This design comes from an exercise in tuning for small area and a short achievable clock period on the open sky130 flow, not from production work.
At most, simulation tests tie the RTL to the original design; equivalence was not proved.
Some runs may be left out. An edit can pass the tests and still lose a function that they never use.
Function not checked in runs 2 to 4: the RTL went through the layout flow alone.
Power is estimated from default activity; no workload was simulated.

File: flow/run.sh
#!/bin/bash
# synth_recipe.tcl (not shown) runs the flow's synth.tcl, then flattens the netlist and writes it again
# the make line also repeats each setting of config.mk as NAME=value (left out here)
make -C /OpenROAD-flow-scripts/flow DESIGN_CONFIG=/design/flow/config.mk WORK_HOME=/design/flow/orfs CLKGATE_MAP_FILE= SYNTH_SCRIPT=/design/flow/synth_recipe.tcl finish
File: flow/config.mk
export PLATFORM = sky130hd
export DESIGN_NAME = mult_top
export DESIGN_NICKNAME = mult_top
export VERILOG_FILES = /design/flow/design.v
export SDC_FILE = /design/flow/constraint.sdc
export NUM_CORES = 4
export LEC_CHECK = 0
export CAP_MARGIN = 20
export CORE_MARGIN = 2
export CORE_UTILIZATION = 40
export SLEW_MARGIN = 20
File: flow/constraint.sdc
create_clock -name core_clock -period 7.0 [get_ports {clk}]
set_input_delay 1.4000 -clock core_clock [delete_from_list [all_inputs] [get_ports {clk}]]
set_output_delay 1.4000 -clock core_clock [all_outputs]
set_load 0.01 [all_outputs]
File: flow/design.v
module ELM_Mitchw6(
    input [15:0] x,
    input [15:0] y,
    output [31:0] p
    );
    wire [1:0] sign_factor;
    wire [16:0] PP_2;
    wire [14:0] PP_1;
    wire [27:0] PP_0;
    PP_2_gen High(
        .x1(x[15:13]),
        .y(y),
        .sign_factor(sign_factor[1]),
        .PP(PP_2)
        );
    PP_1_gen Middle(
        .x(x[13:0]),
        .y1(y[15:13]),
        .sign_factor(sign_factor[0]),
        .PP(PP_1)
        );
    PP_0_gen Low(
        .x0(x[13:0]),
        .y0(y[13:0]),
        .PP(PP_0)
        );
    PP_add Final(
        .sign_factor(sign_factor),
        .PP_2(PP_2),
        .PP_1(PP_1),
        .PP_0(PP_0),
        .p(p)
        );
endmodule
module PP_2_gen(
    input [2:0] x1,
    input [15:0] y,
    output sign_factor,
    output [16:0] PP
    );
    wire one, two, sign;
    code encode_block(
        .one(one),
        .two(two),
        .sign(sign),
        .y2(x1[2]),
        .y1(x1[1]),
        .y0(x1[0])
        );
    wire [16:0] tmp1_pp; 
    assign tmp1_pp = {y[15],y};  
    wire [17:0] out1;
    assign out1[0] = sign;
    genvar i;
    generate
        for ( i = 0; i < 17; i = i+1 )
            begin : pp_rad4_first 
            product pp_pr(tmp1_pp[i],out1[i],one,two,sign,PP[i],out1[i+1]);
            end
    endgenerate
    sgn_gen sign_gen(one,two,sign,sign_factor);
endmodule
module PP_1_gen(
    input [13:0] x,
    input [2:0] y1,
    output sign_factor,
    output [14:0] PP
    );
    wire one, two, sign;
    code encode_block(
        .one(one),
        .two(two),
        .sign(sign),
        .y2(y1[2]),
        .y1(y1[1]),
        .y0(y1[0])
        );
    wire [14:0] tmp1_pp; 
    assign tmp1_pp = {x[13],x};  
    wire [15:0] out1;
    assign out1[0] = sign;
    genvar i;
    generate
        for ( i = 0; i < 15; i = i+1 )
            begin : pp_rad4_first 
            product pp_pr(tmp1_pp[i],out1[i],one,two,sign,PP[i],out1[i+1]);
            end
    endgenerate
    sgn_gen sign_gen(one,two,sign,sign_factor);
endmodule   
module code(one,two,sign,y2,y1,y0);  
	input y2,y1,y0;                     
	output one,two,sign;                
	wire [1:0]k;                        
	xor x1(one,y0,y1);                  
	xor x2(k[1],y2,y1);                 
	not n1(k[0],one);                   
	and a1(two,k[0],k[1]);              
	assign sign=y2;                     
endmodule       
module product(x1,x0,one,two,sign,p,i);
	input x1,x0,sign,one,two;
	output p,i;
	wire [1:0] k;
	xor xo1(i,x1,sign);
	and a1(k[1],i,one);
	and a0(k[0],x0,two);
	or o1(p,k[1],k[0]);
endmodule
module sgn_gen(one,two,sign,sign_factor);
    input sign,one,two;
    output sign_factor;
    wire k;
    or o1(k,one,two);
    and a1(sign_factor,sign,k);
endmodule
module PP_0_gen(
    input signed [13:0] x0,
    input signed [13:0] y0,
    output signed [27:0] PP
    );
    wire [13:0] x0_abs;
    assign x0_abs = x0 ^ {14{x0[13]}};
    wire [13:0] k_x0;
    wire zero_x0;
    wire [13:0] x0_abs2;
	assign x0_abs2 = x0_abs;
    LOD14 lod_x0(
        .data_i(x0_abs),
        .zero_o(zero_x0),
        .data_o(k_x0));
    wire [3:0] k_x0_enc;
    PriorityEncoder_14v2 PE_x0(
        .data_i(k_x0),
        .code_o(k_x0_enc));
    wire [4:0] x_shift;
    LBarrel Lshift_x0(
        .data_i(x0_abs2),
        .shift_i(k_x0),
        .data_o(x_shift));
    wire [13:0] y0_abs;
    assign y0_abs = y0 ^ {14{y0[13]}};
    wire [13:0] k_y0;
    wire zero_y0;
    LOD14 lod_y0(
        .data_i(y0_abs),
        .zero_o(zero_y0),
        .data_o(k_y0));
	wire [13:0] y0_abs2;
	assign y0_abs2 = y0_abs;  
    wire [3:0] k_y0_enc;
    PriorityEncoder_14v2 PE_y0(
        .data_i(k_y0),
        .code_o(k_y0_enc));
    wire [4:0] y_shift;
    LBarrel Lshift_y0(
        .data_i(y0_abs2),
        .shift_i(k_y0),
        .data_o(y_shift));
    wire [9:0] x_log;
    wire [9:0] y_log;
    wire [9:0] p_log;
    assign x_log = {1'b0,k_x0_enc,x_shift};
    assign y_log = {1'b0,k_y0_enc,y_shift};
    assign p_log = x_log + y_log;
    wire [21:0] p_l1b;
    wire [5:0] l1_input;
    assign l1_input = {1'b1,p_log[4:0]};
    L1Barrel L1shift_plog(
        .data_i(l1_input),
        .shift_i(p_log[8:5]),
        .data_o(p_l1b));
    wire [10:0] p_low;
    wire not_k_l5 = ~p_log[9];
    assign p_low = p_l1b[15:5] & {11{not_k_l5}};
    wire [5:0] p_med;
    assign p_med = p_log[9] ? p_l1b[5:0] : p_l1b[21:16];
    wire [10:0] p_high;
    assign p_high = p_l1b[16:6] & {11{p_log[9]}};
    wire [27:0] PP_abs;
    assign PP_abs = {p_high,p_med,p_low};
    wire p_sign;
    wire [27:0] PP_temp;
    assign p_sign = x0[13] ^ y0[13];
    assign PP_temp = PP_abs ^ {28{p_sign}};
    wire notZeroA, notZeroB, notZeroD;
    assign notZeroA = ~zero_x0 | x0[13] | x0[0];
    assign notZeroB = ~zero_y0 | y0[13] | y0[0];
    assign notZeroD = notZeroA & notZeroB;
    assign PP = notZeroD? PP_temp : 28'b0;
endmodule
module LOD14(
    input [13:0] data_i,
    output zero_o,
    output [13:0] data_o
    );
	 wire [13:0] z;
	 wire [3:0] zdet;
	 wire [3:0] select;
	 assign zdet[3] = |(data_i[13:12]);
	 assign zdet[2] = |(data_i[11:8]);
	 assign zdet[1] = |(data_i[7:4]);
	 assign zdet[0] = |(data_i[3:0]);
	 assign zero_o = ~( zdet[0]  | zdet[1] );
	 LOD4 lod4_1 (
		.data_i(data_i[3:0]), 
		.data_o(z[3:0])
	 );
	  LOD4 lod4_2 (
            .data_i(data_i[7:4]), 
            .data_o(z[7:4])
         );
      LOD4 lod4_3 (
           .data_i(data_i[11:8]), 
           .data_o(z[11:8])
        );
	 LOD2 lod2_4 (
                .data_i(data_i[13:12]), 
                .data_o(z[13:12])
             );
	 	LOD4 lod4_5 (
                .data_i(zdet), 
                .data_o(select)
             );
	Muxes2in1Array2 Inst_MUX214_3 (
         .data_i(z[13:12]), 
         .select_i(select[3]), 
         .data_o(data_o[13:12])
     );
	Muxes2in1Array4 Inst_MUX214_2 (
        .data_i(z[11:8]), 
        .select_i(select[2]), 
        .data_o(data_o[11:8])
    );
	 Muxes2in1Array4 Inst_MUX214_1 (
        .data_i(z[7:4]), 
        .select_i(select[1]), 
        .data_o(data_o[7:4])
    );
	 Muxes2in1Array4 Inst_MUX214_0 (
		.data_i(z[3:0]), 
		.select_i(select[0]), 
		.data_o(data_o[3:0])
    );
endmodule
module LOD4(
    input [3:0] data_i,
    output [3:0] data_o
    );
	 wire mux0;
	 wire mux1;
	 wire mux2;
	 assign mux2 = (data_i[3]==1) ? 1'b0 : 1'b1;
	 assign mux1 = (data_i[2]==1) ? 1'b0 : mux2;
	 assign mux0 = (data_i[1]==1) ? 1'b0 : mux1;
	 assign data_o[3] = data_i[3];
	 assign data_o[2] =(mux2 & data_i[2]);
	 assign data_o[1] =(mux1 & data_i[1]);
	 assign data_o[0] =(mux0 & data_i[0]);
endmodule
module LOD2(
    input [1:0] data_i,
    output [1:0] data_o
    );
	 assign data_o[1] = data_i[1];
	 assign data_o[0] =(~data_i[1] & data_i[0]);
endmodule
module Muxes2in1Array4(
    input [3:0] data_i,
    input select_i,
    output [3:0] data_o
    );
	assign data_o[3] = select_i ? data_i[3] : 1'b0;
	assign data_o[2] = select_i ? data_i[2] : 1'b0;
	assign data_o[1] = select_i ? data_i[1] : 1'b0;
	assign data_o[0] = select_i ? data_i[0] : 1'b0;
endmodule
module Muxes2in1Array2(
    input [1:0] data_i,
    input select_i,
    output [1:0] data_o
    );
	assign data_o[1] = select_i ? data_i[1] : 1'b0;
	assign data_o[0] = select_i ? data_i[0] : 1'b0;
endmodule
module PriorityEncoder_14v2(
    input [13:0] data_i,
    output [3:0] code_o
    );
	wire tmp10, tmp20,tmp30,tmp40;
	assign tmp10 = ~(~(data_i[1] | data_i[3]) & ~data_i[5]);
	assign tmp20 = ~(~(data_i[7] | data_i[9]) & ~data_i[11]);
	assign code_o[0] = tmp10 | tmp20;
	assign tmp30 = ~(~(data_i[2] | data_i[3]) & ~data_i[6]);
	assign tmp40 = ~(~(data_i[7] | data_i[10]) & ~data_i[11]);
	assign code_o[1] = tmp30 | tmp40;
	wire [1:0] tmp50, tmp60;
	wire tmp70, tmp80;
	assign tmp50 = ~ (data_i[5:4] | data_i[7:6]);
	assign tmp70 = ~&(tmp50);
	assign code_o[2] = tmp70 | data_i[12];
	assign tmp60 = ~ (data_i[9:8] | data_i[11:10]);
	assign tmp80 = ~&(tmp60);
	assign code_o[3] = tmp80 | data_i[12];
endmodule
module LBarrel(
    input [13:0] data_i,
    input [13:0] shift_i,
    output [4:0] data_o);
	wire [11:0] tmp1_l;  
	wire [5:0] tmp2_l;	 
	wire [2:0] tmp3_l;	 
	assign tmp1_l = ~(data_i[11:0] & shift_i[12:1]);
	assign tmp2_l = ~(tmp1_l[11:6] & tmp1_l[5:0]);	
    assign tmp3_l = ~(tmp2_l[5:3] | tmp2_l[2:0]);
	assign data_o[4] = 	~&tmp3_l;
	wire [11:0] tmp1_r;
	wire [5:0] tmp2_r;
	wire [2:0] tmp3_r;
	assign tmp1_r[11] = 1'b1;
	assign tmp1_r[10:0] = ~(data_i[10:0] & shift_i[12:2]);
	assign tmp2_r = ~(tmp1_r[11:6] & tmp1_r[5:0]);	
    assign tmp3_r = ~(tmp2_r[5:3] | tmp2_r[2:0]);
	assign data_o[3] = 	~&tmp3_r;
	wire [11:0] tmp1_u;
	wire [5:0] tmp2_u;
	wire [2:0] tmp3_u;
	assign tmp1_u[11] = 1'b1;
	assign tmp1_u[10] = 1'b1;
	assign tmp1_u[9:0] = ~(data_i[9:0] & shift_i[12:3]);
	assign tmp2_u = ~(tmp1_u[11:6] & tmp1_u[5:0]);	
    assign tmp3_u = ~(tmp2_u[5:3] | tmp2_u[2:0]);
	assign data_o[2] = 	~&tmp3_u;
	wire [11:0] tmp1_d;
	wire [5:0] tmp2_d;
	wire [2:0] tmp3_d;
    assign tmp1_d[11] = 1'b1;
	assign tmp1_d[10] = 1'b1;
	assign tmp1_d[9] = 1'b1;
	assign tmp1_d[8:0] = ~(data_i[8:0] & shift_i[12:4]);
	assign tmp2_d = ~(tmp1_d[11:6] & tmp1_d[5:0]);	
    assign tmp3_d = ~(tmp2_d[5:3] | tmp2_d[2:0]);
	assign data_o[1] = 	~&tmp3_d;
	wire [11:0] tmp1_m;
	wire [5:0] tmp2_m;
	wire [2:0] tmp3_m;
    assign tmp1_m[11] = 1'b1;
	assign tmp1_m[10] = 1'b1;
	assign tmp1_m[9] = 1'b1;
	assign tmp1_m[8] = 1'b1;
	assign tmp1_m[7:0] = ~(data_i[7:0] & shift_i[12:5]);
	assign tmp2_m = ~(tmp1_m[11:6] & tmp1_m[5:0]);	
    assign tmp3_m = ~(tmp2_m[5:3] | tmp2_m[2:0]);
	assign data_o[0] = 	~&tmp3_m;
endmodule
module L1Barrel(
    input [5:0] data_i,
    input [3:0] shift_i,
    output reg [21:0] data_o);
    always @*
        case (shift_i)
           4'b0000: data_o = data_i;
           4'b0001: data_o = data_i << 1;
           4'b0010: data_o = data_i << 2;
           4'b0011: data_o = data_i << 3;
           4'b0100: data_o = data_i << 4;
           4'b0101: data_o = data_i << 5;
           4'b0110: data_o = data_i << 6;
           4'b0111: data_o = data_i << 7;
           4'b1000: data_o = data_i << 8;
           4'b1001: data_o = data_i << 9;
           4'b1010: data_o = data_i << 10;
           4'b1011: data_o = data_i << 11;
           4'b1100: data_o = data_i << 12;
           4'b1101: data_o = data_i << 13;
           4'b1110: data_o = data_i << 14;
           default: data_o = data_i << 15;
        endcase
endmodule
module PP_add(
    input [1:0] sign_factor,
    input [16:0] PP_2,
    input [14:0] PP_1,
    input [27:0] PP_0,
    output [31:0] p
    );
    wire [2:0] E_MSB;
    assign E_MSB[0] = ~ PP_0[27];
    assign E_MSB[1] = ~ PP_1[14];
    assign E_MSB[2] = ~ PP_2[16];
    wire [15:0] sum00_FA;
    wire [15:0] carry00_FA;
    wire [15:0] tmp001_FA;
    wire [15:0] tmp002_FA;
    wire [15:0] tmp003_FA;
    assign tmp001_FA = {E_MSB[0],PP_0[27],PP_0[27:14]};
    assign tmp002_FA = {E_MSB[1],PP_1};
    assign tmp003_FA = {PP_2[15:0]};
    genvar i001;
    generate
        for (i001 = 0; i001 < 16; i001 = i001 + 1)
            begin : pp_fad00
            FAd pp_fad(tmp001_FA[i001],tmp002_FA[i001], tmp003_FA[i001], carry00_FA[i001],sum00_FA[i001]);
            end
    endgenerate
    wire sum00_HA, carry00_HA;
    assign carry00_HA = PP_2[16];  
    assign sum00_HA = E_MSB[2];  
    wire [31:0] tmp1_add;
    wire [31:0] tmp2_add;
    assign tmp1_add = {E_MSB[2],sum00_HA,sum00_FA,PP_0[13:0]};
    assign tmp2_add = {carry00_HA,carry00_FA,sign_factor[1],{14{sign_factor[0]}}};
    assign p = tmp1_add + tmp2_add;
endmodule
module FAd(a,b,c,cy,sm);
	input a,b,c;
	output cy,sm;
	wire x,y,z;
	xor x1(x,a,b);
	xor x2(sm,x,c);
	and a1(y,a,b);
	and a2(z,x,c);
	or o1(cy,y,z);
endmodule 
module mult_top(
    input clk,
    input  [15:0] x,
    input  [15:0] y,
    output reg [31:0] p_out
    );
    wire [31:0] P_vec;
    reg [15:0] X_vec;
    reg [15:0] Y_vec;
    ELM_Mitchw6 mult(X_vec,Y_vec,P_vec); 
    always @(posedge clk) 
    begin
        p_out <= P_vec;
        X_vec <= x;
        Y_vec <= y;
    end
endmodule 
==> results.cfg, run 1 <==
[status]
status = no timing/DRC/antenna violations

[cells_and_area]
fin_area_sq_um = 10800
multi_input_gates = 933
final_cells = 1546
inv_count = 61
post-route-util = 0.531
dominant_cells = multi-input gates
nonClkBufAreaFrac = 0.161
seq_area_sq_um = 1290
multiInputGateArea_sq_um = 6870
seq_share = 0.120
multi_input_area_share = 0.638
final_common_cell = buf_4
nets = 1362

[power_and_ir_drop]
power_leader = combinational cells
p_leak_nw = 4.23
powerClk_w = 0.000512
combPwrFrac = 0.707
internal_power_w = 0.00194
comb_cell_power_w = 0.00248
power.density_nw_per_um2 = 325
power.switching_w = 0.00156
pwr-share-seq = 0.147
peakVddDrop_mv = 0.141

[setup_path]
r2r-start = X_vec[13]
critPathSlowestCell = or3b_2
cp_top_family = compound AO/OA/AOI/OAI gates
reg2reg_depth = 32
r2r_end = p_out[31]
crit_buf_inv = 5
critPathLaunch = X_vec[13]
cp_num_cells = 32
cp.arrival_ns = 6.91
worstPathMaxFanout = 6
worst_ep_required_time_ns = 7.24
r2r_slack_ns = 0.33

[global_route]
grt_max_degree = 34
use_met2 = 0.370
grt_use_met3 = 0.0386
gr-usage-met1 = 0.317
grt_pass1_wl_um = 41800
grt_pass1_vias = 8162
grt.total_usage = 0.233

[synth]
synthesis.area_sq_um = 8290
yosysTopAreaCell = dfxtp_1
synth_fp_nets = 1242
yosysWarnings = 2
synth-main-ff-cell = dfxtp_1
syn_inst = 1151
synth_xor_area_frac = 0.0740
synth_common_cells = 129 x nor2_1, 87 x a21oi_1, 78 x nand2_1
synth_cell_types = 87

[timing]
setup_slack_ns = 0.326
hold_viol = 0
layout_min_cycle_time_ns = 6.67
setup_violations = 0
max_freq_ghz = 0.150
period_share = 0.953

[hold_path]
min-delay-start = Y_vec[14]

[clock_network]
htree_num_levels = 3
cts-hold-fix-buffers = 0
path_clk_slew_ns = 0.06

[route]
vias_per_cell = 5.90
maxUsedRoutingLayer = met4
antenna_left = 0

[floorplan]
rows = 52
nWellTaps = 270

[placed_design]
dpl.cell_count = 1518
post-dp-hpwl_um = 19800
placed_area_sq_um = 9840

[run]
max-cap-violations = 0
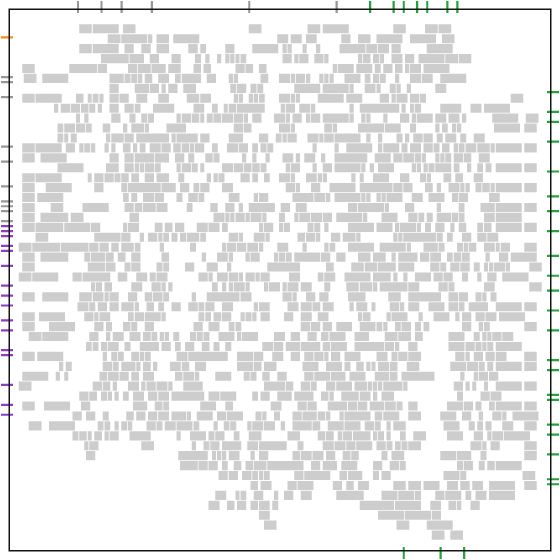
(run_1/io_placement.png)
Pins as bars across the die edge, other pins in grey.
legend:
  orange:
    port: `clk`
    pins: 1
    direction: input
    edge: left
  green:
    port: `p_out`
    pins: 32
    direction: output
    edge: 22 right, 7 top, 3 bottom
  purple:
    port: `x`
    pins: 16
    direction: input
    edge: left
Die Wd: 148 um
Chip Height: 148 um
I/O Buffers: 64

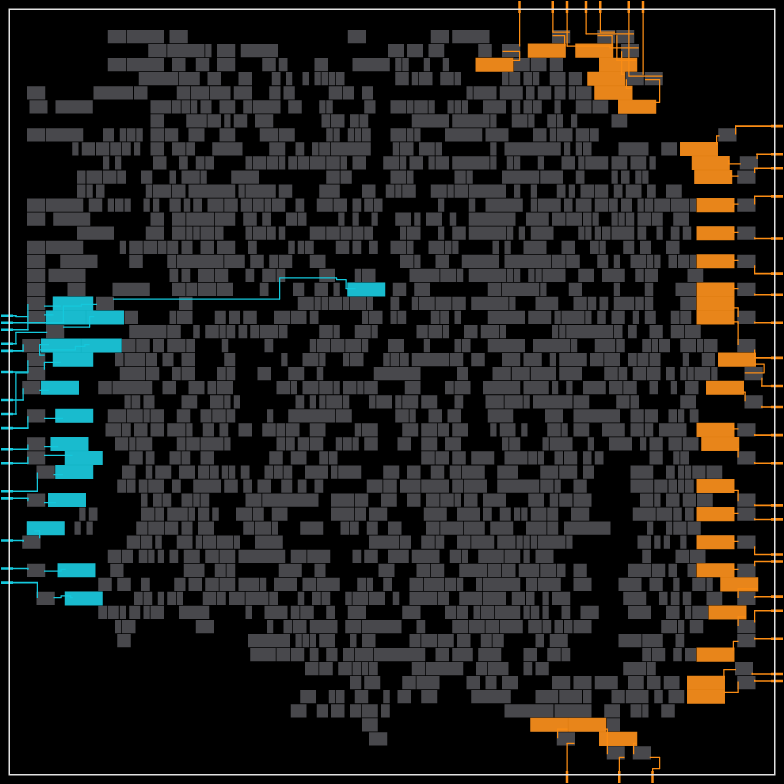
(run_1/io_fan.png)
legend:
  orange:
    port: `p_out`
    bits: 32
    direction: output
    edge: 22 right, 7 top, 3 bottom
    end_cells: 32
    wire: 309 um
  cyan:
    port: `x`
    bits: 16
    direction: input
    edge: left
    end_cells: 16
    wire: 215 um
I/O pin count: 65

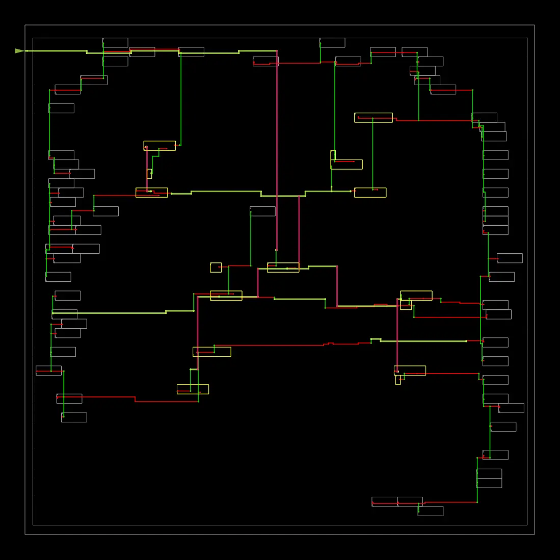
(run_1/clocks.png)
Clock Skew: 0.0170 ns
clock sink count: 64
number of sequential cells: 64
Num CTS Buffers: 9
Clock Buffer Count: 12

==> run 1 -> run 2 <==
==> flow/design.v (replaced) <==
module ELM_Mitchw6(
    input [15:0] x,
    input [15:0] y,
    output [31:0] p
    );
    wire xone = x[14] ^ x[13];
    wire xtwo = ~xone & (x[15] ^ x[14]);
    wire xneg = x[15] & (xone | xtwo);
    wire [16:0] ys = {y[15], y};
    wire [16:0] pp2 = (({17{xone}} & ys) | ({17{xtwo}} & {ys[15:0], 1'b0})) ^ {17{xneg}};
    wire yone = y[14] ^ y[13];
    wire ytwo = ~yone & (y[15] ^ y[14]);
    wire yneg = y[15] & (yone | ytwo);
    wire [14:0] xs = {x[13], x[13:0]};
    wire [14:0] pp1 = (({15{yone}} & xs) | ({15{ytwo}} & {xs[13:0], 1'b0})) ^ {15{yneg}};
    wire [12:0] ax = x[12:0] ^ {13{x[13]}};
    wire [12:0] ay = y[12:0] ^ {13{y[13]}};
    function [3:0] lod;
        input [12:0] a;
        integer i;
        begin
            lod = 4'd0;
            for (i = 0; i < 13; i = i + 1)
                if (a[i]) lod = i;
        end
    endfunction
    wire [3:0] kx = lod(ax);
    wire [3:0] ky = lod(ay);
    wire [17:0] sx = {ax, 5'b0} >> kx;
    wire [17:0] sy = {ay, 5'b0} >> ky;
    wire [9:0] pl = {1'b0, kx, sx[4:0]} + {1'b0, ky, sy[4:0]};
    wire [36:0] ab = {31'b0, 1'b1, pl[4:0]} << pl[9:5];
    wire [27:0] pa = ab[32:5];
    wire s = x[13] ^ y[13];
    wire nz = (x[13] | (|x[7:0])) & (y[13] | (|y[7:0]));
    wire [27:0] pp0 = {28{nz}} & (pa ^ {28{s}});
    assign p = {{1{pp2[16]}}, pp2, 14'b0} + {{3{pp1[14]}}, pp1, 14'b0}
             + {{4{pp0[27]}}, pp0} + {17'b0, xneg, {14{yneg}}};
endmodule
module mult_top(
    input clk,
    input  [15:0] x,
    input  [15:0] y,
    output reg [31:0] p_out
    );
    wire [31:0] P_vec;
    reg [15:0] X_vec;
    reg [15:0] Y_vec;
    ELM_Mitchw6 mult(X_vec,Y_vec,P_vec); 
    always @(posedge clk) 
    begin
        p_out <= P_vec;
        X_vec <= x;
        Y_vec <= y;
    end
endmodule 
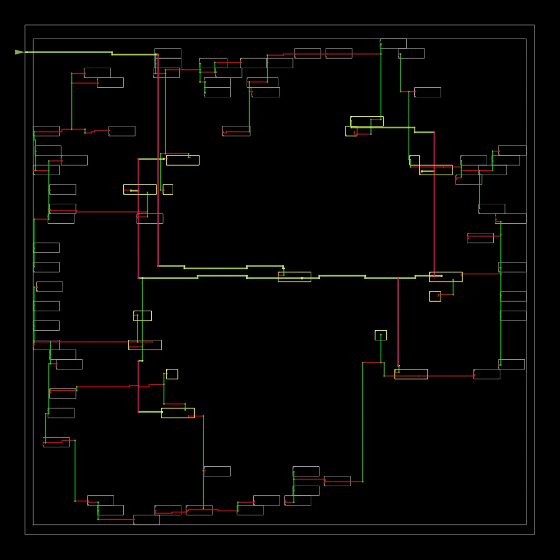
(run_2/clocks.png)
Clock Buffer Count: 10
Power Clock: 0.000452 W
Skew-Pair Late Insertion Delay: 0.36 ns

==> run 2 against run 1 <==
Against the previous run:
- the layout now fails its checks (negative setup slack)
- hold slack improved by 0.17 ns
- critical path depth grew 3
- design area is 10% higher
- via count down 9.8%
- core utilization up 10 points
- area after synthesis is 7.3% lower
==> results.cfg, run 2 <==
[synth]
synth_fp_nets = 1092
synthesis.area_sq_um = 7680
synth-seq-cells = 64
syn_inst = 958
synth_most_common_cell = a21oi_1
synthAdderAreaFrac = 0.184
synth_compound_area_frac = 0.245
synth_cell_types = 81
yosysWarnings = 2
synth_common_cells = 82 x a21oi_1, 81 x ha_1, 74 x nor2_1
async_flop_share = 0
muxShareOfSynthArea = 0.0997
yosysTopAreaCell = dfxtp_1
synth.avg_cell_area_sq_um = 8.02
synth_xor_area_frac = 0.0901
synth-main-ff-cell = dfxtp_1
synth_edf_count = 0
yosysSeqAreaShare = 0.167

[cells_and_area]
multi_input_area_share = 0.591
post-route-util = 0.633
multiInputGateArea_sq_um = 7030
largest-register = p_out
largest_reg_flops = 32
n_fill_cell = 1528
reg_top3 = p_out: 32 flops, X_vec: 16 flops, Y_vec: 16 flops
clock_area_frac = 0.0243
syn_to_final_growth_pct = 54.7
seq_share = 0.109
fin_area_sq_um = 11900
nets = 1379
seq_area_sq_um = 1300
nonClkBufAreaFrac = 0.233
dominant_cells = multi-input gates
final_common_cell = buf_4
inv_count = 57
seq_cell_count = 64
final_cells = 1484
multi_input_gates = 777
n_all_buffers = 336
drive_gt1_frac = 0.386
final_cell_mix = 255 x buf_4, 68 x nor2_1, 65 x xnor2_1
num_antenna_cells = 0

[timing]
tightest_slew_ns = 1.05
hold_viol = 0
max_freq_ghz = 0.134
clock_skew_ns = 0.00795
rsz0062_at_grt = true
setup_slack_ns = -0.471
tns_ns = -4.59
setup_violations = 18
period_share = 1.07
relSlewSlack = 0.298
layout_min_cycle_time_ns = 7.47
report.final.slew_viol_count = 0

[power_and_ir_drop]
power.switching_w = 0.00182
pwr-share-seq = 0.121
peakVddDrop_mv = 0.361
combPwrFrac = 0.775
seq_cell_power_w = 0.000526
p_total_w = 0.00435
comb_cell_power_w = 0.00337
internal_power_w = 0.00253
power.density_nw_per_um2 = 366
pwr-share-clk = 0.104
power_leader = combinational cells
p_leak_nw = 5.25

[floorplan]
die-area_sq_um = 20300
dieWidth_um = 143
io_pins = 65
rows = 50
dieHeight_um = 143
core_area_sq_um = 18800
start_util = 0.409
nWellTaps = 234

[status]
so_faults = negative setup slack
status = failed layout checks

[setup_path]
critPathSlowestCell = a2111o_1
reg2reg_depth = 35
crit_path_frequent_cell = a21o_1
critPathLaunch = Y_vec[1]
critPathCapture = p_out[30]
crit_buf_inv = 4
r2r_slack_ns = -0.47
cp_top_family = compound AO/OA/AOI/OAI gates
r2r_end = p_out[30]
worstPathMaxFanout = 4
worst_ep_required_time_ns = 7.24
path_class = register to register
end_kind = register
start_kind = register
cp.arrival_ns = 7.72
cp_slowest_stage_delay_ns = 0.51
r2r-start = Y_vec[1]
cp_num_cells = 35

[hold_path]
hold_depth = 5
min-delay-start = Y_vec[15]
holdPathEnd = p_out[31]
hold_path.class = register to register

[placed_design]
post-dp-hpwl_um = 17500
gp_congestion = 0.933
dpl.cell_count = 1416
placed_area_sq_um = 10200
port_buffers = 64

[clock_network]
path_clk_slew_ns = 0.06
cts_resized = 76
tritoncts = yes
htree_num_levels = 3
clockRootBuffer = clkbuf_16
cts.sinks = 64
post_cts_buffers = 28
numCtsBuffers = 9
cts-hold-fix-buffers = 0

[global_route]
antenna_found_initial = 0
busiest_layer = met2
grt_pass1_vias = 7626
grt_max_degree = 25
gr-usage-met1 = 0.327
use_met2 = 0.370
grt_pass1_wl_um = 38400
grt_use_met3 = 0.0326
grt.total_usage = 0.235

[route]
dr_wl_met2_um = 11900
antenna_left = 0
vias_per_cell = 5.55
drt_first_pass_iters = 5
wl_per_cell_um = 16.9
wl_met3_um = 1160
vias = 8230
drtIter0Drc = 598
maxUsedRoutingLayer = met4

[run]
max-cap-violations = 0
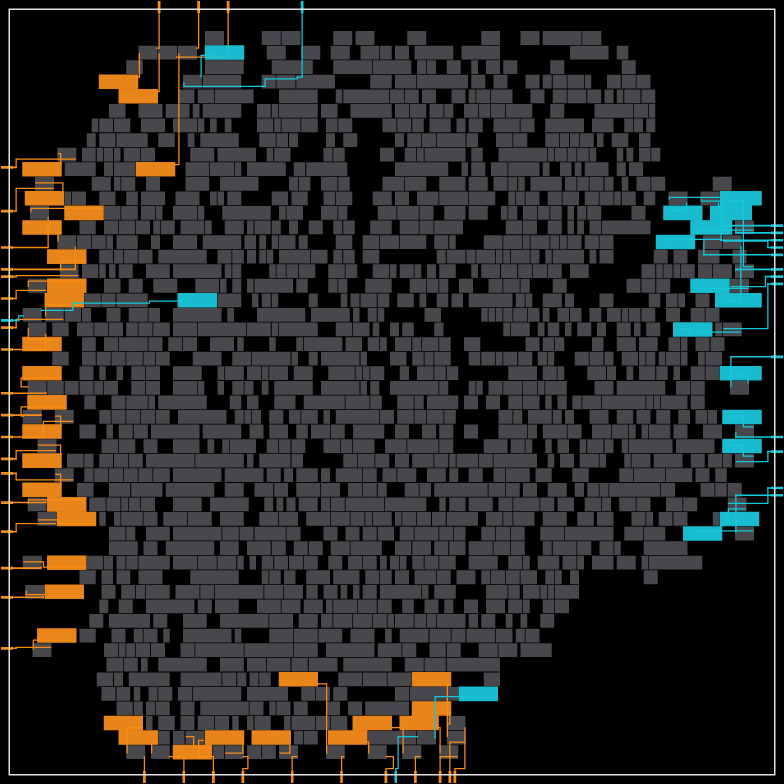
(run_2/io_fan.png)
legend:
  orange:
    port: `p_out`
    bits: 32
    direction: output
    edge: 18 left, 11 bottom, 3 top
    end_cells: 32
    wire: 526 um
  cyan:
    port: `x`
    bits: 16
    direction: input
    edge: 13 right, 1 bottom, 1 left, 1 top
    end_cells: 16
    wire: 378 um

## Run 3: files that changed since run 2, shown whole
==> flow/design.v <==
module ELM_log(
    input  [12:0] a,
    output [3:0]  k,
    output [4:0]  f
    );
    wire [12:0] above;    
    wire [12:0] lead;     
    assign above[12] = 1'b0;
    genvar i, j;
    generate
        for (i = 11; i >= 0; i = i - 1) begin : g_above
            assign above[i] = |a[12:i+1];
        end
        for (i = 0; i < 13; i = i + 1) begin : g_lead
            assign lead[i] = a[i] & ~above[i];
        end
    endgenerate
    assign k[0] = lead[1] | lead[3] | lead[5] | lead[7] | lead[9] | lead[11];
    assign k[1] = lead[2] | lead[3] | lead[6] | lead[7] | lead[10] | lead[11];
    assign k[2] = lead[4] | lead[5] | lead[6] | lead[7] | lead[12];
    assign k[3] = lead[8] | lead[9] | lead[10] | lead[11] | lead[12];
    generate
        for (j = 0; j < 5; j = j + 1) begin : g_f
            wire [12:0] t;
            for (i = 0; i < 13; i = i + 1) begin : g_t
                if (i - 1 - j >= 0) begin : g_on
                    assign t[i] = lead[i] & a[i-1-j];
                end else begin : g_off
                    assign t[i] = 1'b0;
                end
            end
            assign f[4-j] = |t;
        end
    endgenerate
endmodule
module ELM_add #(parameter W = 18) (
    input  [W-1:0] a,
    input  [W-1:0] b,
    input          ci,
    output [W-1:0] s
    );
    wire [W-1:0] p0 = a ^ b;
    wire [W-1:0] g0 = a & b;
    wire [W-1:0] g [0:5];
    wire [W-1:0] p [0:5];
    assign g[0] = {g0[W-1:1], g0[0] | (p0[0] & ci)};
    assign p[0] = p0;
    genvar l, i;
    generate
        for (l = 0; l < 5; l = l + 1) begin : g_lvl
            for (i = 0; i < W; i = i + 1) begin : g_bit
                if (i >= (1 << l)) begin : g_op
                    assign g[l+1][i] = g[l][i] | (p[l][i] & g[l][i-(1<<l)]);
                    assign p[l+1][i] = p[l][i] & p[l][i-(1<<l)];
                end else begin : g_pass
                    assign g[l+1][i] = g[l][i];
                    assign p[l+1][i] = p[l][i];
                end
            end
        end
    endgenerate
    assign s = p0 ^ {g[5][W-2:0], ci};
endmodule
module ELM_front(
    input  [15:0] x,
    input  [15:0] y,
    output [17:0] h,       
    output        yneg,    
    output [4:0]  ksum,    
    output [4:0]  fx,
    output [4:0]  fy,
    output        sn       
    );
    wire xone = x[14] ^ x[13];
    wire xtwo = ~xone & (x[15] ^ x[14]);
    wire xneg = x[15] & (xone | xtwo);
    wire [17:0] ys = {y[15], y[15], y};
    wire [17:0] pp2 = (({18{xone}} & ys) | ({18{xtwo}} & {ys[16:0], 1'b0})) ^ {18{xneg}};
    wire yone = y[14] ^ y[13];
    wire ytwo = ~yone & (y[15] ^ y[14]);
    assign yneg = y[15] & (yone | ytwo);
    wire [17:0] xs = {{4{x[13]}}, x[13:0]};
    wire [17:0] pp1 = (({18{yone}} & xs) | ({18{ytwo}} & {xs[16:0], 1'b0})) ^ {18{yneg}};
    ELM_add #(18) add_h(.a(pp2), .b(pp1), .ci(xneg), .s(h));
    wire [12:0] ax = x[12:0] ^ {13{x[13]}};
    wire [12:0] ay = y[12:0] ^ {13{y[13]}};
    wire [3:0] kx, ky;
    ELM_log log_x(.a(ax), .k(kx), .f(fx));
    ELM_log log_y(.a(ay), .k(ky), .f(fy));
    wire nz = (x[13] | (|x[7:0])) & (y[13] | (|y[7:0]));
    wire [4:0] kk = kx + ky;
    assign ksum = kk | {5{~nz}};
    assign sn = nz & (x[13] ^ y[13]);
endmodule
module ELM_back(
    input  [17:0] h,
    input         yneg,
    input  [4:0]  ksum,
    input  [4:0]  fx,
    input  [4:0]  fy,
    input         sn,
    output [31:0] p
    );
    wire [5:0] m = fx + fy;
    wire [6:0] w = m[5] ? {1'b1, m[4:0], 1'b0} : {1'b0, 1'b1, m[4:0]};
    wire [24:0] oh;
    genvar i, j;
    generate
        for (i = 0; i < 25; i = i + 1) begin : g_oh
            assign oh[i] = (ksum == i);
        end
    endgenerate
    wire [27:0] a;
    generate
        for (j = 0; j < 28; j = j + 1) begin : g_a
            wire [6:0] t;
            for (i = 0; i < 7; i = i + 1) begin : g_t
                if (j + 5 - i >= 0 && j + 5 - i <= 24) begin : g_on
                    assign t[i] = w[i] & oh[j+5-i];
                end else begin : g_off
                    assign t[i] = 1'b0;
                end
            end
            assign a[j] = |t;
        end
    endgenerate
    wire [27:0] pp0 = a ^ {28{sn}};
    assign p[13:0] = pp0[13:0] - yneg;
    wire c14 = yneg & (|pp0[13:0]);
    ELM_add #(18) add_p(.a(h), .b({{4{sn}}, pp0[27:14]}), .ci(c14), .s(p[31:14]));
endmodule
module ELM_Mitchw6(
    input [15:0] x,
    input [15:0] y,
    output [31:0] p
    );
    wire [17:0] h;
    wire yneg, sn;
    wire [4:0] ksum, fx, fy;
    ELM_front front(.x(x), .y(y), .h(h), .yneg(yneg), .ksum(ksum), .fx(fx), .fy(fy), .sn(sn));
    ELM_back back(.h(h), .yneg(yneg), .ksum(ksum), .fx(fx), .fy(fy), .sn(sn), .p(p));
endmodule
module mult_top(
    input clk,
    input  [15:0] x,
    input  [15:0] y,
    output reg [31:0] p_out
    );
    wire [17:0] h_d;
    wire yneg_d, sn_d;
    wire [4:0] ksum_d, fx_d, fy_d;
    ELM_front front(.x(x), .y(y), .h(h_d), .yneg(yneg_d), .ksum(ksum_d),
                    .fx(fx_d), .fy(fy_d), .sn(sn_d));
    reg [17:0] h_q;
    reg yneg_q, sn_q;
    reg [4:0] ksum_q, fx_q, fy_q;
    wire [31:0] P_vec;
    ELM_back back(.h(h_q), .yneg(yneg_q), .ksum(ksum_q), .fx(fx_q), .fy(fy_q),
                  .sn(sn_q), .p(P_vec));
    always @(posedge clk)
    begin
        h_q <= h_d;
        yneg_q <= yneg_d;
        ksum_q <= ksum_d;
        fx_q <= fx_d;
        fy_q <= fy_d;
        sn_q <= sn_d;
        p_out <= P_vec;
    end
endmodule
==> flow/config.mk <==
export PLATFORM = sky130hd
export DESIGN_NAME = mult_top
export DESIGN_NICKNAME = mult_top
export VERILOG_FILES = /design/flow/design.v
export SDC_FILE = /design/flow/constraint.sdc
export NUM_CORES = 4
export LEC_CHECK = 0
export ABC_AREA = 1
export CAP_MARGIN = 20
export CORE_MARGIN = 2
export CORE_UTILIZATION = 40
export SETUP_SLACK_MARGIN = 0
export SLEW_MARGIN = 20
==> run 3 against run 2 <==
Against the previous run:
- the run now finishes clean
- core utilization decreased by 17 points
- synthesized cell count increased by 19%
- final cell count decreased by 4.3%
- global-route usage decreased by 3.1 points
- area after synthesis decreased by 4.0%
- sequential share of layout area increased by 5.0 points
- hold slack got worse by 0.75 ns
- critical endpoint is now p_out[28]
==> results.cfg, run 3 <==
[power_and_ir_drop]
power.density_nw_per_um2 = 341
combPwrFrac = 0.634
pwr-share-clk = 0.157
comb_cell_power_w = 0.00182
swShare = 0.471
p_leak_nw = 4.09
peakVddDrop_mv = 0.251
powerClk_w = 0.000451
power_leader = combinational cells
p_total_w = 0.00287
seq_cell_power_w = 0.000599
power.switching_w = 0.00135
pwr-share-seq = 0.209
internal_power_w = 0.00152

[synth]
synth_top_area_share = 0.182
synth-seq-cells = 67
synth_top_family_by_area = simple AND/OR/NAND/NOR gates
synth_compound_area_frac = 0.186
synth-main-ff-cell = dfxtp_1
syn_inst = 1136
synth_common_cells = 223 x nand2_1, 162 x inv_1, 108 x nor2_1
yosysSeqAreaShare = 0.182
muxShareOfSynthArea = 0
synth_area_leaders = dfxtp_1 18%, nand2_1 11%, xor2_1 8.7%
async_flop_share = 0
synth.avg_cell_area_sq_um = 6.49
synth_most_common_cell = nand2_1
synth_fp_nets = 1217
yosysWarnings = 2
synth_cell_types = 51
synthesis.area_sq_um = 7370
synthAdderAreaFrac = 0.0865
yosysTopAreaCell = dfxtp_1
synth_xor_area_frac = 0.125
synth_edf_count = 0
synth-simple-area-share = 0.310

[placed_design]
port_buffers = 64
placed_area_sq_um = 8120
post-dp-hpwl_um = 16200
dpl.cell_count = 1404
pre_cts_ws_ns = 1.30
gp_congestion = 0.962

[clock_network]
cts_resized = 0
path_clk_slew_ns = 0.06
numCtsBuffers = 9
cts-hold-fix-buffers = 0
clockBufferDepth = 2
post_cts_buffers = 0
htree_num_levels = 3
clockRootBuffer = clkbuf_16
tritoncts = yes

[timing]
setup_slack_ns = 1.40
setup_violations = 0
layout_min_cycle_time_ns = 5.60
max_freq_ghz = 0.178
clock_skew_ns = 0.00593
period_share = 0.800
rsz0062_at_grt = false
relSlewSlack = 0.389
tightest_slew_ns = 0.916
hold_viol = 0
worst_hold_slack_ns = 0.513
report.final.slew_viol_count = 0
tns_ns = 0

[cells_and_area]
inv_count = 166
seq_share = 0.159
multi_input_area_share = 0.620
final_cells = 1420
seq_area_sq_um = 1340
drive_gt1_frac = 0.0630
largest-register = p_out
num_antenna_cells = 0
nonClkBufAreaFrac = 0.0779
multiInputGateArea_sq_um = 5220
reg_top3 = p_out: 32 flops, h_q: 18 flops
multi_input_gates = 876
post-route-util = 0.467
syn_to_final_growth_pct = 14.2
fin_area_sq_um = 8420
n_fill_cell = 1915
clkbuf_count = 10
nets = 1267
final_common_cell = nand2_1
clock_area_frac = 0.0349
final_cell_mix = 223 x nand2_1, 162 x inv_1, 108 x nor2_1
dominant_cells = multi-input gates
largest_reg_flops = 32
n_all_buffers = 66

[route]
wl_per_cell_um = 14.2
antenna_left = 0
maxUsedRoutingLayer = met4
dr_wl_met2_um = 8880
wl_met1_um = 9790
drc = 0
drtIter0Drc = 702
drt_first_pass_iters = 6
vias_per_cell = 5.32
wl_met3_um = 1080

[setup_path]
critPathCapture = p_out[28]
r2r_slack_ns = 1.40
critPathSlowestCell = nor2_4
cp.arrival_ns = 5.87
end_kind = register
cp_slowest_stage_delay_ns = 0.52
start_kind = register
cp_top_family = simple AND/OR/NAND/NOR gates
crit_buf_inv = 0
critPathLaunch = fy_q[4]
reg2reg_depth = 25
worst_ep_required_time_ns = 7.27
r2r-start = fy_q[4]
r2r_end = p_out[28]
path_class = register to register
worstPathMaxFanout = 24
crit_path_frequent_cell = nand2_1
cp_num_cells = 25

[floorplan]
core_area_sq_um = 18000
start_util = 0.409
dieWidth_um = 140
io_pins = 65
dieHeight_um = 140
die-area_sq_um = 19500
nWellTaps = 229
rows = 49

[hold_path]
hold_depth = 1
hold_path.class = register to register
holdPathEnd = p_out[14]
min-delay-start = h_q[0]

[run]
max-cap-violations = 0

[global_route]
busiest_layer = met2
grt_pass1_vias = 6920
grt.total_usage = 0.203
use_met2 = 0.319
grt_max_degree = 27
gr-total-overflow = 0
grt_pass1_wl_um = 33400
antenna_found_initial = 0
gr-usage-met1 = 0.291

[status]
status = no timing/DRC/antenna violations
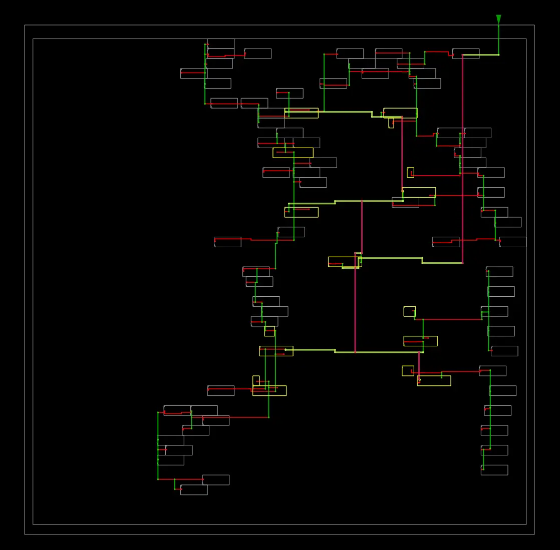
(run_3/clocks.png)
clock sink count: 67
Skew-Pair Late Insertion Delay: 0.34 ns
number of sequential cells: 67

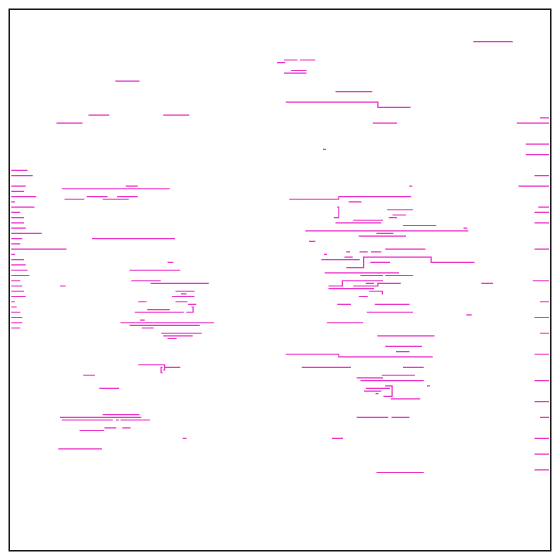
(run_3/layer_met3.png)
longest straight run: 41.9 um
nets with wire on the layer: 137
main direction: horizontal
share of all routed wire: 5.4%
M3 GR Usage: 0.0258
WL final: 20100 um
Vias: 7557

==> run 3 -> run 4 <==
--- a/flow/config.mk
+++ b/flow/config.mk
@@ -11,3 +11,3 @@
 export CORE_UTILIZATION = 40
-export SETUP_SLACK_MARGIN = 0
+export SETUP_SLACK_MARGIN = 3.5
 export SLEW_MARGIN = 20
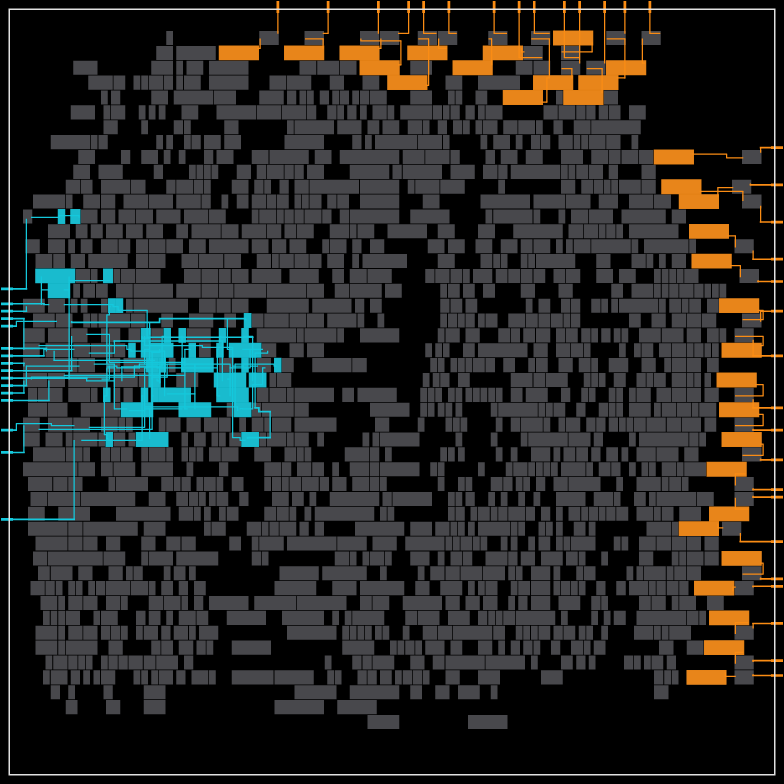
(run_4/io_fan.png)
legend:
  cyan:
    port: `x`
    bits: 16
    direction: input
    edge: left
    end_cells: 37
    wire: 844 um
  orange:
    port: `p_out`
    bits: 32
    direction: output
    edge: 18 right, 14 top
    end_cells: 32
    wire: 357 um

==> run 4 against run 3 <==
Against the previous run:
- via count increased by 14%
- area after synthesis unchanged
- critical path depth grew 6
- clock skew up 0.0026 ns
- register-to-register slack gained 1.3 ns
- highest routed layer unchanged
==> results.cfg, run 4 <==
[route]
vias = 8580
wl_per_cell_um = 15.5
drc = 0
maxUsedRoutingLayer = met4
vias_per_cell = 5.46
dr_wl_met2_um = 12000
drtIter0Drc = 781
antenna_left = 0
drt_first_pass_iters = 6
wl_met3_um = 1340
wl_met1_um = 10300
wirelength_um = 24400

[setup_path]
cp.arrival_ns = 4.53
crit_buf_inv = 19
crit_path_frequent_cell = buf_4
r2r_end = p_out[9]
cp_slowest_stage_delay_ns = 0.38
r2r-start = fx_q[0]
r2r_slack_ns = 2.71
worst_ep_required_time_ns = 7.24
cp_num_cells = 31
critPathLaunch = fx_q[0]
cp_top_family = buffers and inverters
path_class = register to register
worstPathMaxFanout = 7
end_kind = register
reg2reg_depth = 31
start_kind = register
critPathSlowestCell = fa_2
critPathCapture = p_out[9]

[hold_path]
min-delay-start = h_q[0]
hold_depth = 1
hold_path.class = register to register
holdPathEnd = p_out[14]

[synth]
synth_top_area_share = 0.182
syn_inst = 1136
synth.avg_cell_area_sq_um = 6.49
yosysWarnings = 2
synth-simple-area-share = 0.310
synth-main-ff-cell = dfxtp_1
muxShareOfSynthArea = 0
async_flop_share = 0
synth_cell_types = 51
yosysSeqAreaShare = 0.182
synth_common_cells = 223 x nand2_1, 162 x inv_1, 108 x nor2_1
synthAdderAreaFrac = 0.0865
synthesis.area_sq_um = 7370
synth_area_leaders = dfxtp_1 18%, nand2_1 11%, xor2_1 8.7%
synth_xor_area_frac = 0.125
synth_most_common_cell = nand2_1
synth_top_family_by_area = simple AND/OR/NAND/NOR gates
yosysTopAreaCell = dfxtp_1
synth-seq-cells = 67
synth_fp_nets = 1217
synth_compound_area_frac = 0.186
synth_edf_count = 0

[cells_and_area]
multiInputGateArea_sq_um = 6410
reg_top3 = p_out: 32 flops, h_q: 18 flops
multi_input_area_share = 0.583
seq_cell_count = 67
syn_to_final_growth_pct = 49.1
final_cells = 1571
inv_count = 167
dominant_cells = multi-input gates
multi_input_gates = 878
nets = 1418
final_common_cell = nand2_1
seq_share = 0.122
clkbuf_count = 9
final_cell_mix = 187 x nand2_1, 146 x inv_1, 128 x buf_4
n_all_buffers = 214
clock_area_frac = 0.0295
num_antenna_cells = 0
drive_gt1_frac = 0.318
seq_area_sq_um = 1350
n_fill_cell = 1631
largest-register = p_out
nonClkBufAreaFrac = 0.179
largest_reg_flops = 32

[floorplan]
nWellTaps = 229
io_pins = 65
dieWidth_um = 140
dieHeight_um = 140
rows = 49
die-area_sq_um = 19500
start_util = 0.409

[timing]
worst_hold_slack_ns = 0.569
rsz0062_at_grt = true
tightest_slew_ns = 0.997
max_freq_ghz = 0.233
report.final.slew_viol_count = 0
hold_viol = 0
layout_min_cycle_time_ns = 4.29
setup_violations = 0
period_share = 0.613
tns_ns = 0
relSlewSlack = 0.335
setup_slack_ns = 2.71
clock_skew_ns = 0.00853

[status]
status = no timing/DRC/antenna violations

[power_and_ir_drop]
combPwrFrac = 0.714
comb_cell_power_w = 0.00277
power.switching_w = 0.00173
power_leader = combinational cells
internal_power_w = 0.00214
swShare = 0.447
powerClk_w = 0.000497
power.density_nw_per_um2 = 352
pwr-share-clk = 0.128
peakVddDrop_mv = 0.247
seq_cell_power_w = 0.000610
pwr-share-seq = 0.157

[clock_network]
cts_resized = 137
path_clk_slew_ns = 0.06
clockBufferDepth = 2
numCtsBuffers = 9
post_cts_buffers = 88
clockRootBuffer = clkbuf_16
clk_latency_ns = 0.35
cts-hold-fix-buffers = 0
htree_num_levels = 3
cts.sinks = 67
tritoncts = yes

[global_route]
grt_pass1_wl_um = 37300
gr-total-overflow = 0
use_met2 = 0.385
grt_pass1_vias = 7785
grt.total_usage = 0.229
antenna_found_initial = 0
busiest_layer = met2
grt_use_met3 = 0.0286
grt_max_degree = 27
gr-usage-met1 = 0.298

[placed_design]
post-dp-hpwl_um = 16100
gp_congestion = 0.957
port_buffers = 64
pre_cts_ws_ns = 1.71
dpl.cell_count = 1404
placed_area_sq_um = 8400

[run]
max-cap-violations = 0
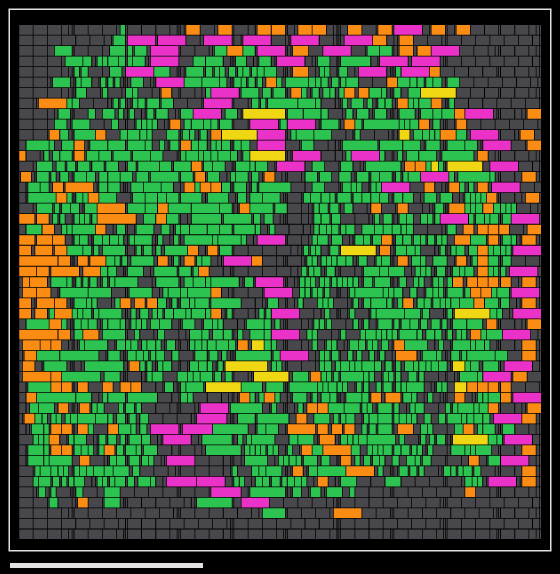
(run_4/placement_by_type.png)
Bar = 50 um. Fill, decap, tap and diode cells in grey.
legend:
  green:
    class: combinational and other logic
    cells: 1045
  magenta:
    class: flops
    cells: 67
  yellow:
    class: clock drivers and dummy loads
    cells: 16
  orange:
    class: other buffers and delay cells
    cells: 214
core footprint: 18000 sq um
end-of-flow core utilization: 0.610
Final Cell Area: 11000 sq um

==> run 4 -> run 5 <==
--- a/flow/design.v
+++ b/flow/design.v
@@ -69,4 +69,3 @@
     output [4:0]  ksum,    
-    output [4:0]  fx,
-    output [4:0]  fy,
+    output [5:0]  m,       
     output        sn       
@@ -87,2 +86,3 @@
     wire [3:0] kx, ky;
+    wire [4:0] fx, fy;
     ELM_log log_x(.a(ax), .k(kx), .f(fx));
@@ -93,2 +93,3 @@
     assign sn = nz & (x[13] ^ y[13]);
+    assign m = fx + fy;
 endmodule
@@ -98,4 +99,3 @@
     input  [4:0]  ksum,
-    input  [4:0]  fx,
-    input  [4:0]  fy,
+    input  [5:0]  m,
     input         sn,
@@ -103,3 +103,2 @@
     );
-    wire [5:0] m = fx + fy;
     wire [6:0] w = m[5] ? {1'b1, m[4:0], 1'b0} : {1'b0, 1'b1, m[4:0]};
@@ -138,5 +137,6 @@
     wire yneg, sn;
-    wire [4:0] ksum, fx, fy;
-    ELM_front front(.x(x), .y(y), .h(h), .yneg(yneg), .ksum(ksum), .fx(fx), .fy(fy), .sn(sn));
-    ELM_back back(.h(h), .yneg(yneg), .ksum(ksum), .fx(fx), .fy(fy), .sn(sn), .p(p));
+    wire [4:0] ksum;
+    wire [5:0] m;
+    ELM_front front(.x(x), .y(y), .h(h), .yneg(yneg), .ksum(ksum), .m(m), .sn(sn));
+    ELM_back back(.h(h), .yneg(yneg), .ksum(ksum), .m(m), .sn(sn), .p(p));
 endmodule
@@ -150,10 +150,12 @@
     wire yneg_d, sn_d;
-    wire [4:0] ksum_d, fx_d, fy_d;
+    wire [4:0] ksum_d;
+    wire [5:0] m_d;
     ELM_front front(.x(x), .y(y), .h(h_d), .yneg(yneg_d), .ksum(ksum_d),
-                    .fx(fx_d), .fy(fy_d), .sn(sn_d));
+                    .m(m_d), .sn(sn_d));
     reg [17:0] h_q;
     reg yneg_q, sn_q;
-    reg [4:0] ksum_q, fx_q, fy_q;
+    reg [4:0] ksum_q;
+    reg [5:0] m_q;
     wire [31:0] P_vec;
-    ELM_back back(.h(h_q), .yneg(yneg_q), .ksum(ksum_q), .fx(fx_q), .fy(fy_q),
+    ELM_back back(.h(h_q), .yneg(yneg_q), .ksum(ksum_q), .m(m_q),
                   .sn(sn_q), .p(P_vec));
@@ -164,4 +166,3 @@
         ksum_q <= ksum_d;
-        fx_q <= fx_d;
-        fy_q <= fy_d;
+        m_q <= m_d;
         sn_q <= sn_d;
--- a/flow/config.mk
+++ b/flow/config.mk
@@ -11,3 +11,2 @@
 export CORE_UTILIZATION = 40
-export SETUP_SLACK_MARGIN = 3.5
 export SLEW_MARGIN = 20
==> run 5 against run 4 <==
Against the previous run:
- synthesized cell count grew 0.35%
- still clean
- core utilization decreased by 14 points
- total power shrank 26%
==> results.cfg, run 5 <==
[synth]
synthesis.area_sq_um = 7350
synth-main-ff-cell = dfxtp_1
synth-seq-cells = 63
synth-simple-area-share = 0.336
synth_fp_nets = 1221
syn_inst = 1140
synth_cell_types = 52
async_flop_share = 0
synth_most_common_cell = nand2_1
synthAdderAreaFrac = 0.0868
synth_top_area_share = 0.172
synth_compound_area_frac = 0.166
synth_top_family_by_area = simple AND/OR/NAND/NOR gates
synth_common_cells = 245 x nand2_1, 127 x inv_1, 106 x nor2_1
synth.avg_cell_area_sq_um = 6.45

[setup_path]
worst_ep_required_time_ns = 7.22
worstPathMaxFanout = 20
start_kind = input pin
crit_buf_inv = 3
end_kind = register
path_class = input pin to register
critPathLaunch = y[13]
r2r-start = m_q[5]
cp_num_cells = 16
crit_path_frequent_cell = nor2_2
cp.arrival_ns = 4.91
reg2reg_depth = 21

[route]
wirelength_um = 19600
antenna_left = 0
drtIter0Drc = 690
maxUsedRoutingLayer = met4
wl_per_cell_um = 13.8
wl_met3_um = 1160
drt_first_pass_iters = 5

[cells_and_area]
num_antenna_cells = 0
reg_top3 = p_out: 32 flops, h_q: 18 flops, m_q: 6 flops
dominant_cells = multi-input gates
largest_reg_flops = 32
nets = 1266
n_fill_cell = 1932
largest-register = p_out
nonClkBufAreaFrac = 0.0796
multiInputGateArea_sq_um = 5330
n_all_buffers = 68
final_common_cell = nand2_1
multi_input_area_share = 0.632
drive_gt1_frac = 0.0756
final_cell_mix = 245 x nand2_1, 127 x inv_1, 106 x nor2_1
fin_area_sq_um = 8430
multi_input_gates = 902

[power_and_ir_drop]
p_total_w = 0.00288
combPwrFrac = 0.610
seq_cell_power_w = 0.000613
comb_cell_power_w = 0.00176
power.density_nw_per_um2 = 342
power.switching_w = 0.00133
pwr-share-clk = 0.177
peakVddDrop_mv = 0.316
pwr-share-seq = 0.213
swShare = 0.462
internal_power_w = 0.00155
power_leader = combinational cells

[clock_network]
path_clk_slew_ns = 0.06
post_cts_buffers = 0
clockBufferDepth = 2
numCtsBuffers = 9
tritoncts = yes
clockRootBuffer = clkbuf_16
cts-hold-fix-buffers = 0
cts_resized = 0

[timing]
rsz0062_at_grt = false
report.final.slew_viol_count = 0
layout_min_cycle_time_ns = 4.69
tightest_slew_ns = 0.981
hold_viol = 0
relSlewSlack = 0.344
setup_slack_ns = 2.31
max_freq_ghz = 0.213
tns_ns = 0

[hold_path]
hold_depth = 2
holdPathEnd = p_out[31]

[floorplan]
io_pins = 65
core_area_sq_um = 18000
nWellTaps = 229
rows = 49

[global_route]
gr-usage-met1 = 0.284
use_met2 = 0.318
gr-total-overflow = 0
busiest_layer = met2
grt_max_degree = 29
antenna_found_initial = 0
grt_pass1_wl_um = 32900
grt_use_met3 = 0.0251
grt_pass1_vias = 6778

[placed_design]
placed_area_sq_um = 8080
dpl.cell_count = 1403
port_buffers = 64
post-dp-hpwl_um = 15400

[status]
status = no timing/DRC/antenna violations

[run]
max-cap-violations = 0
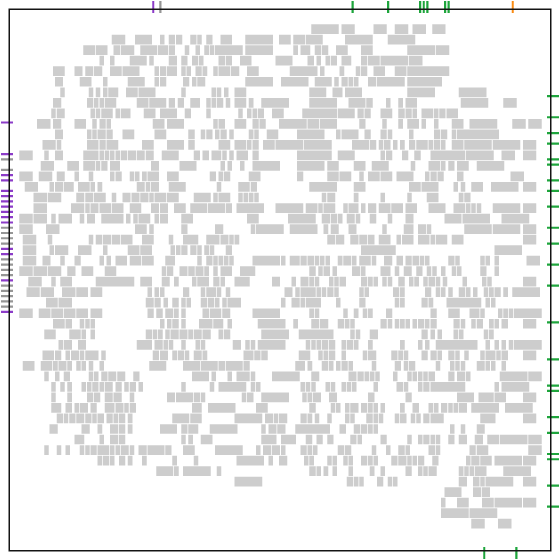
(run_5/io_placement.png)
Pins as bars across the die edge, other pins in grey.
legend:
  purple:
    port: `x`
    pins: 16
    direction: input
    edge: 15 left, 1 top
  green:
    port: `p_out`
    pins: 32
    direction: output
    edge: 23 right, 7 top, 2 bottom
  orange:
    port: `clk`
    pins: 1
    direction: input
    edge: top
all pins by edge: 30 left, 23 right, 10 top, 2 bottom
Chip Height: 140 um
Die Wd: 140 um

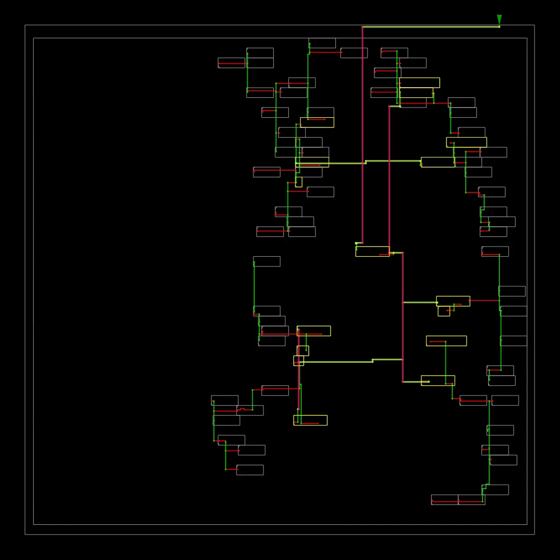
(run_5/clocks.png)
Clock Skew: 0.00655 ns
Clock Buffer Count: 9
number of sequential cells: 63
Power Clock: 0.000510 W

==> run 5 -> run 6 <==
==> flow/flow/run.sh (new file) <==
#!/bin/bash
# Standard layout, with two changes passed to the ORFS make run:
#  - no full/half adder cell extraction in synthesis (ABC maps the adders),
#  - port buffers made from the smallest buffer cell.
export ADDER_MAP_FILE=
export BUFFER_PORTS_ARGS="-buffer_cell sky130_fd_sc_hd__buf_1"
bash standard.sh > standard.log 2>&1
==> flow/standard.sh (new file) <==
#!/bin/bash
# synth_recipe.tcl (not shown) runs the flow's synth.tcl, then flattens the netlist and writes it again
# the make line also repeats each setting of config.mk as NAME=value (left out here)
make -C /OpenROAD-flow-scripts/flow DESIGN_CONFIG=/design/flow/config.mk WORK_HOME=/design/flow/orfs CLKGATE_MAP_FILE= SYNTH_SCRIPT=/design/flow/synth_recipe.tcl "${@:-finish}"
removed: flow/run.sh
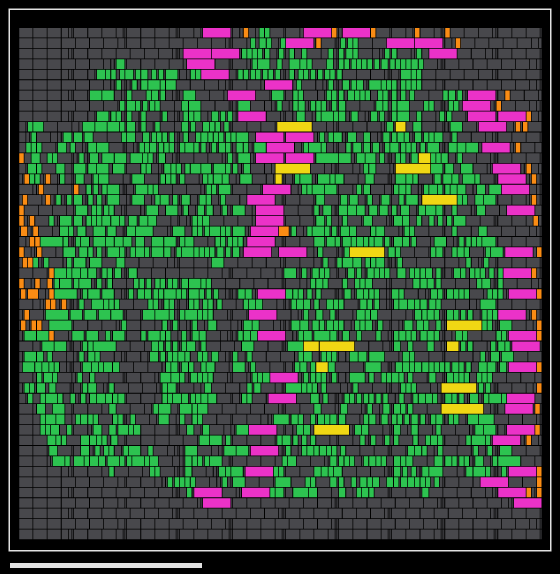
(run_6/placement_by_type.png)
Bar = 50 um. Fill, decap, tap and diode cells in grey.
legend:
  orange:
    class: other buffers and delay cells
    cells: 66
  green:
    class: combinational and other logic
    cells: 1195
  magenta:
    class: flops
    cells: 63
  yellow:
    class: clock drivers and dummy loads
    cells: 16
core footprint: 18100 sq um
end-of-flow core utilization: 0.446
Seq/total area: 0.156

==> run 6 against run 5 <==
Against the previous run:
- area after synthesis up 1.4%
- via count is 8.5% higher
- global-route usage increased by 0.74 points
- register-to-register slack better by 0.68 ns
- total power fell by 5.0%
- non-clock buffer count fell by 2
- critical path type unchanged
- critical endpoint is now h_q[16]
==> results.cfg, run 6 <==
[status]
status = no timing/DRC/antenna violations

[clock_network]
numCtsBuffers = 9
path_clk_slew_ns = 0.06
cts.sinks = 63
htree_num_levels = 3
post_cts_buffers = 0
clockRootBuffer = clkbuf_16
clockBufferDepth = 2
clk_latency_ns = 0.34
cts-hold-fix-buffers = 0
cts_resized = 0
tritoncts = yes

[synth]
synth_area_leaders = nand2_1 18%, dfxtp_1 17%, xor2_1 8.9%
syn_inst = 1293
synth.avg_cell_area_sq_um = 5.77
muxShareOfSynthArea = 0
synth_top_family_by_area = simple AND/OR/NAND/NOR gates
async_flop_share = 0
synth-simple-area-share = 0.446
synth_top_area_share = 0.180
synthesis.area_sq_um = 7460
yosysWarnings = 2
synth_cell_types = 51
yosysSeqAreaShare = 0.169
synth_compound_area_frac = 0.143
synth-main-ff-cell = dfxtp_1
synthAdderAreaFrac = 0
yosysTopAreaCell = nand2_1
synth-seq-cells = 63
synth_fp_nets = 1326
synth_most_common_cell = nand2_1
synth_xor_area_frac = 0.133
synth_edf_count = 0
synth_common_cells = 357 x nand2_1, 171 x nor2_1, 144 x inv_1

[setup_path]
end_kind = register
critPathSlowestCell = nand2_1
cp_top_family = simple AND/OR/NAND/NOR gates
worstPathMaxFanout = 17
crit_path_frequent_cell = nand2_1
r2r_slack_ns = 3.06
cp_slowest_stage_delay_ns = 0.58
cp.arrival_ns = 4.25
cp_num_cells = 15
start_kind = input pin
worstPathCellList = clkbuf_2 > nand2_1 > nand2_1 > xor2_1 > o21ai_0 > nand3_1 > o21ai_1 > nand2_1 > nand3_1 > nand3_1 > nand2_1 > a21o_1 > nand2_1 > nand3_1 > nand2_1
r2r_end = p_out[30]
critPathCapture = h_q[16]
r2r-start = m_q[5]
crit_buf_inv = 1
worst_ep_required_time_ns = 7.23
reg2reg_depth = 23
critPathLaunch = y[13]
path_class = input pin to register

[timing]
hold_viol = 0
period_share = 0.575
relSlewSlack = 0.327
clock_skew_ns = 0.00686
tightest_slew_ns = 1.01
rsz0062_at_grt = false
tns_ns = 0
setup_slack_ns = 2.98
max_freq_ghz = 0.249
layout_min_cycle_time_ns = 4.02
report.final.slew_viol_count = 0
setup_violations = 0
worst_hold_slack_ns = 0.561

[cells_and_area]
dominant_cells = multi-input gates
fin_area_sq_um = 8090
num_antenna_cells = 0
final_common_cell = nand2_1
nets = 1368
seq_cell_count = 63
final_cells = 1569
nonClkBufAreaFrac = 0.0317
syn_to_final_growth_pct = 8.40
seq_area_sq_um = 1260
largest-register = p_out
multi_input_gates = 1038
final_cell_mix = 357 x nand2_1, 171 x nor2_1, 144 x inv_1
clkbuf_count = 9
inv_count = 157
drive_gt1_frac = 0.0784
clock_area_frac = 0.0378
multi_input_area_share = 0.666
n_all_buffers = 66
largest_reg_flops = 32
multiInputGateArea_sq_um = 5380
reg_top3 = p_out: 32 flops, h_q: 18 flops, m_q: 6 flops
n_fill_cell = 1979

[route]
wl_met3_um = 1470
wl_met1_um = 10100
dr_wl_met2_um = 9060
wl_per_cell_um = 13.3
antenna_left = 0
drc = 0
drt_first_pass_iters = 5
maxUsedRoutingLayer = met4
vias_per_cell = 5.21
drtIter0Drc = 988

[power_and_ir_drop]
power_leader = combinational cells
pwr-share-clk = 0.166
p_total_w = 0.00273
power.density_nw_per_um2 = 338
peakVddDrop_mv = 0.141
powerClk_w = 0.000455
p_leak_nw = 4.10
seq_cell_power_w = 0.000598
power.switching_w = 0.00141
pwr-share-seq = 0.219
combPwrFrac = 0.615
internal_power_w = 0.00133
swShare = 0.516
comb_cell_power_w = 0.00168

[floorplan]
dieWidth_um = 141
dieHeight_um = 141
io_pins = 65
die-area_sq_um = 19800
nWellTaps = 229
start_util = 0.411
rows = 49

[placed_design]
pre_cts_ws_ns = 2.16
gp_congestion = 0.934
port_buffers = 64
dpl.cell_count = 1553
post-dp-hpwl_um = 16300
placed_area_sq_um = 7780

[hold_path]
hold_depth = 2
holdPathEnd = p_out[14]
min-delay-start = yneg_q
hold_path.class = register to register

[global_route]
antenna_found_initial = 0
grt.total_usage = 0.208
gr-usage-met1 = 0.302
grt_max_degree = 37
grt_pass1_wl_um = 34500
grt_pass1_vias = 7178
busiest_layer = met2
gr-total-overflow = 0
use_met2 = 0.325

[run]
max-cap-violations = 0
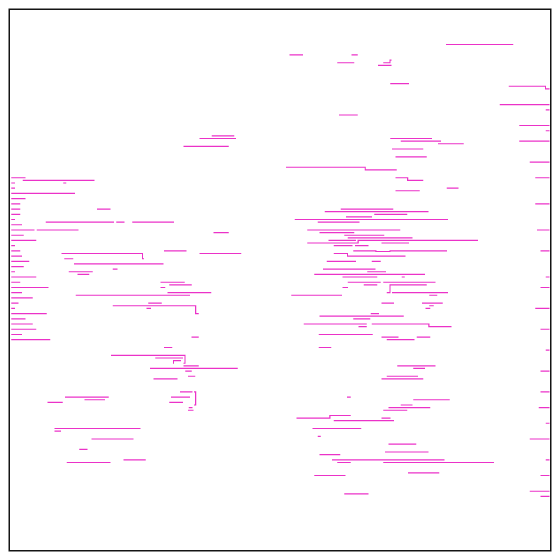
(run_6/layer_met3.png)
main direction: horizontal
wire length on this layer: 1470 um
longest straight run: 39.6 um
Vias: 8177
WL final: 20900 um
M3 GR Usage: 0.0274

==> run 6 -> run 7 <==
--- a/flow/config.mk
+++ b/flow/config.mk
@@ -11,2 +11,3 @@
 export CORE_UTILIZATION = 40
+export SETUP_SLACK_MARGIN = 3.8
 export SLEW_MARGIN = 20
==> run 7 against run 6 <==
Against the previous run:
- still clean
- core utilization rose by 9.4 points
- clock skew barely moved
- first-iteration DRC count fell by 23%
- combinational power rose by 17%
- maximum frequency rose by 23%
==> results.cfg, run 7 <==
[placed_design]
post-dp-hpwl_um = 16300
placed_area_sq_um = 8110

[clock_network]
cts-hold-fix-buffers = 0
tritoncts = yes
clockBufferDepth = 2
numCtsBuffers = 9
clockRootBuffer = clkbuf_16
post_cts_buffers = 12
cts_resized = 61
htree_num_levels = 3
path_clk_slew_ns = 0.06

[power_and_ir_drop]
power.switching_w = 0.00153
p_leak_nw = 4.66
swShare = 0.508
pwr-share-clk = 0.150
peakVddDrop_mv = 0.161
combPwrFrac = 0.652
p_total_w = 0.00301
comb_cell_power_w = 0.00196

[timing]
layout_min_cycle_time_ns = 3.27
tightest_slew_ns = 0.603
worst_hold_slack_ns = 0.570
setup_slack_ns = 3.73
setup_violations = 0
period_share = 0.467

[run]
max-cap-violations = 0

[cells_and_area]
seq_share = 0.130
num_antenna_cells = 0
nets = 1421
post-route-util = 0.540
largest-register = p_out
multiInputGateArea_sq_um = 6500
fin_area_sq_um = 9800
final_cells = 1622
clkbuf_count = 9
syn_to_final_growth_pct = 31.3
seq_area_sq_um = 1270
drive_gt1_frac = 0.244
dominant_cells = multi-input gates

[synth]
synth_edf_count = 0
yosysWarnings = 2
yosysSeqAreaShare = 0.169
synth_area_leaders = nand2_1 18%, dfxtp_1 17%, xor2_1 8.9%
syn_inst = 1293
synthAdderAreaFrac = 0
synth_cell_types = 51
synth_top_family_by_area = simple AND/OR/NAND/NOR gates
async_flop_share = 0
synth_common_cells = 357 x nand2_1, 171 x nor2_1, 144 x inv_1
synth_xor_area_frac = 0.133
synth-seq-cells = 63

[route]
drtIter0Drc = 764
wirelength_um = 23200
wl_per_cell_um = 14.3
dr_wl_met2_um = 10800

[setup_path]
end_kind = register
worst_ep_required_time_ns = 7.24
crit_path_frequent_cell = nand2_1
worstPathCellList = clkbuf_16 > clkinv_8 > nand2_8 > nand2_4 > nand2_8 > buf_12 > o22ai_4 > xor2_2 > or2_4 > nand2_2 > inv_2 > nand2_1 > nor2_1 > nand3_2 > nand2_2 > a21o_1 > nand2_1 > nand3_2 > nand2_1
cp_slowest_stage_delay_ns = 0.20
worstPathMaxFanout = 8
r2r-start = m_q[5]
reg2reg_depth = 14
cp_top_family = simple AND/OR/NAND/NOR gates
path_class = input pin to register

[global_route]
grt_max_degree = 37
busiest_layer = met2
use_met2 = 0.356
gr-usage-met1 = 0.304

[floorplan]
core_area_sq_um = 18100
die-area_sq_um = 19800
nWellTaps = 229

[hold_path]
holdPathEnd = p_out[14]
hold_path.class = register to register

[status]
status = no timing/DRC/antenna violations
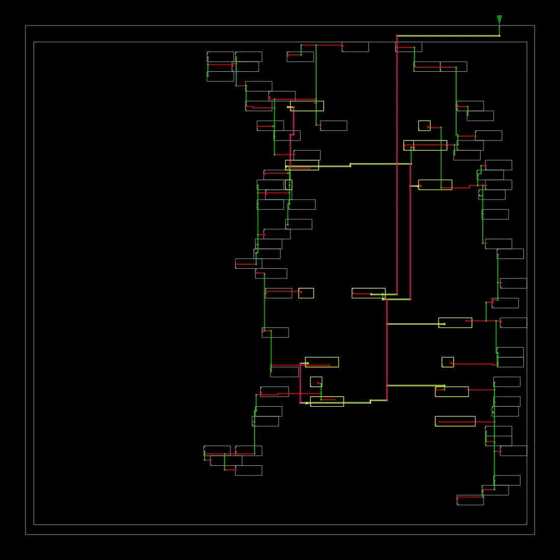
(run_7/clocks.png)
Power Clock: 0.000453 W
Clock Skew: 0.00698 ns
clock sink count: 63

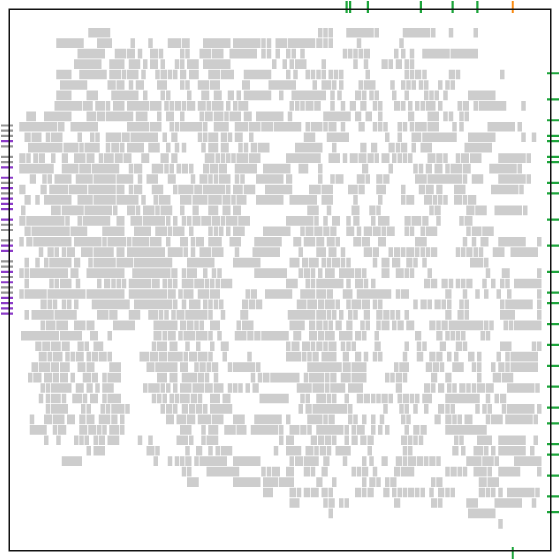
(run_7/io_placement.png)
Pins as bars across the die edge, other pins in grey.
legend:
  green:
    port: `p_out`
    pins: 32
    direction: output
    edge: 25 right, 6 top, 1 bottom
  orange:
    port: `clk`
    pins: 1
    direction: input
    edge: top
  purple:
    port: `x`
    pins: 16
    direction: input
    edge: left
all pins by edge: 32 left, 25 right, 7 top, 1 bottom
Die Wd: 141 um
Chip Height: 141 um

==> run 7 -> run 8 <==
--- a/flow/config.mk
+++ b/flow/config.mk
@@ -11,3 +11,3 @@
 export CORE_UTILIZATION = 40
-export SETUP_SLACK_MARGIN = 3.8
+export SETUP_SLACK_MARGIN = 3.0
 export SLEW_MARGIN = 20
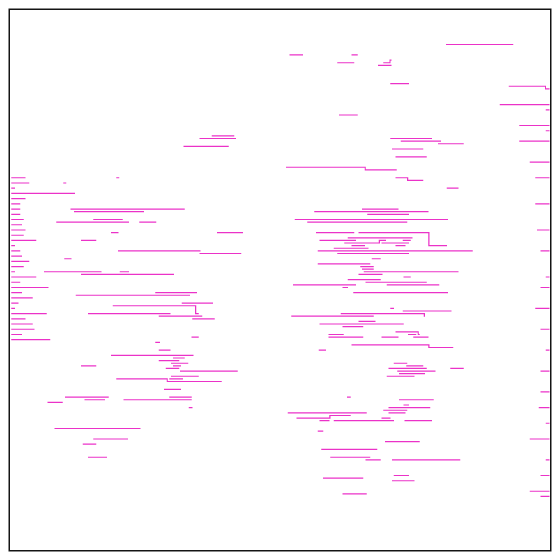
(run_8/layer_met3.png)
longest straight run: 40.0 um
main direction: horizontal
M3 GR Usage: 0.0277
WL final: 21000 um
Vias: 8153

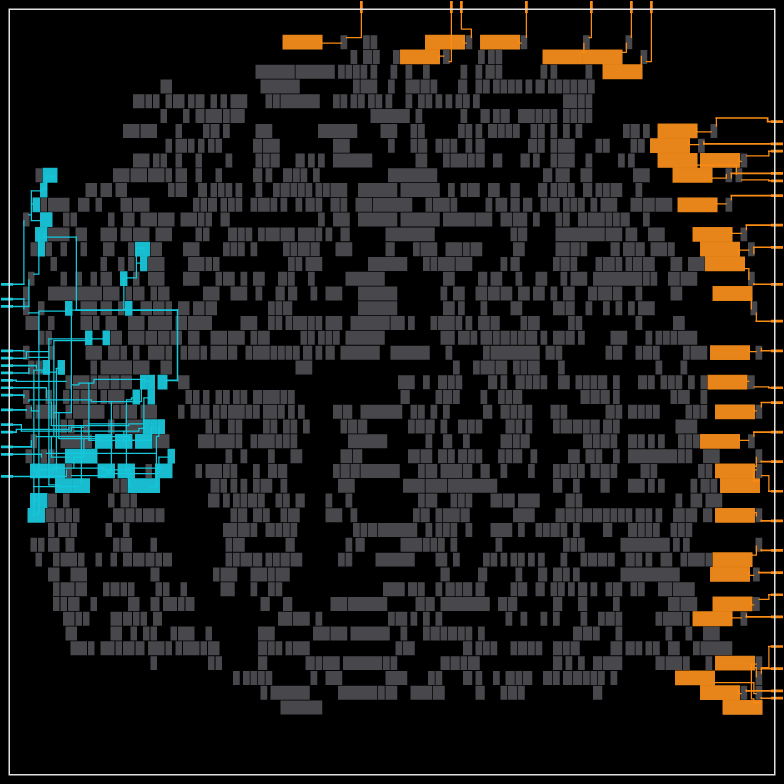
(run_8/io_fan.png)
legend:
  orange:
    port: `p_out`
    bits: 32
    direction: output
    edge: 25 right, 7 top
    end_cells: 32
    wire: 266 um
  cyan:
    port: `x`
    bits: 16
    direction: input
    edge: left
    end_cells: 38
    wire: 696 um

==> run 8 against run 7 <==
Against the previous run:
- clock skew hardly changed
- sequential power hardly changed
- largest cell class unchanged
- hold slack worse by 0.0031 ns
- setup slack worse by 0.39 ns
- critical endpoint is now h_q[16]
==> results.cfg, run 8 <==
[status]
status = no timing/DRC/antenna violations

[setup_path]
cp_slowest_stage_delay_ns = 0.25
critPathCapture = h_q[16]
cp.arrival_ns = 3.88
crit_path_frequent_cell = nand2_1
r2r_end = p_out[31]
crit_buf_inv = 4
start_kind = input pin
path_class = input pin to register
worstPathMaxFanout = 20
r2r_slack_ns = 3.41
worst_ep_required_time_ns = 7.23
critPathLaunch = x[13]
reg2reg_depth = 13
worstPathCellList = buf_1 > buf_6 > inv_1 > nand2_1 > nand2_4 > o22ai_1 > xor2_1 > inv_1 > nand2_1 > nand3_1 > o21ai_1 > nand2_1 > nand3_1 > nand3_1 > nand2_1 > a21o_1 > nand2_1 > nand3_1 > nand2_1
critPathSlowestCell = xor2_1
r2r-start = m_q[5]

[synth]
muxShareOfSynthArea = 0
yosysTopAreaCell = nand2_1
synth_compound_area_frac = 0.143
synth_top_area_share = 0.180
synth_common_cells = 357 x nand2_1, 171 x nor2_1, 144 x inv_1
synth.avg_cell_area_sq_um = 5.77
synth_cell_types = 51
synth-seq-cells = 63
synth_fp_nets = 1326
synthesis.area_sq_um = 7460
synth_area_leaders = nand2_1 18%, dfxtp_1 17%, xor2_1 8.9%
synth_most_common_cell = nand2_1
yosysWarnings = 2
synth_top_family_by_area = simple AND/OR/NAND/NOR gates
yosysSeqAreaShare = 0.169
synth-simple-area-share = 0.446
synthAdderAreaFrac = 0
synth_xor_area_frac = 0.133

[power_and_ir_drop]
swShare = 0.516
combPwrFrac = 0.616
seq_cell_power_w = 0.000599
p_leak_nw = 4.12
peakVddDrop_mv = 0.141
powerClk_w = 0.000454
p_total_w = 0.00274
comb_cell_power_w = 0.00169
power.switching_w = 0.00141
internal_power_w = 0.00133
power_leader = combinational cells

[route]
wl_met1_um = 10000
drc = 0
wl_per_cell_um = 13.4
drtIter0Drc = 925
dr_wl_met2_um = 9090
maxUsedRoutingLayer = met4
antenna_left = 0

[cells_and_area]
multi_input_area_share = 0.667
clkbuf_count = 9
inv_count = 157
nets = 1368
nonClkBufAreaFrac = 0.0323
dominant_cells = multi-input gates
syn_to_final_growth_pct = 9.16
final_common_cell = nand2_1
final_cells = 1569
clock_area_frac = 0.0375
multiInputGateArea_sq_um = 5430
n_fill_cell = 1976
largest_reg_flops = 32
post-route-util = 0.449
num_antenna_cells = 0
final_cell_mix = 352 x nand2_1, 171 x nor2_1, 144 x inv_1
seq_cell_count = 63
drive_gt1_frac = 0.0851

[floorplan]
die-area_sq_um = 19800
nWellTaps = 229
start_util = 0.411
dieWidth_um = 141
core_area_sq_um = 18100
rows = 49
dieHeight_um = 141

[timing]
report.final.slew_viol_count = 0
tightest_slew_ns = 1.01
layout_min_cycle_time_ns = 3.66
setup_violations = 0
clock_skew_ns = 0.00686
worst_hold_slack_ns = 0.567
period_share = 0.522
tns_ns = 0

[placed_design]
gp_congestion = 0.934
port_buffers = 64
placed_area_sq_um = 7780
dpl.cell_count = 1553

[clock_network]
cts_resized = 3
post_cts_buffers = 0
clk_latency_ns = 0.33
numCtsBuffers = 9
cts-hold-fix-buffers = 0
clockRootBuffer = clkbuf_16
cts.sinks = 63
tritoncts = yes

[hold_path]
hold_path.class = register to register
hold_depth = 2
min-delay-start = yneg_q
holdPathEnd = p_out[14]

[global_route]
antenna_found_initial = 0
gr-total-overflow = 0
grt_pass1_wl_um = 34500
grt.total_usage = 0.208
grt_pass1_vias = 7189
gr-usage-met1 = 0.302
use_met2 = 0.325
==> run_8/io_placement.png <==
Pins as bars across the die edge, other pins in grey.
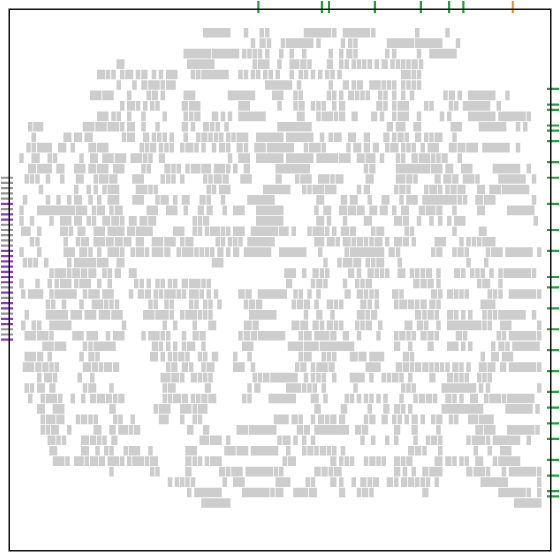

==> run 8 -> run 9 <==
--- a/flow/design.v
+++ b/flow/design.v
@@ -104,7 +104,8 @@
     wire [6:0] w = m[5] ? {1'b1, m[4:0], 1'b0} : {1'b0, 1'b1, m[4:0]};
-    wire [24:0] oh;
+    wire [9:0] u = {3'b0, w} << ksum[1:0];
+    wire [7:0] oq;
     genvar i, j;
     generate
-        for (i = 0; i < 25; i = i + 1) begin : g_oh
-            assign oh[i] = (ksum == i);
+        for (i = 0; i < 8; i = i + 1) begin : g_oq
+            assign oq[i] = (ksum[4:2] == i) && (i < 7);
         end
@@ -116,4 +117,4 @@
             for (i = 0; i < 7; i = i + 1) begin : g_t
-                if (j + 5 - i >= 0 && j + 5 - i <= 24) begin : g_on
-                    assign t[i] = w[i] & oh[j+5-i];
+                if (j + 5 - 4 * i >= 0 && j + 5 - 4 * i <= 9) begin : g_on
+                    assign t[i] = u[j+5-4*i] & oq[i];
                 end else begin : g_off
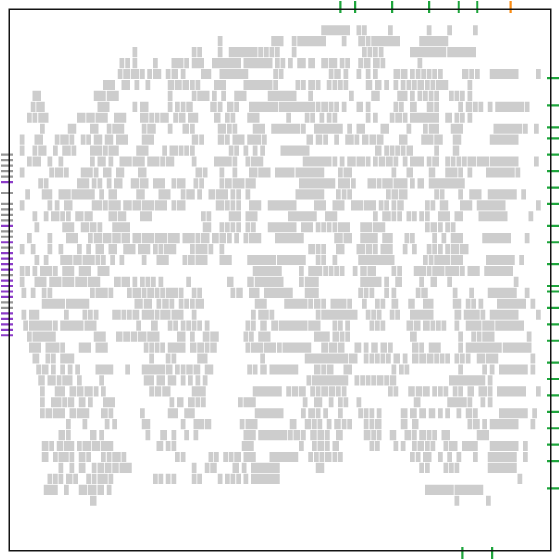
(run_9/io_placement.png)
Pins as bars across the die edge, other pins in grey.
legend:
  orange:
    port: `clk`
    pins: 1
    direction: input
    edge: top
  purple:
    port: `x`
    pins: 16
    direction: input
    edge: left
  green:
    port: `p_out`
    pins: 32
    direction: output
    edge: 24 right, 6 top, 2 bottom
Die Wd: 134 um
Chip Height: 134 um

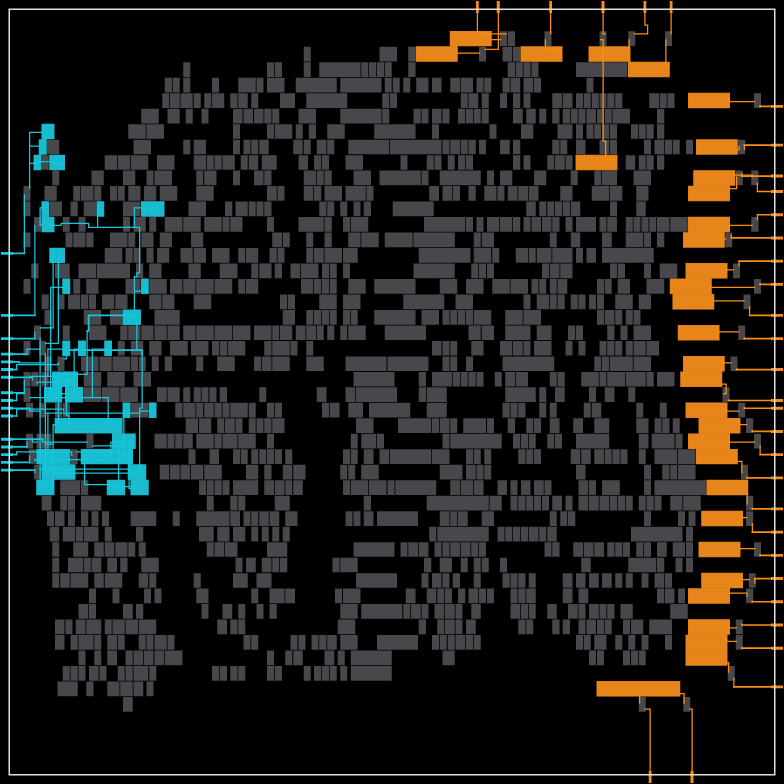
(run_9/io_fan.png)
legend:
  cyan:
    port: `x`
    bits: 16
    direction: input
    edge: left
    end_cells: 37
    wire: 601 um
  orange:
    port: `p_out`
    bits: 32
    direction: output
    edge: 24 right, 6 top, 2 bottom
    end_cells: 32
    wire: 303 um

==> run 9 against run 8 <==
Against the previous run:
- register-to-register slack improved by 0.09 ns
- setup slack got worse by 0.062 ns
- core utilization increased by 0.35 points
- combinational power decreased by 7%
- sequential share of layout area increased by 1.3 points
- total power decreased by 4.7%
- global-route usage decreased by 1.4 points
- flip-flop and latch count unchanged
- hold slack got worse by 0.022 ns
==> results.cfg, run 9 <==
[cells_and_area]
nonClkBufAreaFrac = 0.0335
drive_gt1_frac = 0.0895
reg_top3 = p_out: 32 flops, h_q: 18 flops, m_q: 6 flops
seq_share = 0.168
multi_input_area_share = 0.632
post-route-util = 0.452
syn_to_final_growth_pct = 10.5
multiInputGateArea_sq_um = 4740
num_antenna_cells = 0
largest_reg_flops = 32
clkbuf_count = 11
nets = 1223
clock_area_frac = 0.0412
dominant_cells = multi-input gates

[floorplan]
nWellTaps = 220
io_pins = 65
core_area_sq_um = 16600
start_util = 0.409

[synth]
synth_top_area_share = 0.186
yosysTopAreaCell = dfxtp_1
yosysWarnings = 2
syn_inst = 1132
synth_common_cells = 324 x nand2_1, 153 x inv_1, 100 x nor2_1
synth-seq-cells = 63
synth_xor_area_frac = 0.150
muxShareOfSynthArea = 0
yosysSeqAreaShare = 0.186
async_flop_share = 0
synthesis.area_sq_um = 6780
synth_edf_count = 0
synth-simple-area-share = 0.408
synth_most_common_cell = nand2_1
synth_top_family_by_area = simple AND/OR/NAND/NOR gates
synth.avg_cell_area_sq_um = 5.99
synth_area_leaders = dfxtp_1 19%, nand2_1 18%, xor2_1 10%

[placed_design]
post-dp-hpwl_um = 14100
pre_cts_ws_ns = 2.37
gp_congestion = 0.919
port_buffers = 64
placed_area_sq_um = 7160

[global_route]
gr-total-overflow = 0
grt_max_degree = 27
gr-usage-met1 = 0.270
grt_pass1_wl_um = 29000
busiest_layer = met2
grt.total_usage = 0.194
grt_pass1_vias = 6279

[clock_network]
path_clk_slew_ns = 0.05
clockRootBuffer = clkbuf_16
numCtsBuffers = 9
tritoncts = yes
cts.sinks = 63
clockBufferDepth = 2

[power_and_ir_drop]
seq_cell_power_w = 0.000589
p_leak_nw = 3.78
p_total_w = 0.00261
combPwrFrac = 0.604
powerClk_w = 0.000446
pwr-share-clk = 0.171
power.density_nw_per_um2 = 348
comb_cell_power_w = 0.00158
power_leader = combinational cells
power.switching_w = 0.00126
internal_power_w = 0.00135
swShare = 0.483

[timing]
rsz0062_at_grt = false
tightest_slew_ns = 1.15
hold_viol = 0
max_freq_ghz = 0.269
tns_ns = 0
clock_skew_ns = 0.00675
setup_slack_ns = 3.28
period_share = 0.531
layout_min_cycle_time_ns = 3.72
relSlewSlack = 0.235
worst_hold_slack_ns = 0.546

[route]
vias = 7007
maxUsedRoutingLayer = met4
dr_wl_met2_um = 7470
vias_per_cell = 4.95
antenna_left = 0
wl_per_cell_um = 12.2
drc = 0

[status]
status = no timing/DRC/antenna violations

[setup_path]
r2r-start = sn_q
cp.arrival_ns = 3.98
reg2reg_depth = 12
worstPathMaxFanout = 19
path_class = input pin to register
critPathLaunch = x[13]
r2r_end = p_out[30]
start_kind = input pin
cp_num_cells = 14
end_kind = register
critPathCapture = ksum_q[4]
cp_slowest_stage_delay_ns = 0.47

[hold_path]
holdPathEnd = p_out[14]

[run]
max-cap-violations = 0
==> run_9/clocks.png <==
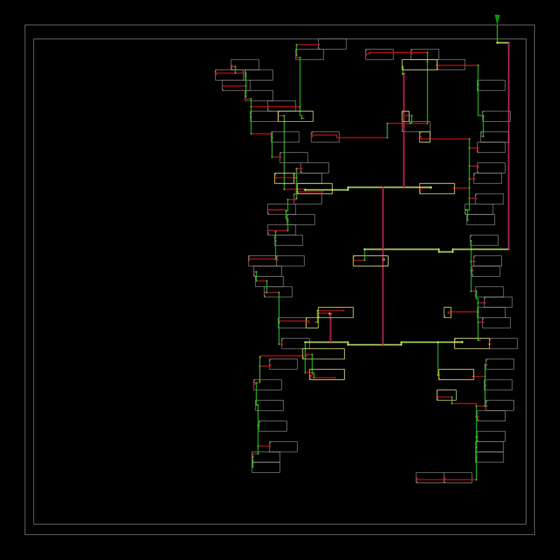

==> run 9 -> run 10 <==
--- a/flow/config.mk
+++ b/flow/config.mk
@@ -11,3 +11,3 @@
 export CORE_UTILIZATION = 40
-export SETUP_SLACK_MARGIN = 3.0
+export SETUP_SLACK_MARGIN = 3.3
 export SLEW_MARGIN = 20
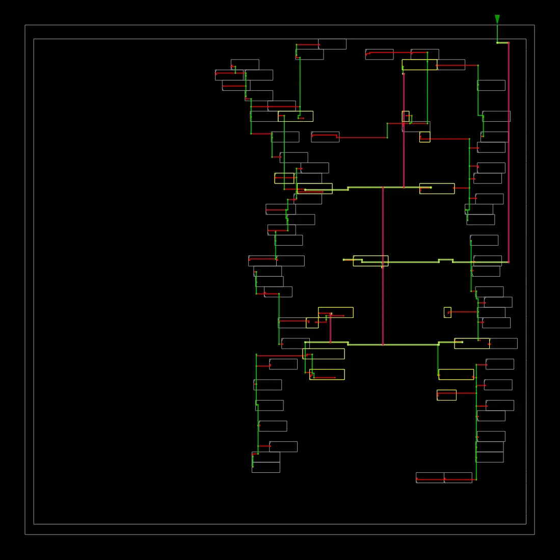
(run_10/clocks.png)
Clock Buffer Count: 11
Skew-Pair Late Insertion Delay: 0.33 ns
Power Clock: 0.000446 W

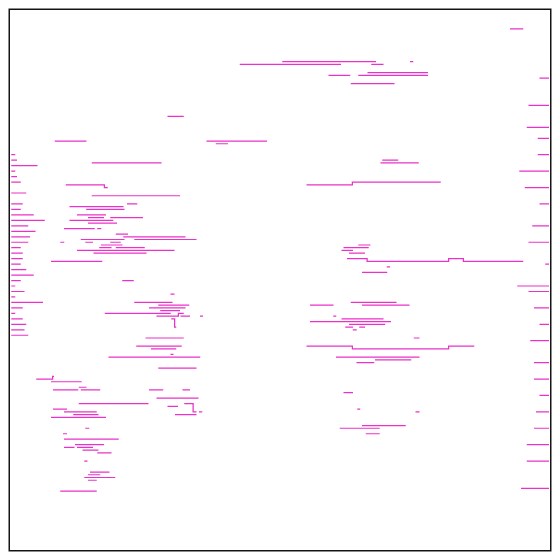
(run_10/layer_met3.png)
nets with wire on the layer: 148
wire length on this layer: 1120 um
main direction: horizontal
share of all routed wire: 6.4%
WL final: 17400 um
Vias: 7080
M3 GR Usage: 0.0325

==> run 10 against run 9 <==
Against the previous run:
- still clean
- sequential power barely moved
- non-clock buffer count rose by 9
- die area did not move
- combinational power barely moved
- via count rose by 1.0%
- flip-flop and latch count did not move
==> results.cfg, run 10 <==
[synth]
synth_cell_types = 56
synth-seq-cells = 63
synth-simple-area-share = 0.408
yosysSeqAreaShare = 0.186
synth_top_area_share = 0.186
yosysWarnings = 2
synth_fp_nets = 1165
yosysTopAreaCell = dfxtp_1
synth_common_cells = 324 x nand2_1, 153 x inv_1, 100 x nor2_1
synthesis.area_sq_um = 6780
synthAdderAreaFrac = 0
synth_edf_count = 0
syn_inst = 1132

[global_route]
grt.total_usage = 0.194
gr-total-overflow = 0
grt_pass1_vias = 6290
busiest_layer = met2
grt_max_degree = 27
gr-usage-met1 = 0.270
antenna_found_initial = 0

[cells_and_area]
syn_to_final_growth_pct = 13.9
drive_gt1_frac = 0.111
largest_reg_flops = 32
largest-register = p_out
multi_input_gates = 877
n_all_buffers = 74
post-route-util = 0.466
nonClkBufAreaFrac = 0.0434
fin_area_sq_um = 7730
seq_area_sq_um = 1260
num_antenna_cells = 0
inv_count = 173
final_cell_mix = 319 x nand2_1, 152 x inv_1, 97 x nor2_1
multiInputGateArea_sq_um = 4890
nets = 1231
seq_cell_count = 63
seq_share = 0.163

[floorplan]
dieHeight_um = 134
rows = 47
core_area_sq_um = 16600
start_util = 0.409

[power_and_ir_drop]
combPwrFrac = 0.607
power.density_nw_per_um2 = 341
comb_cell_power_w = 0.00160
peakVddDrop_mv = 0.159
swShare = 0.483
pwr-share-seq = 0.224
power.switching_w = 0.00127
p_total_w = 0.00263

[setup_path]
end_kind = register
reg2reg_depth = 12
cp_top_family = simple AND/OR/NAND/NOR gates
cp_slowest_stage_delay_ns = 0.36
cp.arrival_ns = 3.80
critPathLaunch = x[13]
critPathSlowestCell = nor3_4
r2r_slack_ns = 4.06
r2r_end = p_out[30]
path_class = input pin to register
worstPathMaxFanout = 13
crit_path_frequent_cell = nand2_1
crit_buf_inv = 4
cp_num_cells = 18
r2r-start = sn_q

[timing]
layout_min_cycle_time_ns = 3.58
hold_viol = 0
tns_ns = 0
report.final.slew_viol_count = 0

[status]
status = no timing/DRC/antenna violations

[route]
drt_first_pass_iters = 8
maxUsedRoutingLayer = met4
wl_met1_um = 8410
dr_wl_met2_um = 7510
drtIter0Drc = 449
wl_met3_um = 1120
drc = 0

[hold_path]
hold_path.class = register to register
hold_depth = 2

[placed_design]
port_buffers = 64
gp_congestion = 0.919

[clock_network]
numCtsBuffers = 9
cts.sinks = 63
path_clk_slew_ns = 0.05
post_cts_buffers = 0
htree_num_levels = 3
cts-hold-fix-buffers = 0

[run]
max-cap-violations = 0
==> run_10/placement_by_type.png <==
Bar = 50 um. Fill, decap, tap and diode cells in grey.
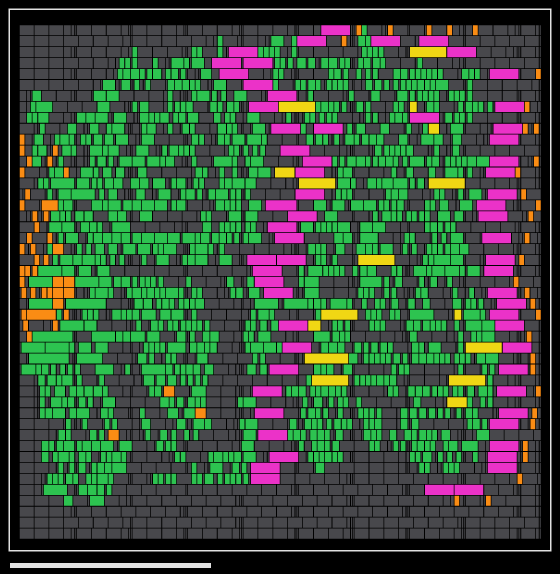

==> run 10 -> run 11 <==
--- a/flow/config.mk
+++ b/flow/config.mk
@@ -11,2 +11,3 @@
 export CORE_UTILIZATION = 40
+export CTS_BUF_LIST = sky130_fd_sc_hd__clkbuf_8
 export SETUP_SLACK_MARGIN = 3.3
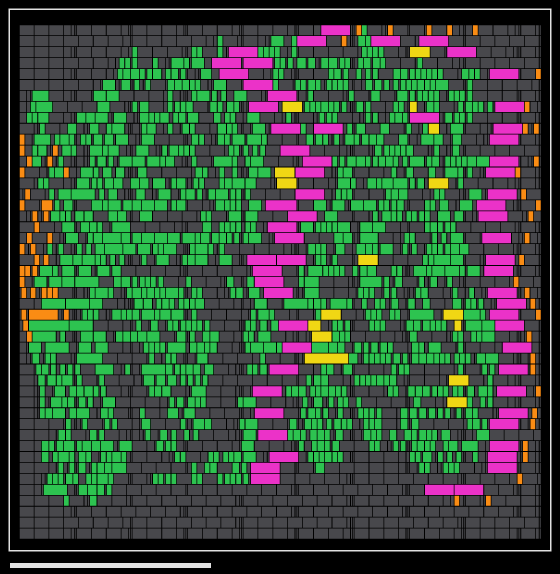
(run_11/placement_by_type.png)
Bar = 50 um. Fill, decap, tap and diode cells in grey.
legend:
  magenta:
    class: flops
    cells: 63
  orange:
    class: other buffers and delay cells
    cells: 65
  green:
    class: combinational and other logic
    cells: 1050
  yellow:
    class: clock drivers and dummy loads
    cells: 16
core footprint: 16600 sq um
end-of-flow core utilization: 0.451
row cnt: 47

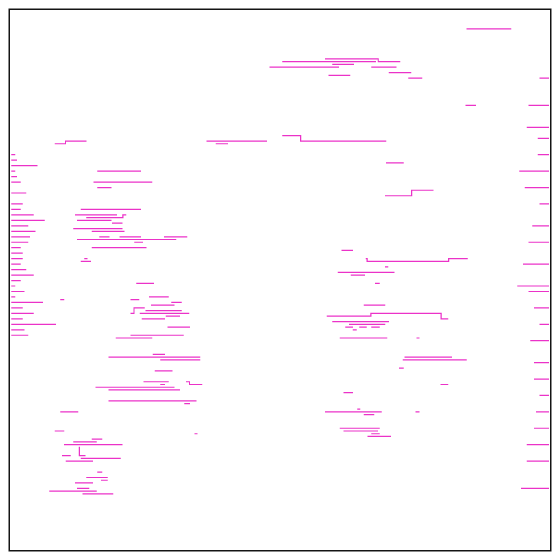
(run_11/layer_met3.png)
share of all routed wire: 5.8%
nets with wire on the layer: 143
longest straight run: 24.4 um
main direction: horizontal
wire length on this layer: 1000 um
WL final: 17200 um
Vias: 7024
M3 GR Usage: 0.0280

==> run 11 against run 10 <==
Against the previous run:
- via count fell by 0.79%
- area after synthesis did not move
- clock power fell by 28%
- combinational power barely moved
- flip-flop and latch count did not move
- global-route usage fell by 0.079 points
- register-to-register slack barely moved
- synthesized cell count did not move
- core utilization fell by 1.5 points
- critical path depth fell by 2
- hold slack barely moved
- critical endpoint is now ksum_q[3]
- highest routed layer unchanged
==> results.cfg, run 11 <==
[status]
status = no timing/DRC/antenna violations

[power_and_ir_drop]
seq_cell_power_w = 0.000587
powerClk_w = 0.000322
internal_power_w = 0.00124
comb_cell_power_w = 0.00158
peakVddDrop_mv = 0.154
power.switching_w = 0.00125
power_leader = combinational cells
p_total_w = 0.00249
pwr-share-clk = 0.129

[synth]
synth_common_cells = 324 x nand2_1, 153 x inv_1, 100 x nor2_1
synth_top_area_share = 0.186
synth_top_family_by_area = simple AND/OR/NAND/NOR gates
muxShareOfSynthArea = 0
synth_edf_count = 0
synth-main-ff-cell = dfxtp_1
synth-seq-cells = 63
synth_cell_types = 56
synth-simple-area-share = 0.408
synth_xor_area_frac = 0.150
async_flop_share = 0
synth_area_leaders = dfxtp_1 19%, nand2_1 18%, xor2_1 10%
yosysWarnings = 2
synth_compound_area_frac = 0.139
synth_fp_nets = 1165
synthesis.area_sq_um = 6780
yosysTopAreaCell = dfxtp_1

[cells_and_area]
largest-register = p_out
multiInputGateArea_sq_um = 4810
multi_input_area_share = 0.644
nonClkBufAreaFrac = 0.0353
n_all_buffers = 65
clkbuf_count = 11
n_fill_cell = 1825
seq_share = 0.169
drive_gt1_frac = 0.0938
syn_to_final_growth_pct = 10.2
final_cell_mix = 321 x nand2_1, 153 x inv_1, 100 x nor2_1
clock_area_frac = 0.0278
final_cells = 1414
multi_input_gates = 877
dominant_cells = multi-input gates
reg_top3 = p_out: 32 flops, h_q: 18 flops, m_q: 6 flops

[global_route]
antenna_found_initial = 0
grt.total_usage = 0.193
busiest_layer = met2
gr-total-overflow = 0
use_met2 = 0.304
grt_pass1_wl_um = 29000
grt_pass1_vias = 6292
gr-usage-met1 = 0.270

[timing]
relSlewSlack = 0.532
period_share = 0.506
setup_slack_ns = 3.46
layout_min_cycle_time_ns = 3.54
clock_skew_ns = 0.0108
worst_hold_slack_ns = 0.552
max_freq_ghz = 0.283
report.final.slew_viol_count = 0
rsz0062_at_grt = true
tns_ns = 0

[setup_path]
start_kind = input pin
cp_slowest_stage_delay_ns = 0.27
r2r_end = p_out[30]
worst_ep_required_time_ns = 7.23
critPathCapture = ksum_q[3]
critPathSlowestCell = xnor2_1
critPathLaunch = x[13]
crit_path_frequent_cell = nand2_1
cp.arrival_ns = 3.77
end_kind = register
worstPathCellList = buf_1 > buf_12 > xor2_1 > inv_1 > nand3_4 > inv_2 > nand2_1 > nand2_1 > nor3_1 > nand2_1 > xnor2_1 > o21ai_2 > inv_2 > a21oi_2 > a21boi_1 > o21ai_0
worstPathMaxFanout = 19
path_class = input pin to register
reg2reg_depth = 12
cp_top_family = simple AND/OR/NAND/NOR gates
cp_num_cells = 16

[placed_design]
post-dp-hpwl_um = 14100
dpl.cell_count = 1398
pre_cts_ws_ns = 2.37
port_buffers = 64

[floorplan]
dieHeight_um = 134
io_pins = 65
start_util = 0.409
nWellTaps = 220
die-area_sq_um = 18000

[hold_path]
hold_depth = 2
holdPathEnd = p_out[14]
hold_path.class = register to register

[route]
wl_met1_um = 8480
drc = 0
wl_per_cell_um = 12.2
dr_wl_met2_um = 7440
wl_met3_um = 999
drt_first_pass_iters = 5
maxUsedRoutingLayer = met4
drtIter0Drc = 447
vias_per_cell = 4.97
antenna_left = 0

[clock_network]
htree_num_levels = 3
cts.sinks = 63
tritoncts = yes
post_cts_buffers = 0
numCtsBuffers = 9
cts_resized = 8
cts-hold-fix-buffers = 0
path_clk_slew_ns = 0.07
clk_latency_ns = 0.35

[run]
max-cap-violations = 0
==> run 11 -> run 12 <==
--- a/flow/config.mk
+++ b/flow/config.mk
@@ -11,4 +11,4 @@
 export CORE_UTILIZATION = 40
-export CTS_BUF_LIST = sky130_fd_sc_hd__clkbuf_8
-export SETUP_SLACK_MARGIN = 3.3
+export CTS_BUF_LIST = sky130_fd_sc_hd__clkbuf_4
+export SETUP_SLACK_MARGIN = 3.0
 export SLEW_MARGIN = 20
==> run 12 against run 11 <==
Against the previous run:
- design area down 2.2%
- core utilization down 1.0 points
- global-route usage fell by 0.16 points
- critical path type unchanged
- via count shrank 0.51%
- synthesized cell count stayed put
- routed wire length fell by 0.30%
- first-iteration DRC count shrank 8.9%
- still clean on timing, DRC and antenna
- setup slack got worse by 0.19 ns
- area after synthesis unchanged
==> results.cfg, run 12 <==
[cells_and_area]
seq_area_sq_um = 1260
seq_cell_count = 63
num_antenna_cells = 0
post-route-util = 0.441
seq_share = 0.173
multi_input_area_share = 0.647
final_common_cell = nand2_1
final_cell_mix = 322 x nand2_1, 153 x inv_1, 100 x nor2_1
largest-register = p_out
n_fill_cell = 1854
nets = 1223
syn_to_final_growth_pct = 7.75
fin_area_sq_um = 7310
final_cells = 1415
clock_area_frac = 0.0180
inv_count = 174
multiInputGateArea_sq_um = 4730
n_all_buffers = 65
drive_gt1_frac = 0.0870
largest_reg_flops = 32
reg_top3 = p_out: 32 flops, h_q: 18 flops, m_q: 6 flops
dominant_cells = multi-input gates
multi_input_gates = 877

[clock_network]
cts_resized = 3
cts-hold-fix-buffers = 0
htree_num_levels = 3
tritoncts = yes
clockBufferDepth = 2
post_cts_buffers = 0
cts.sinks = 63
path_clk_slew_ns = 0.09

[synth]
muxShareOfSynthArea = 0
yosysTopAreaCell = dfxtp_1
synth_top_family_by_area = simple AND/OR/NAND/NOR gates
synth-main-ff-cell = dfxtp_1
synth_top_area_share = 0.186
async_flop_share = 0
synthAdderAreaFrac = 0
yosysWarnings = 2
synth_edf_count = 0
synth.avg_cell_area_sq_um = 5.99
yosysSeqAreaShare = 0.186
synth-seq-cells = 63
synth_xor_area_frac = 0.150
synth_common_cells = 324 x nand2_1, 153 x inv_1, 100 x nor2_1
synth_area_leaders = dfxtp_1 19%, nand2_1 18%, xor2_1 10%
synth_cell_types = 56
synth_compound_area_frac = 0.139
syn_inst = 1132
synth-simple-area-share = 0.408
synth_fp_nets = 1165

[placed_design]
port_buffers = 64
pre_cts_ws_ns = 2.37
placed_area_sq_um = 7160
dpl.cell_count = 1398
gp_congestion = 0.919
post-dp-hpwl_um = 14100

[route]
drt_first_pass_iters = 5
drc = 0
maxUsedRoutingLayer = met4
drtIter0Drc = 407
dr_wl_met2_um = 7440
wl_per_cell_um = 12.1
vias_per_cell = 4.94
antenna_left = 0
wirelength_um = 17200
wl_met3_um = 965
wl_met1_um = 8490
vias = 6988

[power_and_ir_drop]
p_leak_nw = 3.69
peakVddDrop_mv = 0.153
pwr-share-clk = 0.098
seq_cell_power_w = 0.000587
combPwrFrac = 0.657
power_leader = combinational cells
internal_power_w = 0.00116
power.density_nw_per_um2 = 328
power.switching_w = 0.00123
comb_cell_power_w = 0.00157
pwr-share-seq = 0.245
p_total_w = 0.00239
swShare = 0.516

[setup_path]
end_kind = register
r2r_end = p_out[31]
critPathCapture = ksum_q[3]
critPathSlowestCell = nor4_1
crit_path_frequent_cell = nand2_1
reg2reg_depth = 11
crit_buf_inv = 4
path_class = input pin to register
worst_ep_required_time_ns = 7.29
worstPathCellList = buf_1 > buf_4 > xor2_2 > nor3_2 > nand3_2 > inv_2 > nand2_1 > nand2_1 > nor4_1 > inv_1 > nor2_1 > a21oi_2 > a21boi_1 > o21ai_0
cp.arrival_ns = 4.02
r2r_slack_ns = 3.32
worstPathMaxFanout = 19
cp_slowest_stage_delay_ns = 0.60
start_kind = input pin
critPathLaunch = x[13]
cp_top_family = simple AND/OR/NAND/NOR gates

[floorplan]
dieWidth_um = 134
die-area_sq_um = 18000
start_util = 0.409
core_area_sq_um = 16600
nWellTaps = 220
dieHeight_um = 134
io_pins = 65

[global_route]
busiest_layer = met2
use_met2 = 0.305
grt_max_degree = 27
grt_use_met3 = 0.0272
antenna_found_initial = 0
grt_pass1_wl_um = 28800
gr-total-overflow = 0
grt_pass1_vias = 6273
grt.total_usage = 0.192
gr-usage-met1 = 0.268

[timing]
relSlewSlack = 0.277
layout_min_cycle_time_ns = 3.73
report.final.slew_viol_count = 0
hold_viol = 0
max_freq_ghz = 0.268
rsz0062_at_grt = true
setup_slack_ns = 3.27
setup_violations = 0
tns_ns = 0
clock_skew_ns = 0.0197
worst_hold_slack_ns = 0.560

[hold_path]
min-delay-start = yneg_q
hold_path.class = register to register
hold_depth = 2

[run]
max-cap-violations = 0

[status]
status = no timing/DRC/antenna violations
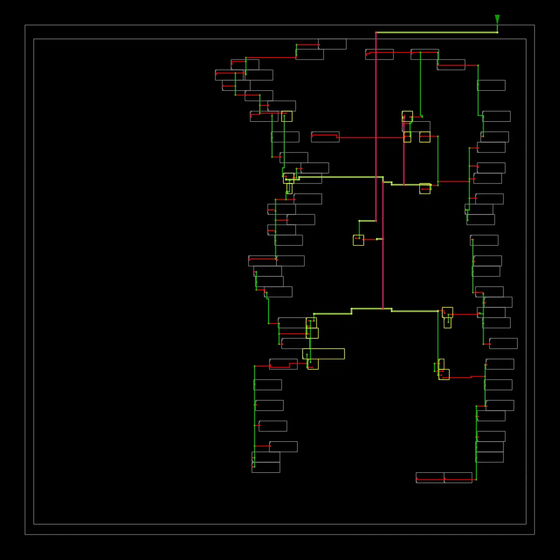
(run_12/clocks.png)
Skew-Pair Late Insertion Delay: 0.41 ns
Clock Buffer Count: 9
Power Clock: 0.000234 W

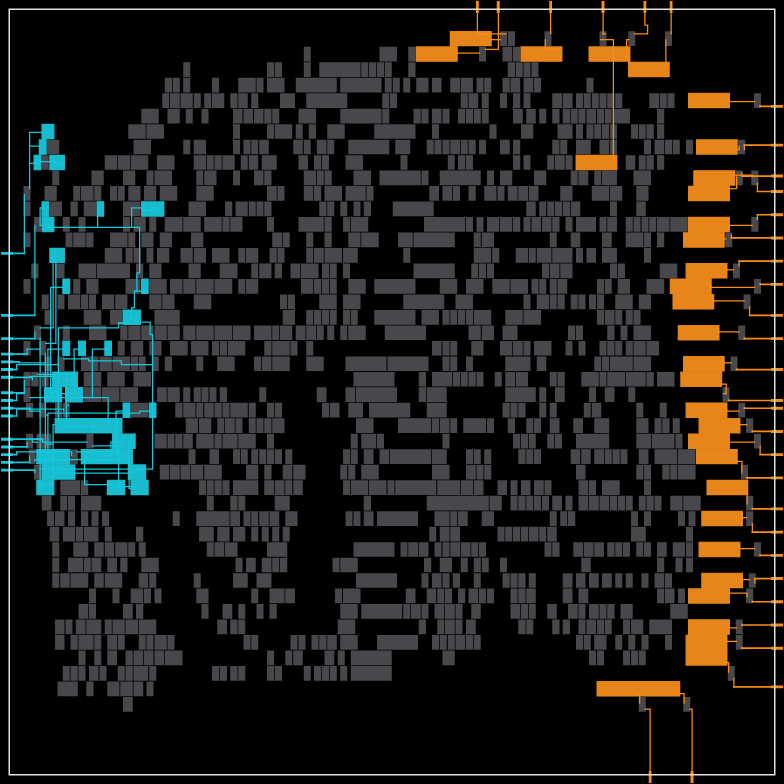
(run_12/io_fan.png)
legend:
  cyan:
    port: `x`
    bits: 16
    direction: input
    edge: left
    end_cells: 37
    wire: 608 um
  orange:
    port: `p_out`
    bits: 32
    direction: output
    edge: 24 right, 6 top, 2 bottom
    end_cells: 32
    wire: 305 um

==> run 12 -> run 13 <==
--- a/flow/config.mk
+++ b/flow/config.mk
@@ -12,3 +12,3 @@
 export CTS_BUF_LIST = sky130_fd_sc_hd__clkbuf_4
-export SETUP_SLACK_MARGIN = 3.0
+export SETUP_SLACK_MARGIN = 3.6
 export SLEW_MARGIN = 20
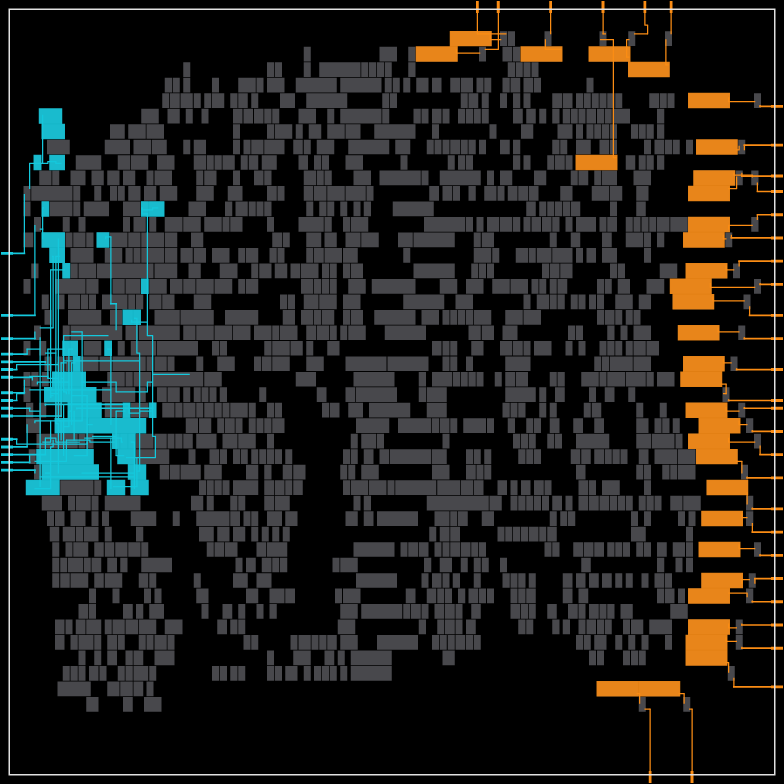
(run_13/io_fan.png)
legend:
  cyan:
    port: `x`
    bits: 16
    direction: input
    edge: left
    end_cells: 37
    wire: 742 um
  orange:
    port: `p_out`
    bits: 32
    direction: output
    edge: 24 right, 6 top, 2 bottom
    end_cells: 32
    wire: 305 um

==> run 13 against run 12 <==
Against the previous run:
- global-route usage is essentially flat
- core utilization grew 3.3 points
- clock skew grew 0.0014 ns
- flip-flop and latch count is the same
- sequential power is essentially flat
- count of clock-buffer cells in the layout is the same
- critical path depth grew 2
- total power grew 2.7%
- largest cell class unchanged
==> results.cfg, run 13 <==
[floorplan]
io_pins = 65
rows = 47
core_area_sq_um = 16600
die-area_sq_um = 18000

[synth]
synth_compound_area_frac = 0.139
synth_area_leaders = dfxtp_1 19%, nand2_1 18%, xor2_1 10%
syn_inst = 1132
synth_fp_nets = 1165
synthAdderAreaFrac = 0
synth_cell_types = 56
synth-seq-cells = 63
async_flop_share = 0
yosysTopAreaCell = dfxtp_1
yosysWarnings = 2
synth_most_common_cell = nand2_1
synth-main-ff-cell = dfxtp_1
yosysSeqAreaShare = 0.186
synth_top_family_by_area = simple AND/OR/NAND/NOR gates
synth_top_area_share = 0.186
synth.avg_cell_area_sq_um = 5.99

[setup_path]
reg2reg_depth = 12
start_kind = input pin
worstPathMaxFanout = 7
r2r-start = sn_q
cp_slowest_stage_delay_ns = 0.29
path_class = input pin to register
cp_num_cells = 16
cp.arrival_ns = 3.63
critPathLaunch = x[13]
critPathCapture = ksum_q[3]
crit_path_frequent_cell = nand2_1
worst_ep_required_time_ns = 7.29

[power_and_ir_drop]
combPwrFrac = 0.666
power.density_nw_per_um2 = 313
swShare = 0.514
power.switching_w = 0.00126
p_leak_nw = 3.90
seq_cell_power_w = 0.000586
power_leader = combinational cells
pwr-share-clk = 0.095

[timing]
tightest_slew_ns = 0.732
layout_min_cycle_time_ns = 3.34
period_share = 0.477
relSlewSlack = 0.508
report.final.slew_viol_count = 0
worst_hold_slack_ns = 0.548
hold_viol = 0
tns_ns = 0
max_freq_ghz = 0.299
setup_slack_ns = 3.66
clock_skew_ns = 0.0211

[placed_design]
gp_congestion = 0.919
dpl.cell_count = 1398
port_buffers = 64
pre_cts_ws_ns = 2.37
placed_area_sq_um = 7160

[cells_and_area]
n_fill_cell = 1778
nets = 1238
post-route-util = 0.473
clkbuf_count = 9
fin_area_sq_um = 7850
seq_area_sq_um = 1260
final_cells = 1430
final_common_cell = nand2_1
n_all_buffers = 80
syn_to_final_growth_pct = 15.7
seq_share = 0.161
inv_count = 173
num_antenna_cells = 0
clock_area_frac = 0.0167

[route]
vias_per_cell = 4.97
wirelength_um = 17800
vias = 7109
maxUsedRoutingLayer = met4
wl_per_cell_um = 12.4
wl_met3_um = 1010

[hold_path]
hold_depth = 2
hold_path.class = register to register
min-delay-start = yneg_q

[global_route]
gr-total-overflow = 0
gr-usage-met1 = 0.267
grt_pass1_vias = 6295
grt_use_met3 = 0.0280
use_met2 = 0.305
grt_pass1_wl_um = 28900
busiest_layer = met2
grt_max_degree = 27

[clock_network]
tritoncts = yes
cts.sinks = 63
htree_num_levels = 3
post_cts_buffers = 0
clockRootBuffer = clkbuf_4
clockBufferDepth = 2
path_clk_slew_ns = 0.09

[status]
status = no timing/DRC/antenna violations
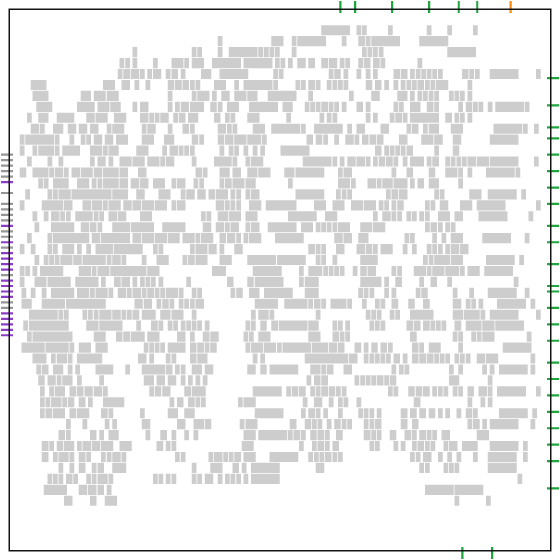
(run_13/io_placement.png)
Pins as bars across the die edge, other pins in grey.
legend:
  purple:
    port: `x`
    pins: 16
    direction: input
    edge: left
  orange:
    port: `clk`
    pins: 1
    direction: input
    edge: top
  green:
    port: `p_out`
    pins: 32
    direction: output
    edge: 24 right, 6 top, 2 bottom
all pins by edge: 32 left, 24 right, 7 top, 2 bottom

==> run 13 -> run 14 <==
--- a/flow/config.mk
+++ b/flow/config.mk
@@ -12,3 +12,3 @@
 export CTS_BUF_LIST = sky130_fd_sc_hd__clkbuf_4
-export SETUP_SLACK_MARGIN = 3.6
+export SETUP_SLACK_MARGIN = 3.3
 export SLEW_MARGIN = 20
==> run 14 against run 13 <==
Against the previous run:
- still clean
- setup slack got worse by 0.20 ns
- critical path depth did not move
- register-to-register slack got worse by 0.02 ns
- non-clock buffer count fell by 15
- die area did not move
- first-iteration DRC count rose by 5.7%
- sequential power barely moved
- critical path type unchanged
- critical endpoint is now m_q[5]
==> results.cfg, run 14 <==
[timing]
tightest_slew_ns = 0.731
clock_skew_ns = 0.0198
period_share = 0.506
hold_viol = 0
setup_violations = 0
layout_min_cycle_time_ns = 3.54
max_freq_ghz = 0.283
report.final.slew_viol_count = 0
rsz0062_at_grt = true
setup_slack_ns = 3.46
relSlewSlack = 0.509
tns_ns = 0
worst_hold_slack_ns = 0.550

[setup_path]
crit_buf_inv = 4
r2r_slack_ns = 4.07
path_class = input pin to register
cp_num_cells = 16
reg2reg_depth = 12
end_kind = register
cp.arrival_ns = 3.89
cp_slowest_stage_delay_ns = 0.33
worstPathMaxFanout = 19
critPathLaunch = x[13]
crit_path_frequent_cell = nand2_1
r2r-start = sn_q
worstPathCellList = buf_1 > buf_6 > xor2_1 > inv_1 > nand3_4 > inv_2 > nand2_1 > o22ai_1 > nor3_1 > a21o_1 > nand2_1 > o21ai_2 > nand3_1 > nand2_1 > nand2_1 > nand2_1
critPathCapture = m_q[5]
critPathSlowestCell = nor3_1
start_kind = input pin
r2r_end = p_out[30]
cp_top_family = simple AND/OR/NAND/NOR gates
worst_ep_required_time_ns = 7.35

[clock_network]
cts_resized = 7
post_cts_buffers = 0
clk_latency_ns = 0.42
htree_num_levels = 3
clockRootBuffer = clkbuf_4
path_clk_slew_ns = 0.09
clockBufferDepth = 2
numCtsBuffers = 9
cts-hold-fix-buffers = 0
tritoncts = yes
cts.sinks = 63

[synth]
synth_fp_nets = 1165
yosysSeqAreaShare = 0.186
synth_area_leaders = dfxtp_1 19%, nand2_1 18%, xor2_1 10%
synth_xor_area_frac = 0.150
synth_most_common_cell = nand2_1
yosysTopAreaCell = dfxtp_1
synth_cell_types = 56
muxShareOfSynthArea = 0
synth-seq-cells = 63
synth_edf_count = 0
syn_inst = 1132
yosysWarnings = 2
synth_top_family_by_area = simple AND/OR/NAND/NOR gates
synth_common_cells = 324 x nand2_1, 153 x inv_1, 100 x nor2_1
synth_compound_area_frac = 0.139
synth.avg_cell_area_sq_um = 5.99
synth-simple-area-share = 0.408
synthesis.area_sq_um = 6780
synthAdderAreaFrac = 0
synth_top_area_share = 0.186
synth-main-ff-cell = dfxtp_1
async_flop_share = 0

[route]
drt_first_pass_iters = 6
maxUsedRoutingLayer = met4
drc = 0
drtIter0Drc = 486
antenna_left = 0
wl_met3_um = 917
wl_per_cell_um = 12.2
vias_per_cell = 4.96
wl_met1_um = 8510
dr_wl_met2_um = 7490

[floorplan]
nWellTaps = 220
core_area_sq_um = 16600
dieHeight_um = 134
die-area_sq_um = 18000
rows = 47
dieWidth_um = 134
io_pins = 65
start_util = 0.409

[cells_and_area]
nonClkBufAreaFrac = 0.0347
post-route-util = 0.444
clock_area_frac = 0.0178
final_cells = 1414
num_antenna_cells = 0
syn_to_final_growth_pct = 8.52
n_fill_cell = 1839
seq_cell_count = 63
multiInputGateArea_sq_um = 4780
seq_area_sq_um = 1260
seq_share = 0.171
reg_top3 = p_out: 32 flops, h_q: 18 flops, m_q: 6 flops
dominant_cells = multi-input gates
nets = 1222
fin_area_sq_um = 7360
largest_reg_flops = 32
final_cell_mix = 321 x nand2_1, 153 x inv_1, 100 x nor2_1
clkbuf_count = 9
final_common_cell = nand2_1
drive_gt1_frac = 0.0905
n_all_buffers = 65
multi_input_area_share = 0.650
multi_input_gates = 877
inv_count = 173
largest-register = p_out

[hold_path]
hold_depth = 2
holdPathEnd = p_out[14]
hold_path.class = register to register
min-delay-start = yneg_q

[power_and_ir_drop]
power.density_nw_per_um2 = 326
power.switching_w = 0.00124
p_leak_nw = 3.71
internal_power_w = 0.00116
comb_cell_power_w = 0.00158
seq_cell_power_w = 0.000586
peakVddDrop_mv = 0.153
combPwrFrac = 0.658
pwr-share-seq = 0.244
p_total_w = 0.00240
powerClk_w = 0.000234
pwr-share-clk = 0.098
power_leader = combinational cells

[placed_design]
pre_cts_ws_ns = 2.37
port_buffers = 64
gp_congestion = 0.919
post-dp-hpwl_um = 14100
dpl.cell_count = 1398
placed_area_sq_um = 7160

[global_route]
gr-total-overflow = 0
use_met2 = 0.305
antenna_found_initial = 0
grt_pass1_vias = 6273
grt_max_degree = 27
gr-usage-met1 = 0.268
grt.total_usage = 0.192
grt_pass1_wl_um = 28800
busiest_layer = met2

[status]
status = no timing/DRC/antenna violations

[run]
max-cap-violations = 0
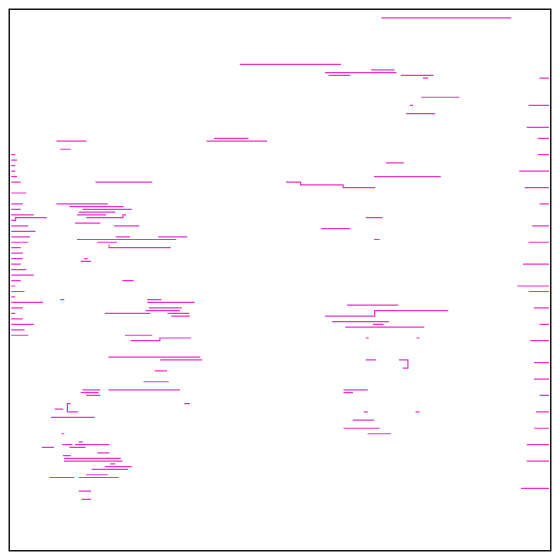
(run_14/layer_met3.png)
main direction: horizontal
wire length on this layer: 917 um
longest straight run: 32.0 um
nets with wire on the layer: 133
share of all routed wire: 5.3%
M3 GR Usage: 0.0272
WL final: 17200 um
Vias: 7012

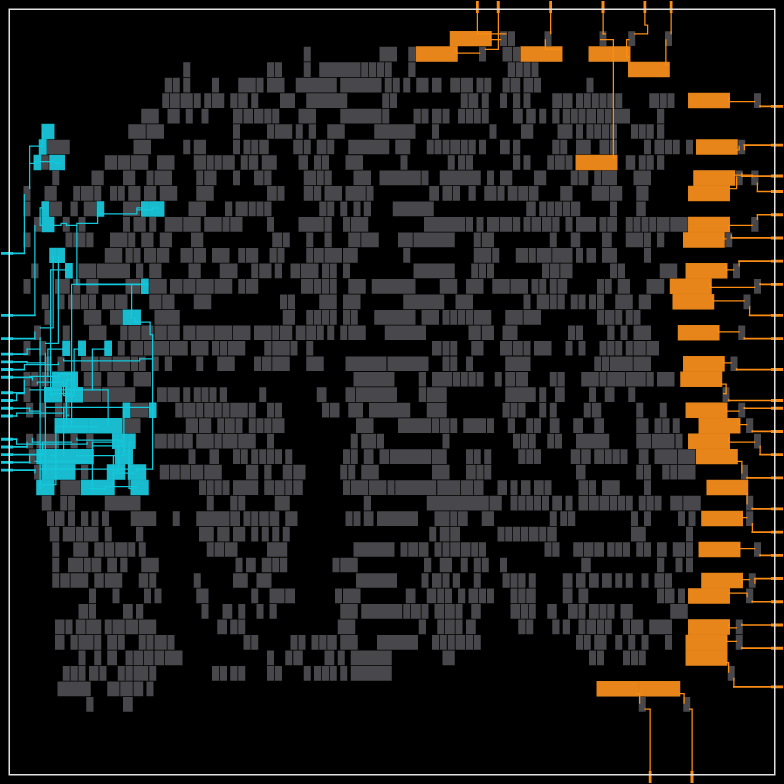
(run_14/io_fan.png)
legend:
  orange:
    port: `p_out`
    bits: 32
    direction: output
    edge: 24 right, 6 top, 2 bottom
    end_cells: 32
    wire: 305 um
  cyan:
    port: `x`
    bits: 16
    direction: input
    edge: left
    end_cells: 37
    wire: 610 um


## Gallery

Clock routing.
picture 1
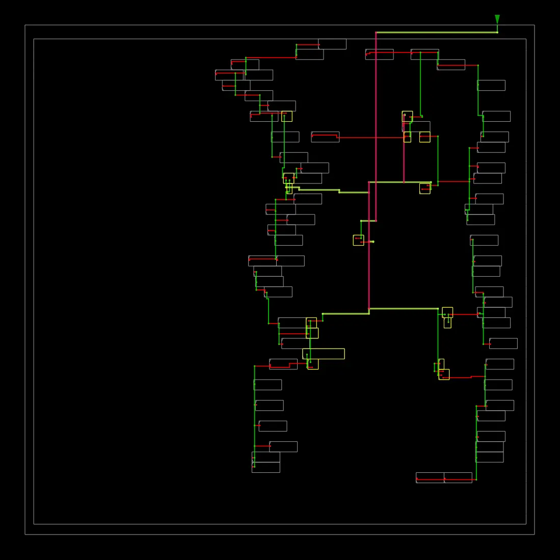
picture 2
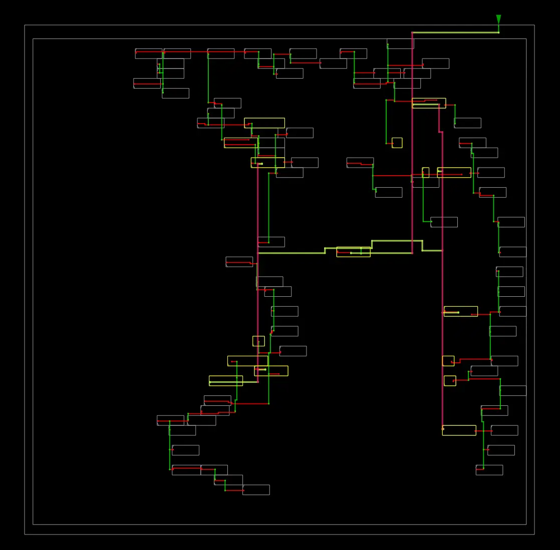
run 4 -> picture 2
run 14 -> picture 1


## Gallery

I/O nets highlighted.
shot_01.png
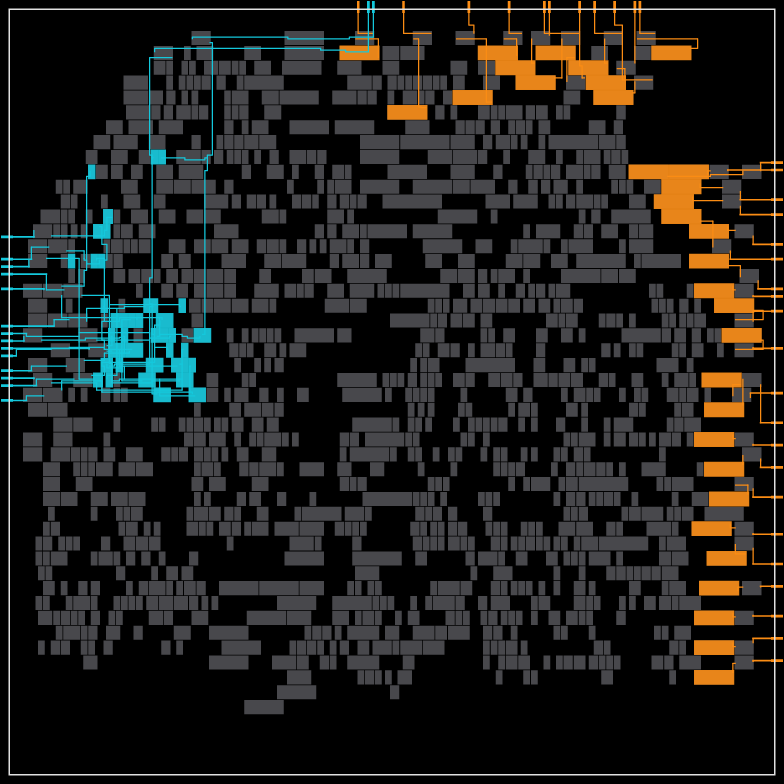
shot_02.png
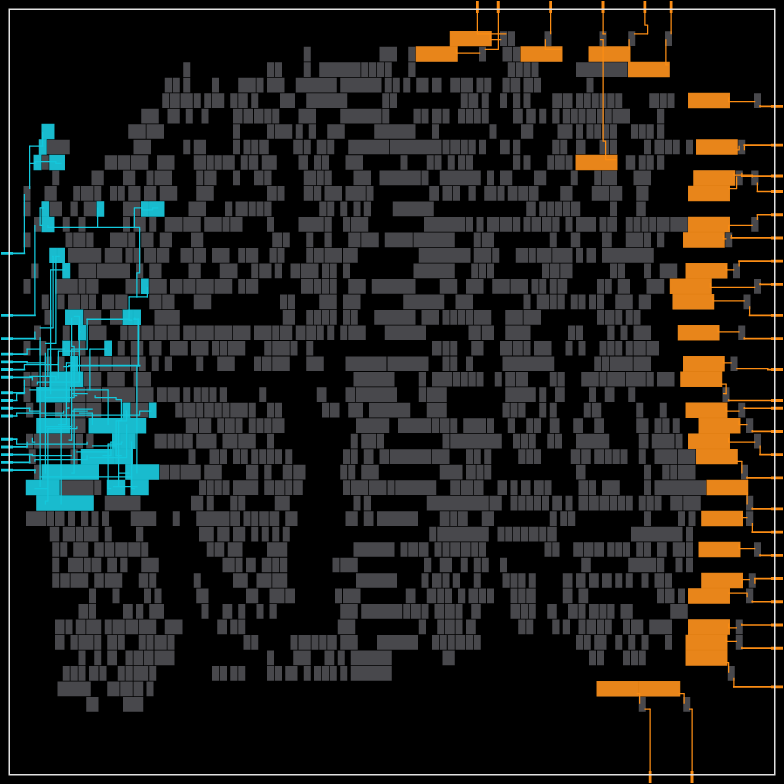
shot_03.png
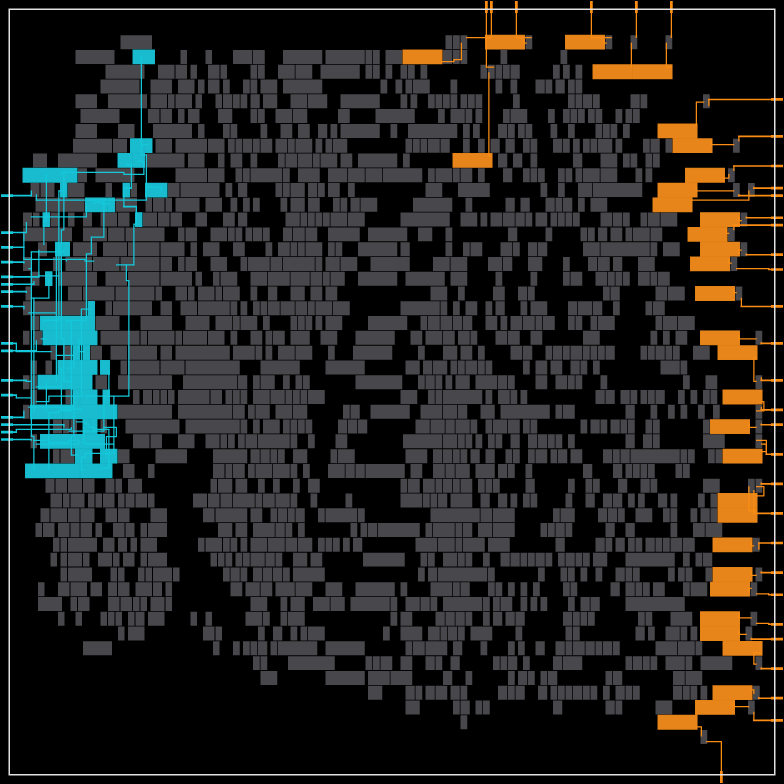
| picture | from |
|---|---|
| shot_01.png | run 3 |
| shot_02.png | run 10 |
| shot_03.png | run 7 |

port drivers added, routing unchanged:
How much do the figures lean on ideal ports? The routed layouts below were timed once more, with nothing changed but the port constraints.
Step 1 (the two cells are an assumption about what drives the block):
set clk [get_ports {clk}]
set_driving_cell -lib_cell sky130_fd_sc_hd__clkbuf_16 $clk
set_driving_cell -lib_cell sky130_fd_sc_hd__buf_2 [delete_from_list [all_inputs] $clk]
Step 2 also shifts input and output timing later by t, the mid clock arrival at the registers, as if the neighbouring blocks saw the same clock.
Three values: no drivers, after step 1, after step 2; two values: the first two.
run | t (ns) | slack for setup (ns) | worst slew at a driven data input, ns | cell pins on the clock port's net
run 1 | 0.396 | 0.326 / 0.326 / 0.326 | 0.04 | 1
run 2 | 0.400 | -0.471 / -0.471 / -0.471 | 0.05 | 1
run 3 | 0.376 | 1.397 / 1.397 / 1.235 | 0.06 | 1
run 4 | 0.386 | 2.710 / 2.710 / 2.710 | 0.08 | 1
run 5 | 0.372 | 2.305 / 2.322 / 1.949 | 0.04 | 1
run 6 | 0.372 | 2.976 / 2.994 / 2.622 | 0.04 | 1
run 7 | 0.379 | 3.732 / 3.677 / 3.298 | 0.10 | 1
run 8 | 0.372 | 3.344 / 3.364 / 2.991 | 0.04 | 1
run 9 | 0.365 | 3.282 / 3.298 / 2.933 | 0.03 | 1
run 10 | 0.368 | 3.423 / 3.443 / 3.075 | 0.04 | 1
run 11 | 0.380 | 3.461 / 3.474 / 3.094 | 0.04 | 1
run 12 | 0.433 | 3.269 / 3.276 / 2.843 | 0.03 | 1
run 13 | 0.435 | 3.659 / 3.666 / 3.231 | 0.05 | 1
run 14 | 0.435 | 3.461 / 3.468 / 3.033 | 0.03 | 1
For run 7, which loses most, drivers alone change the setup slack by -0.055 ns; drivers and shift together by -0.434 ns.
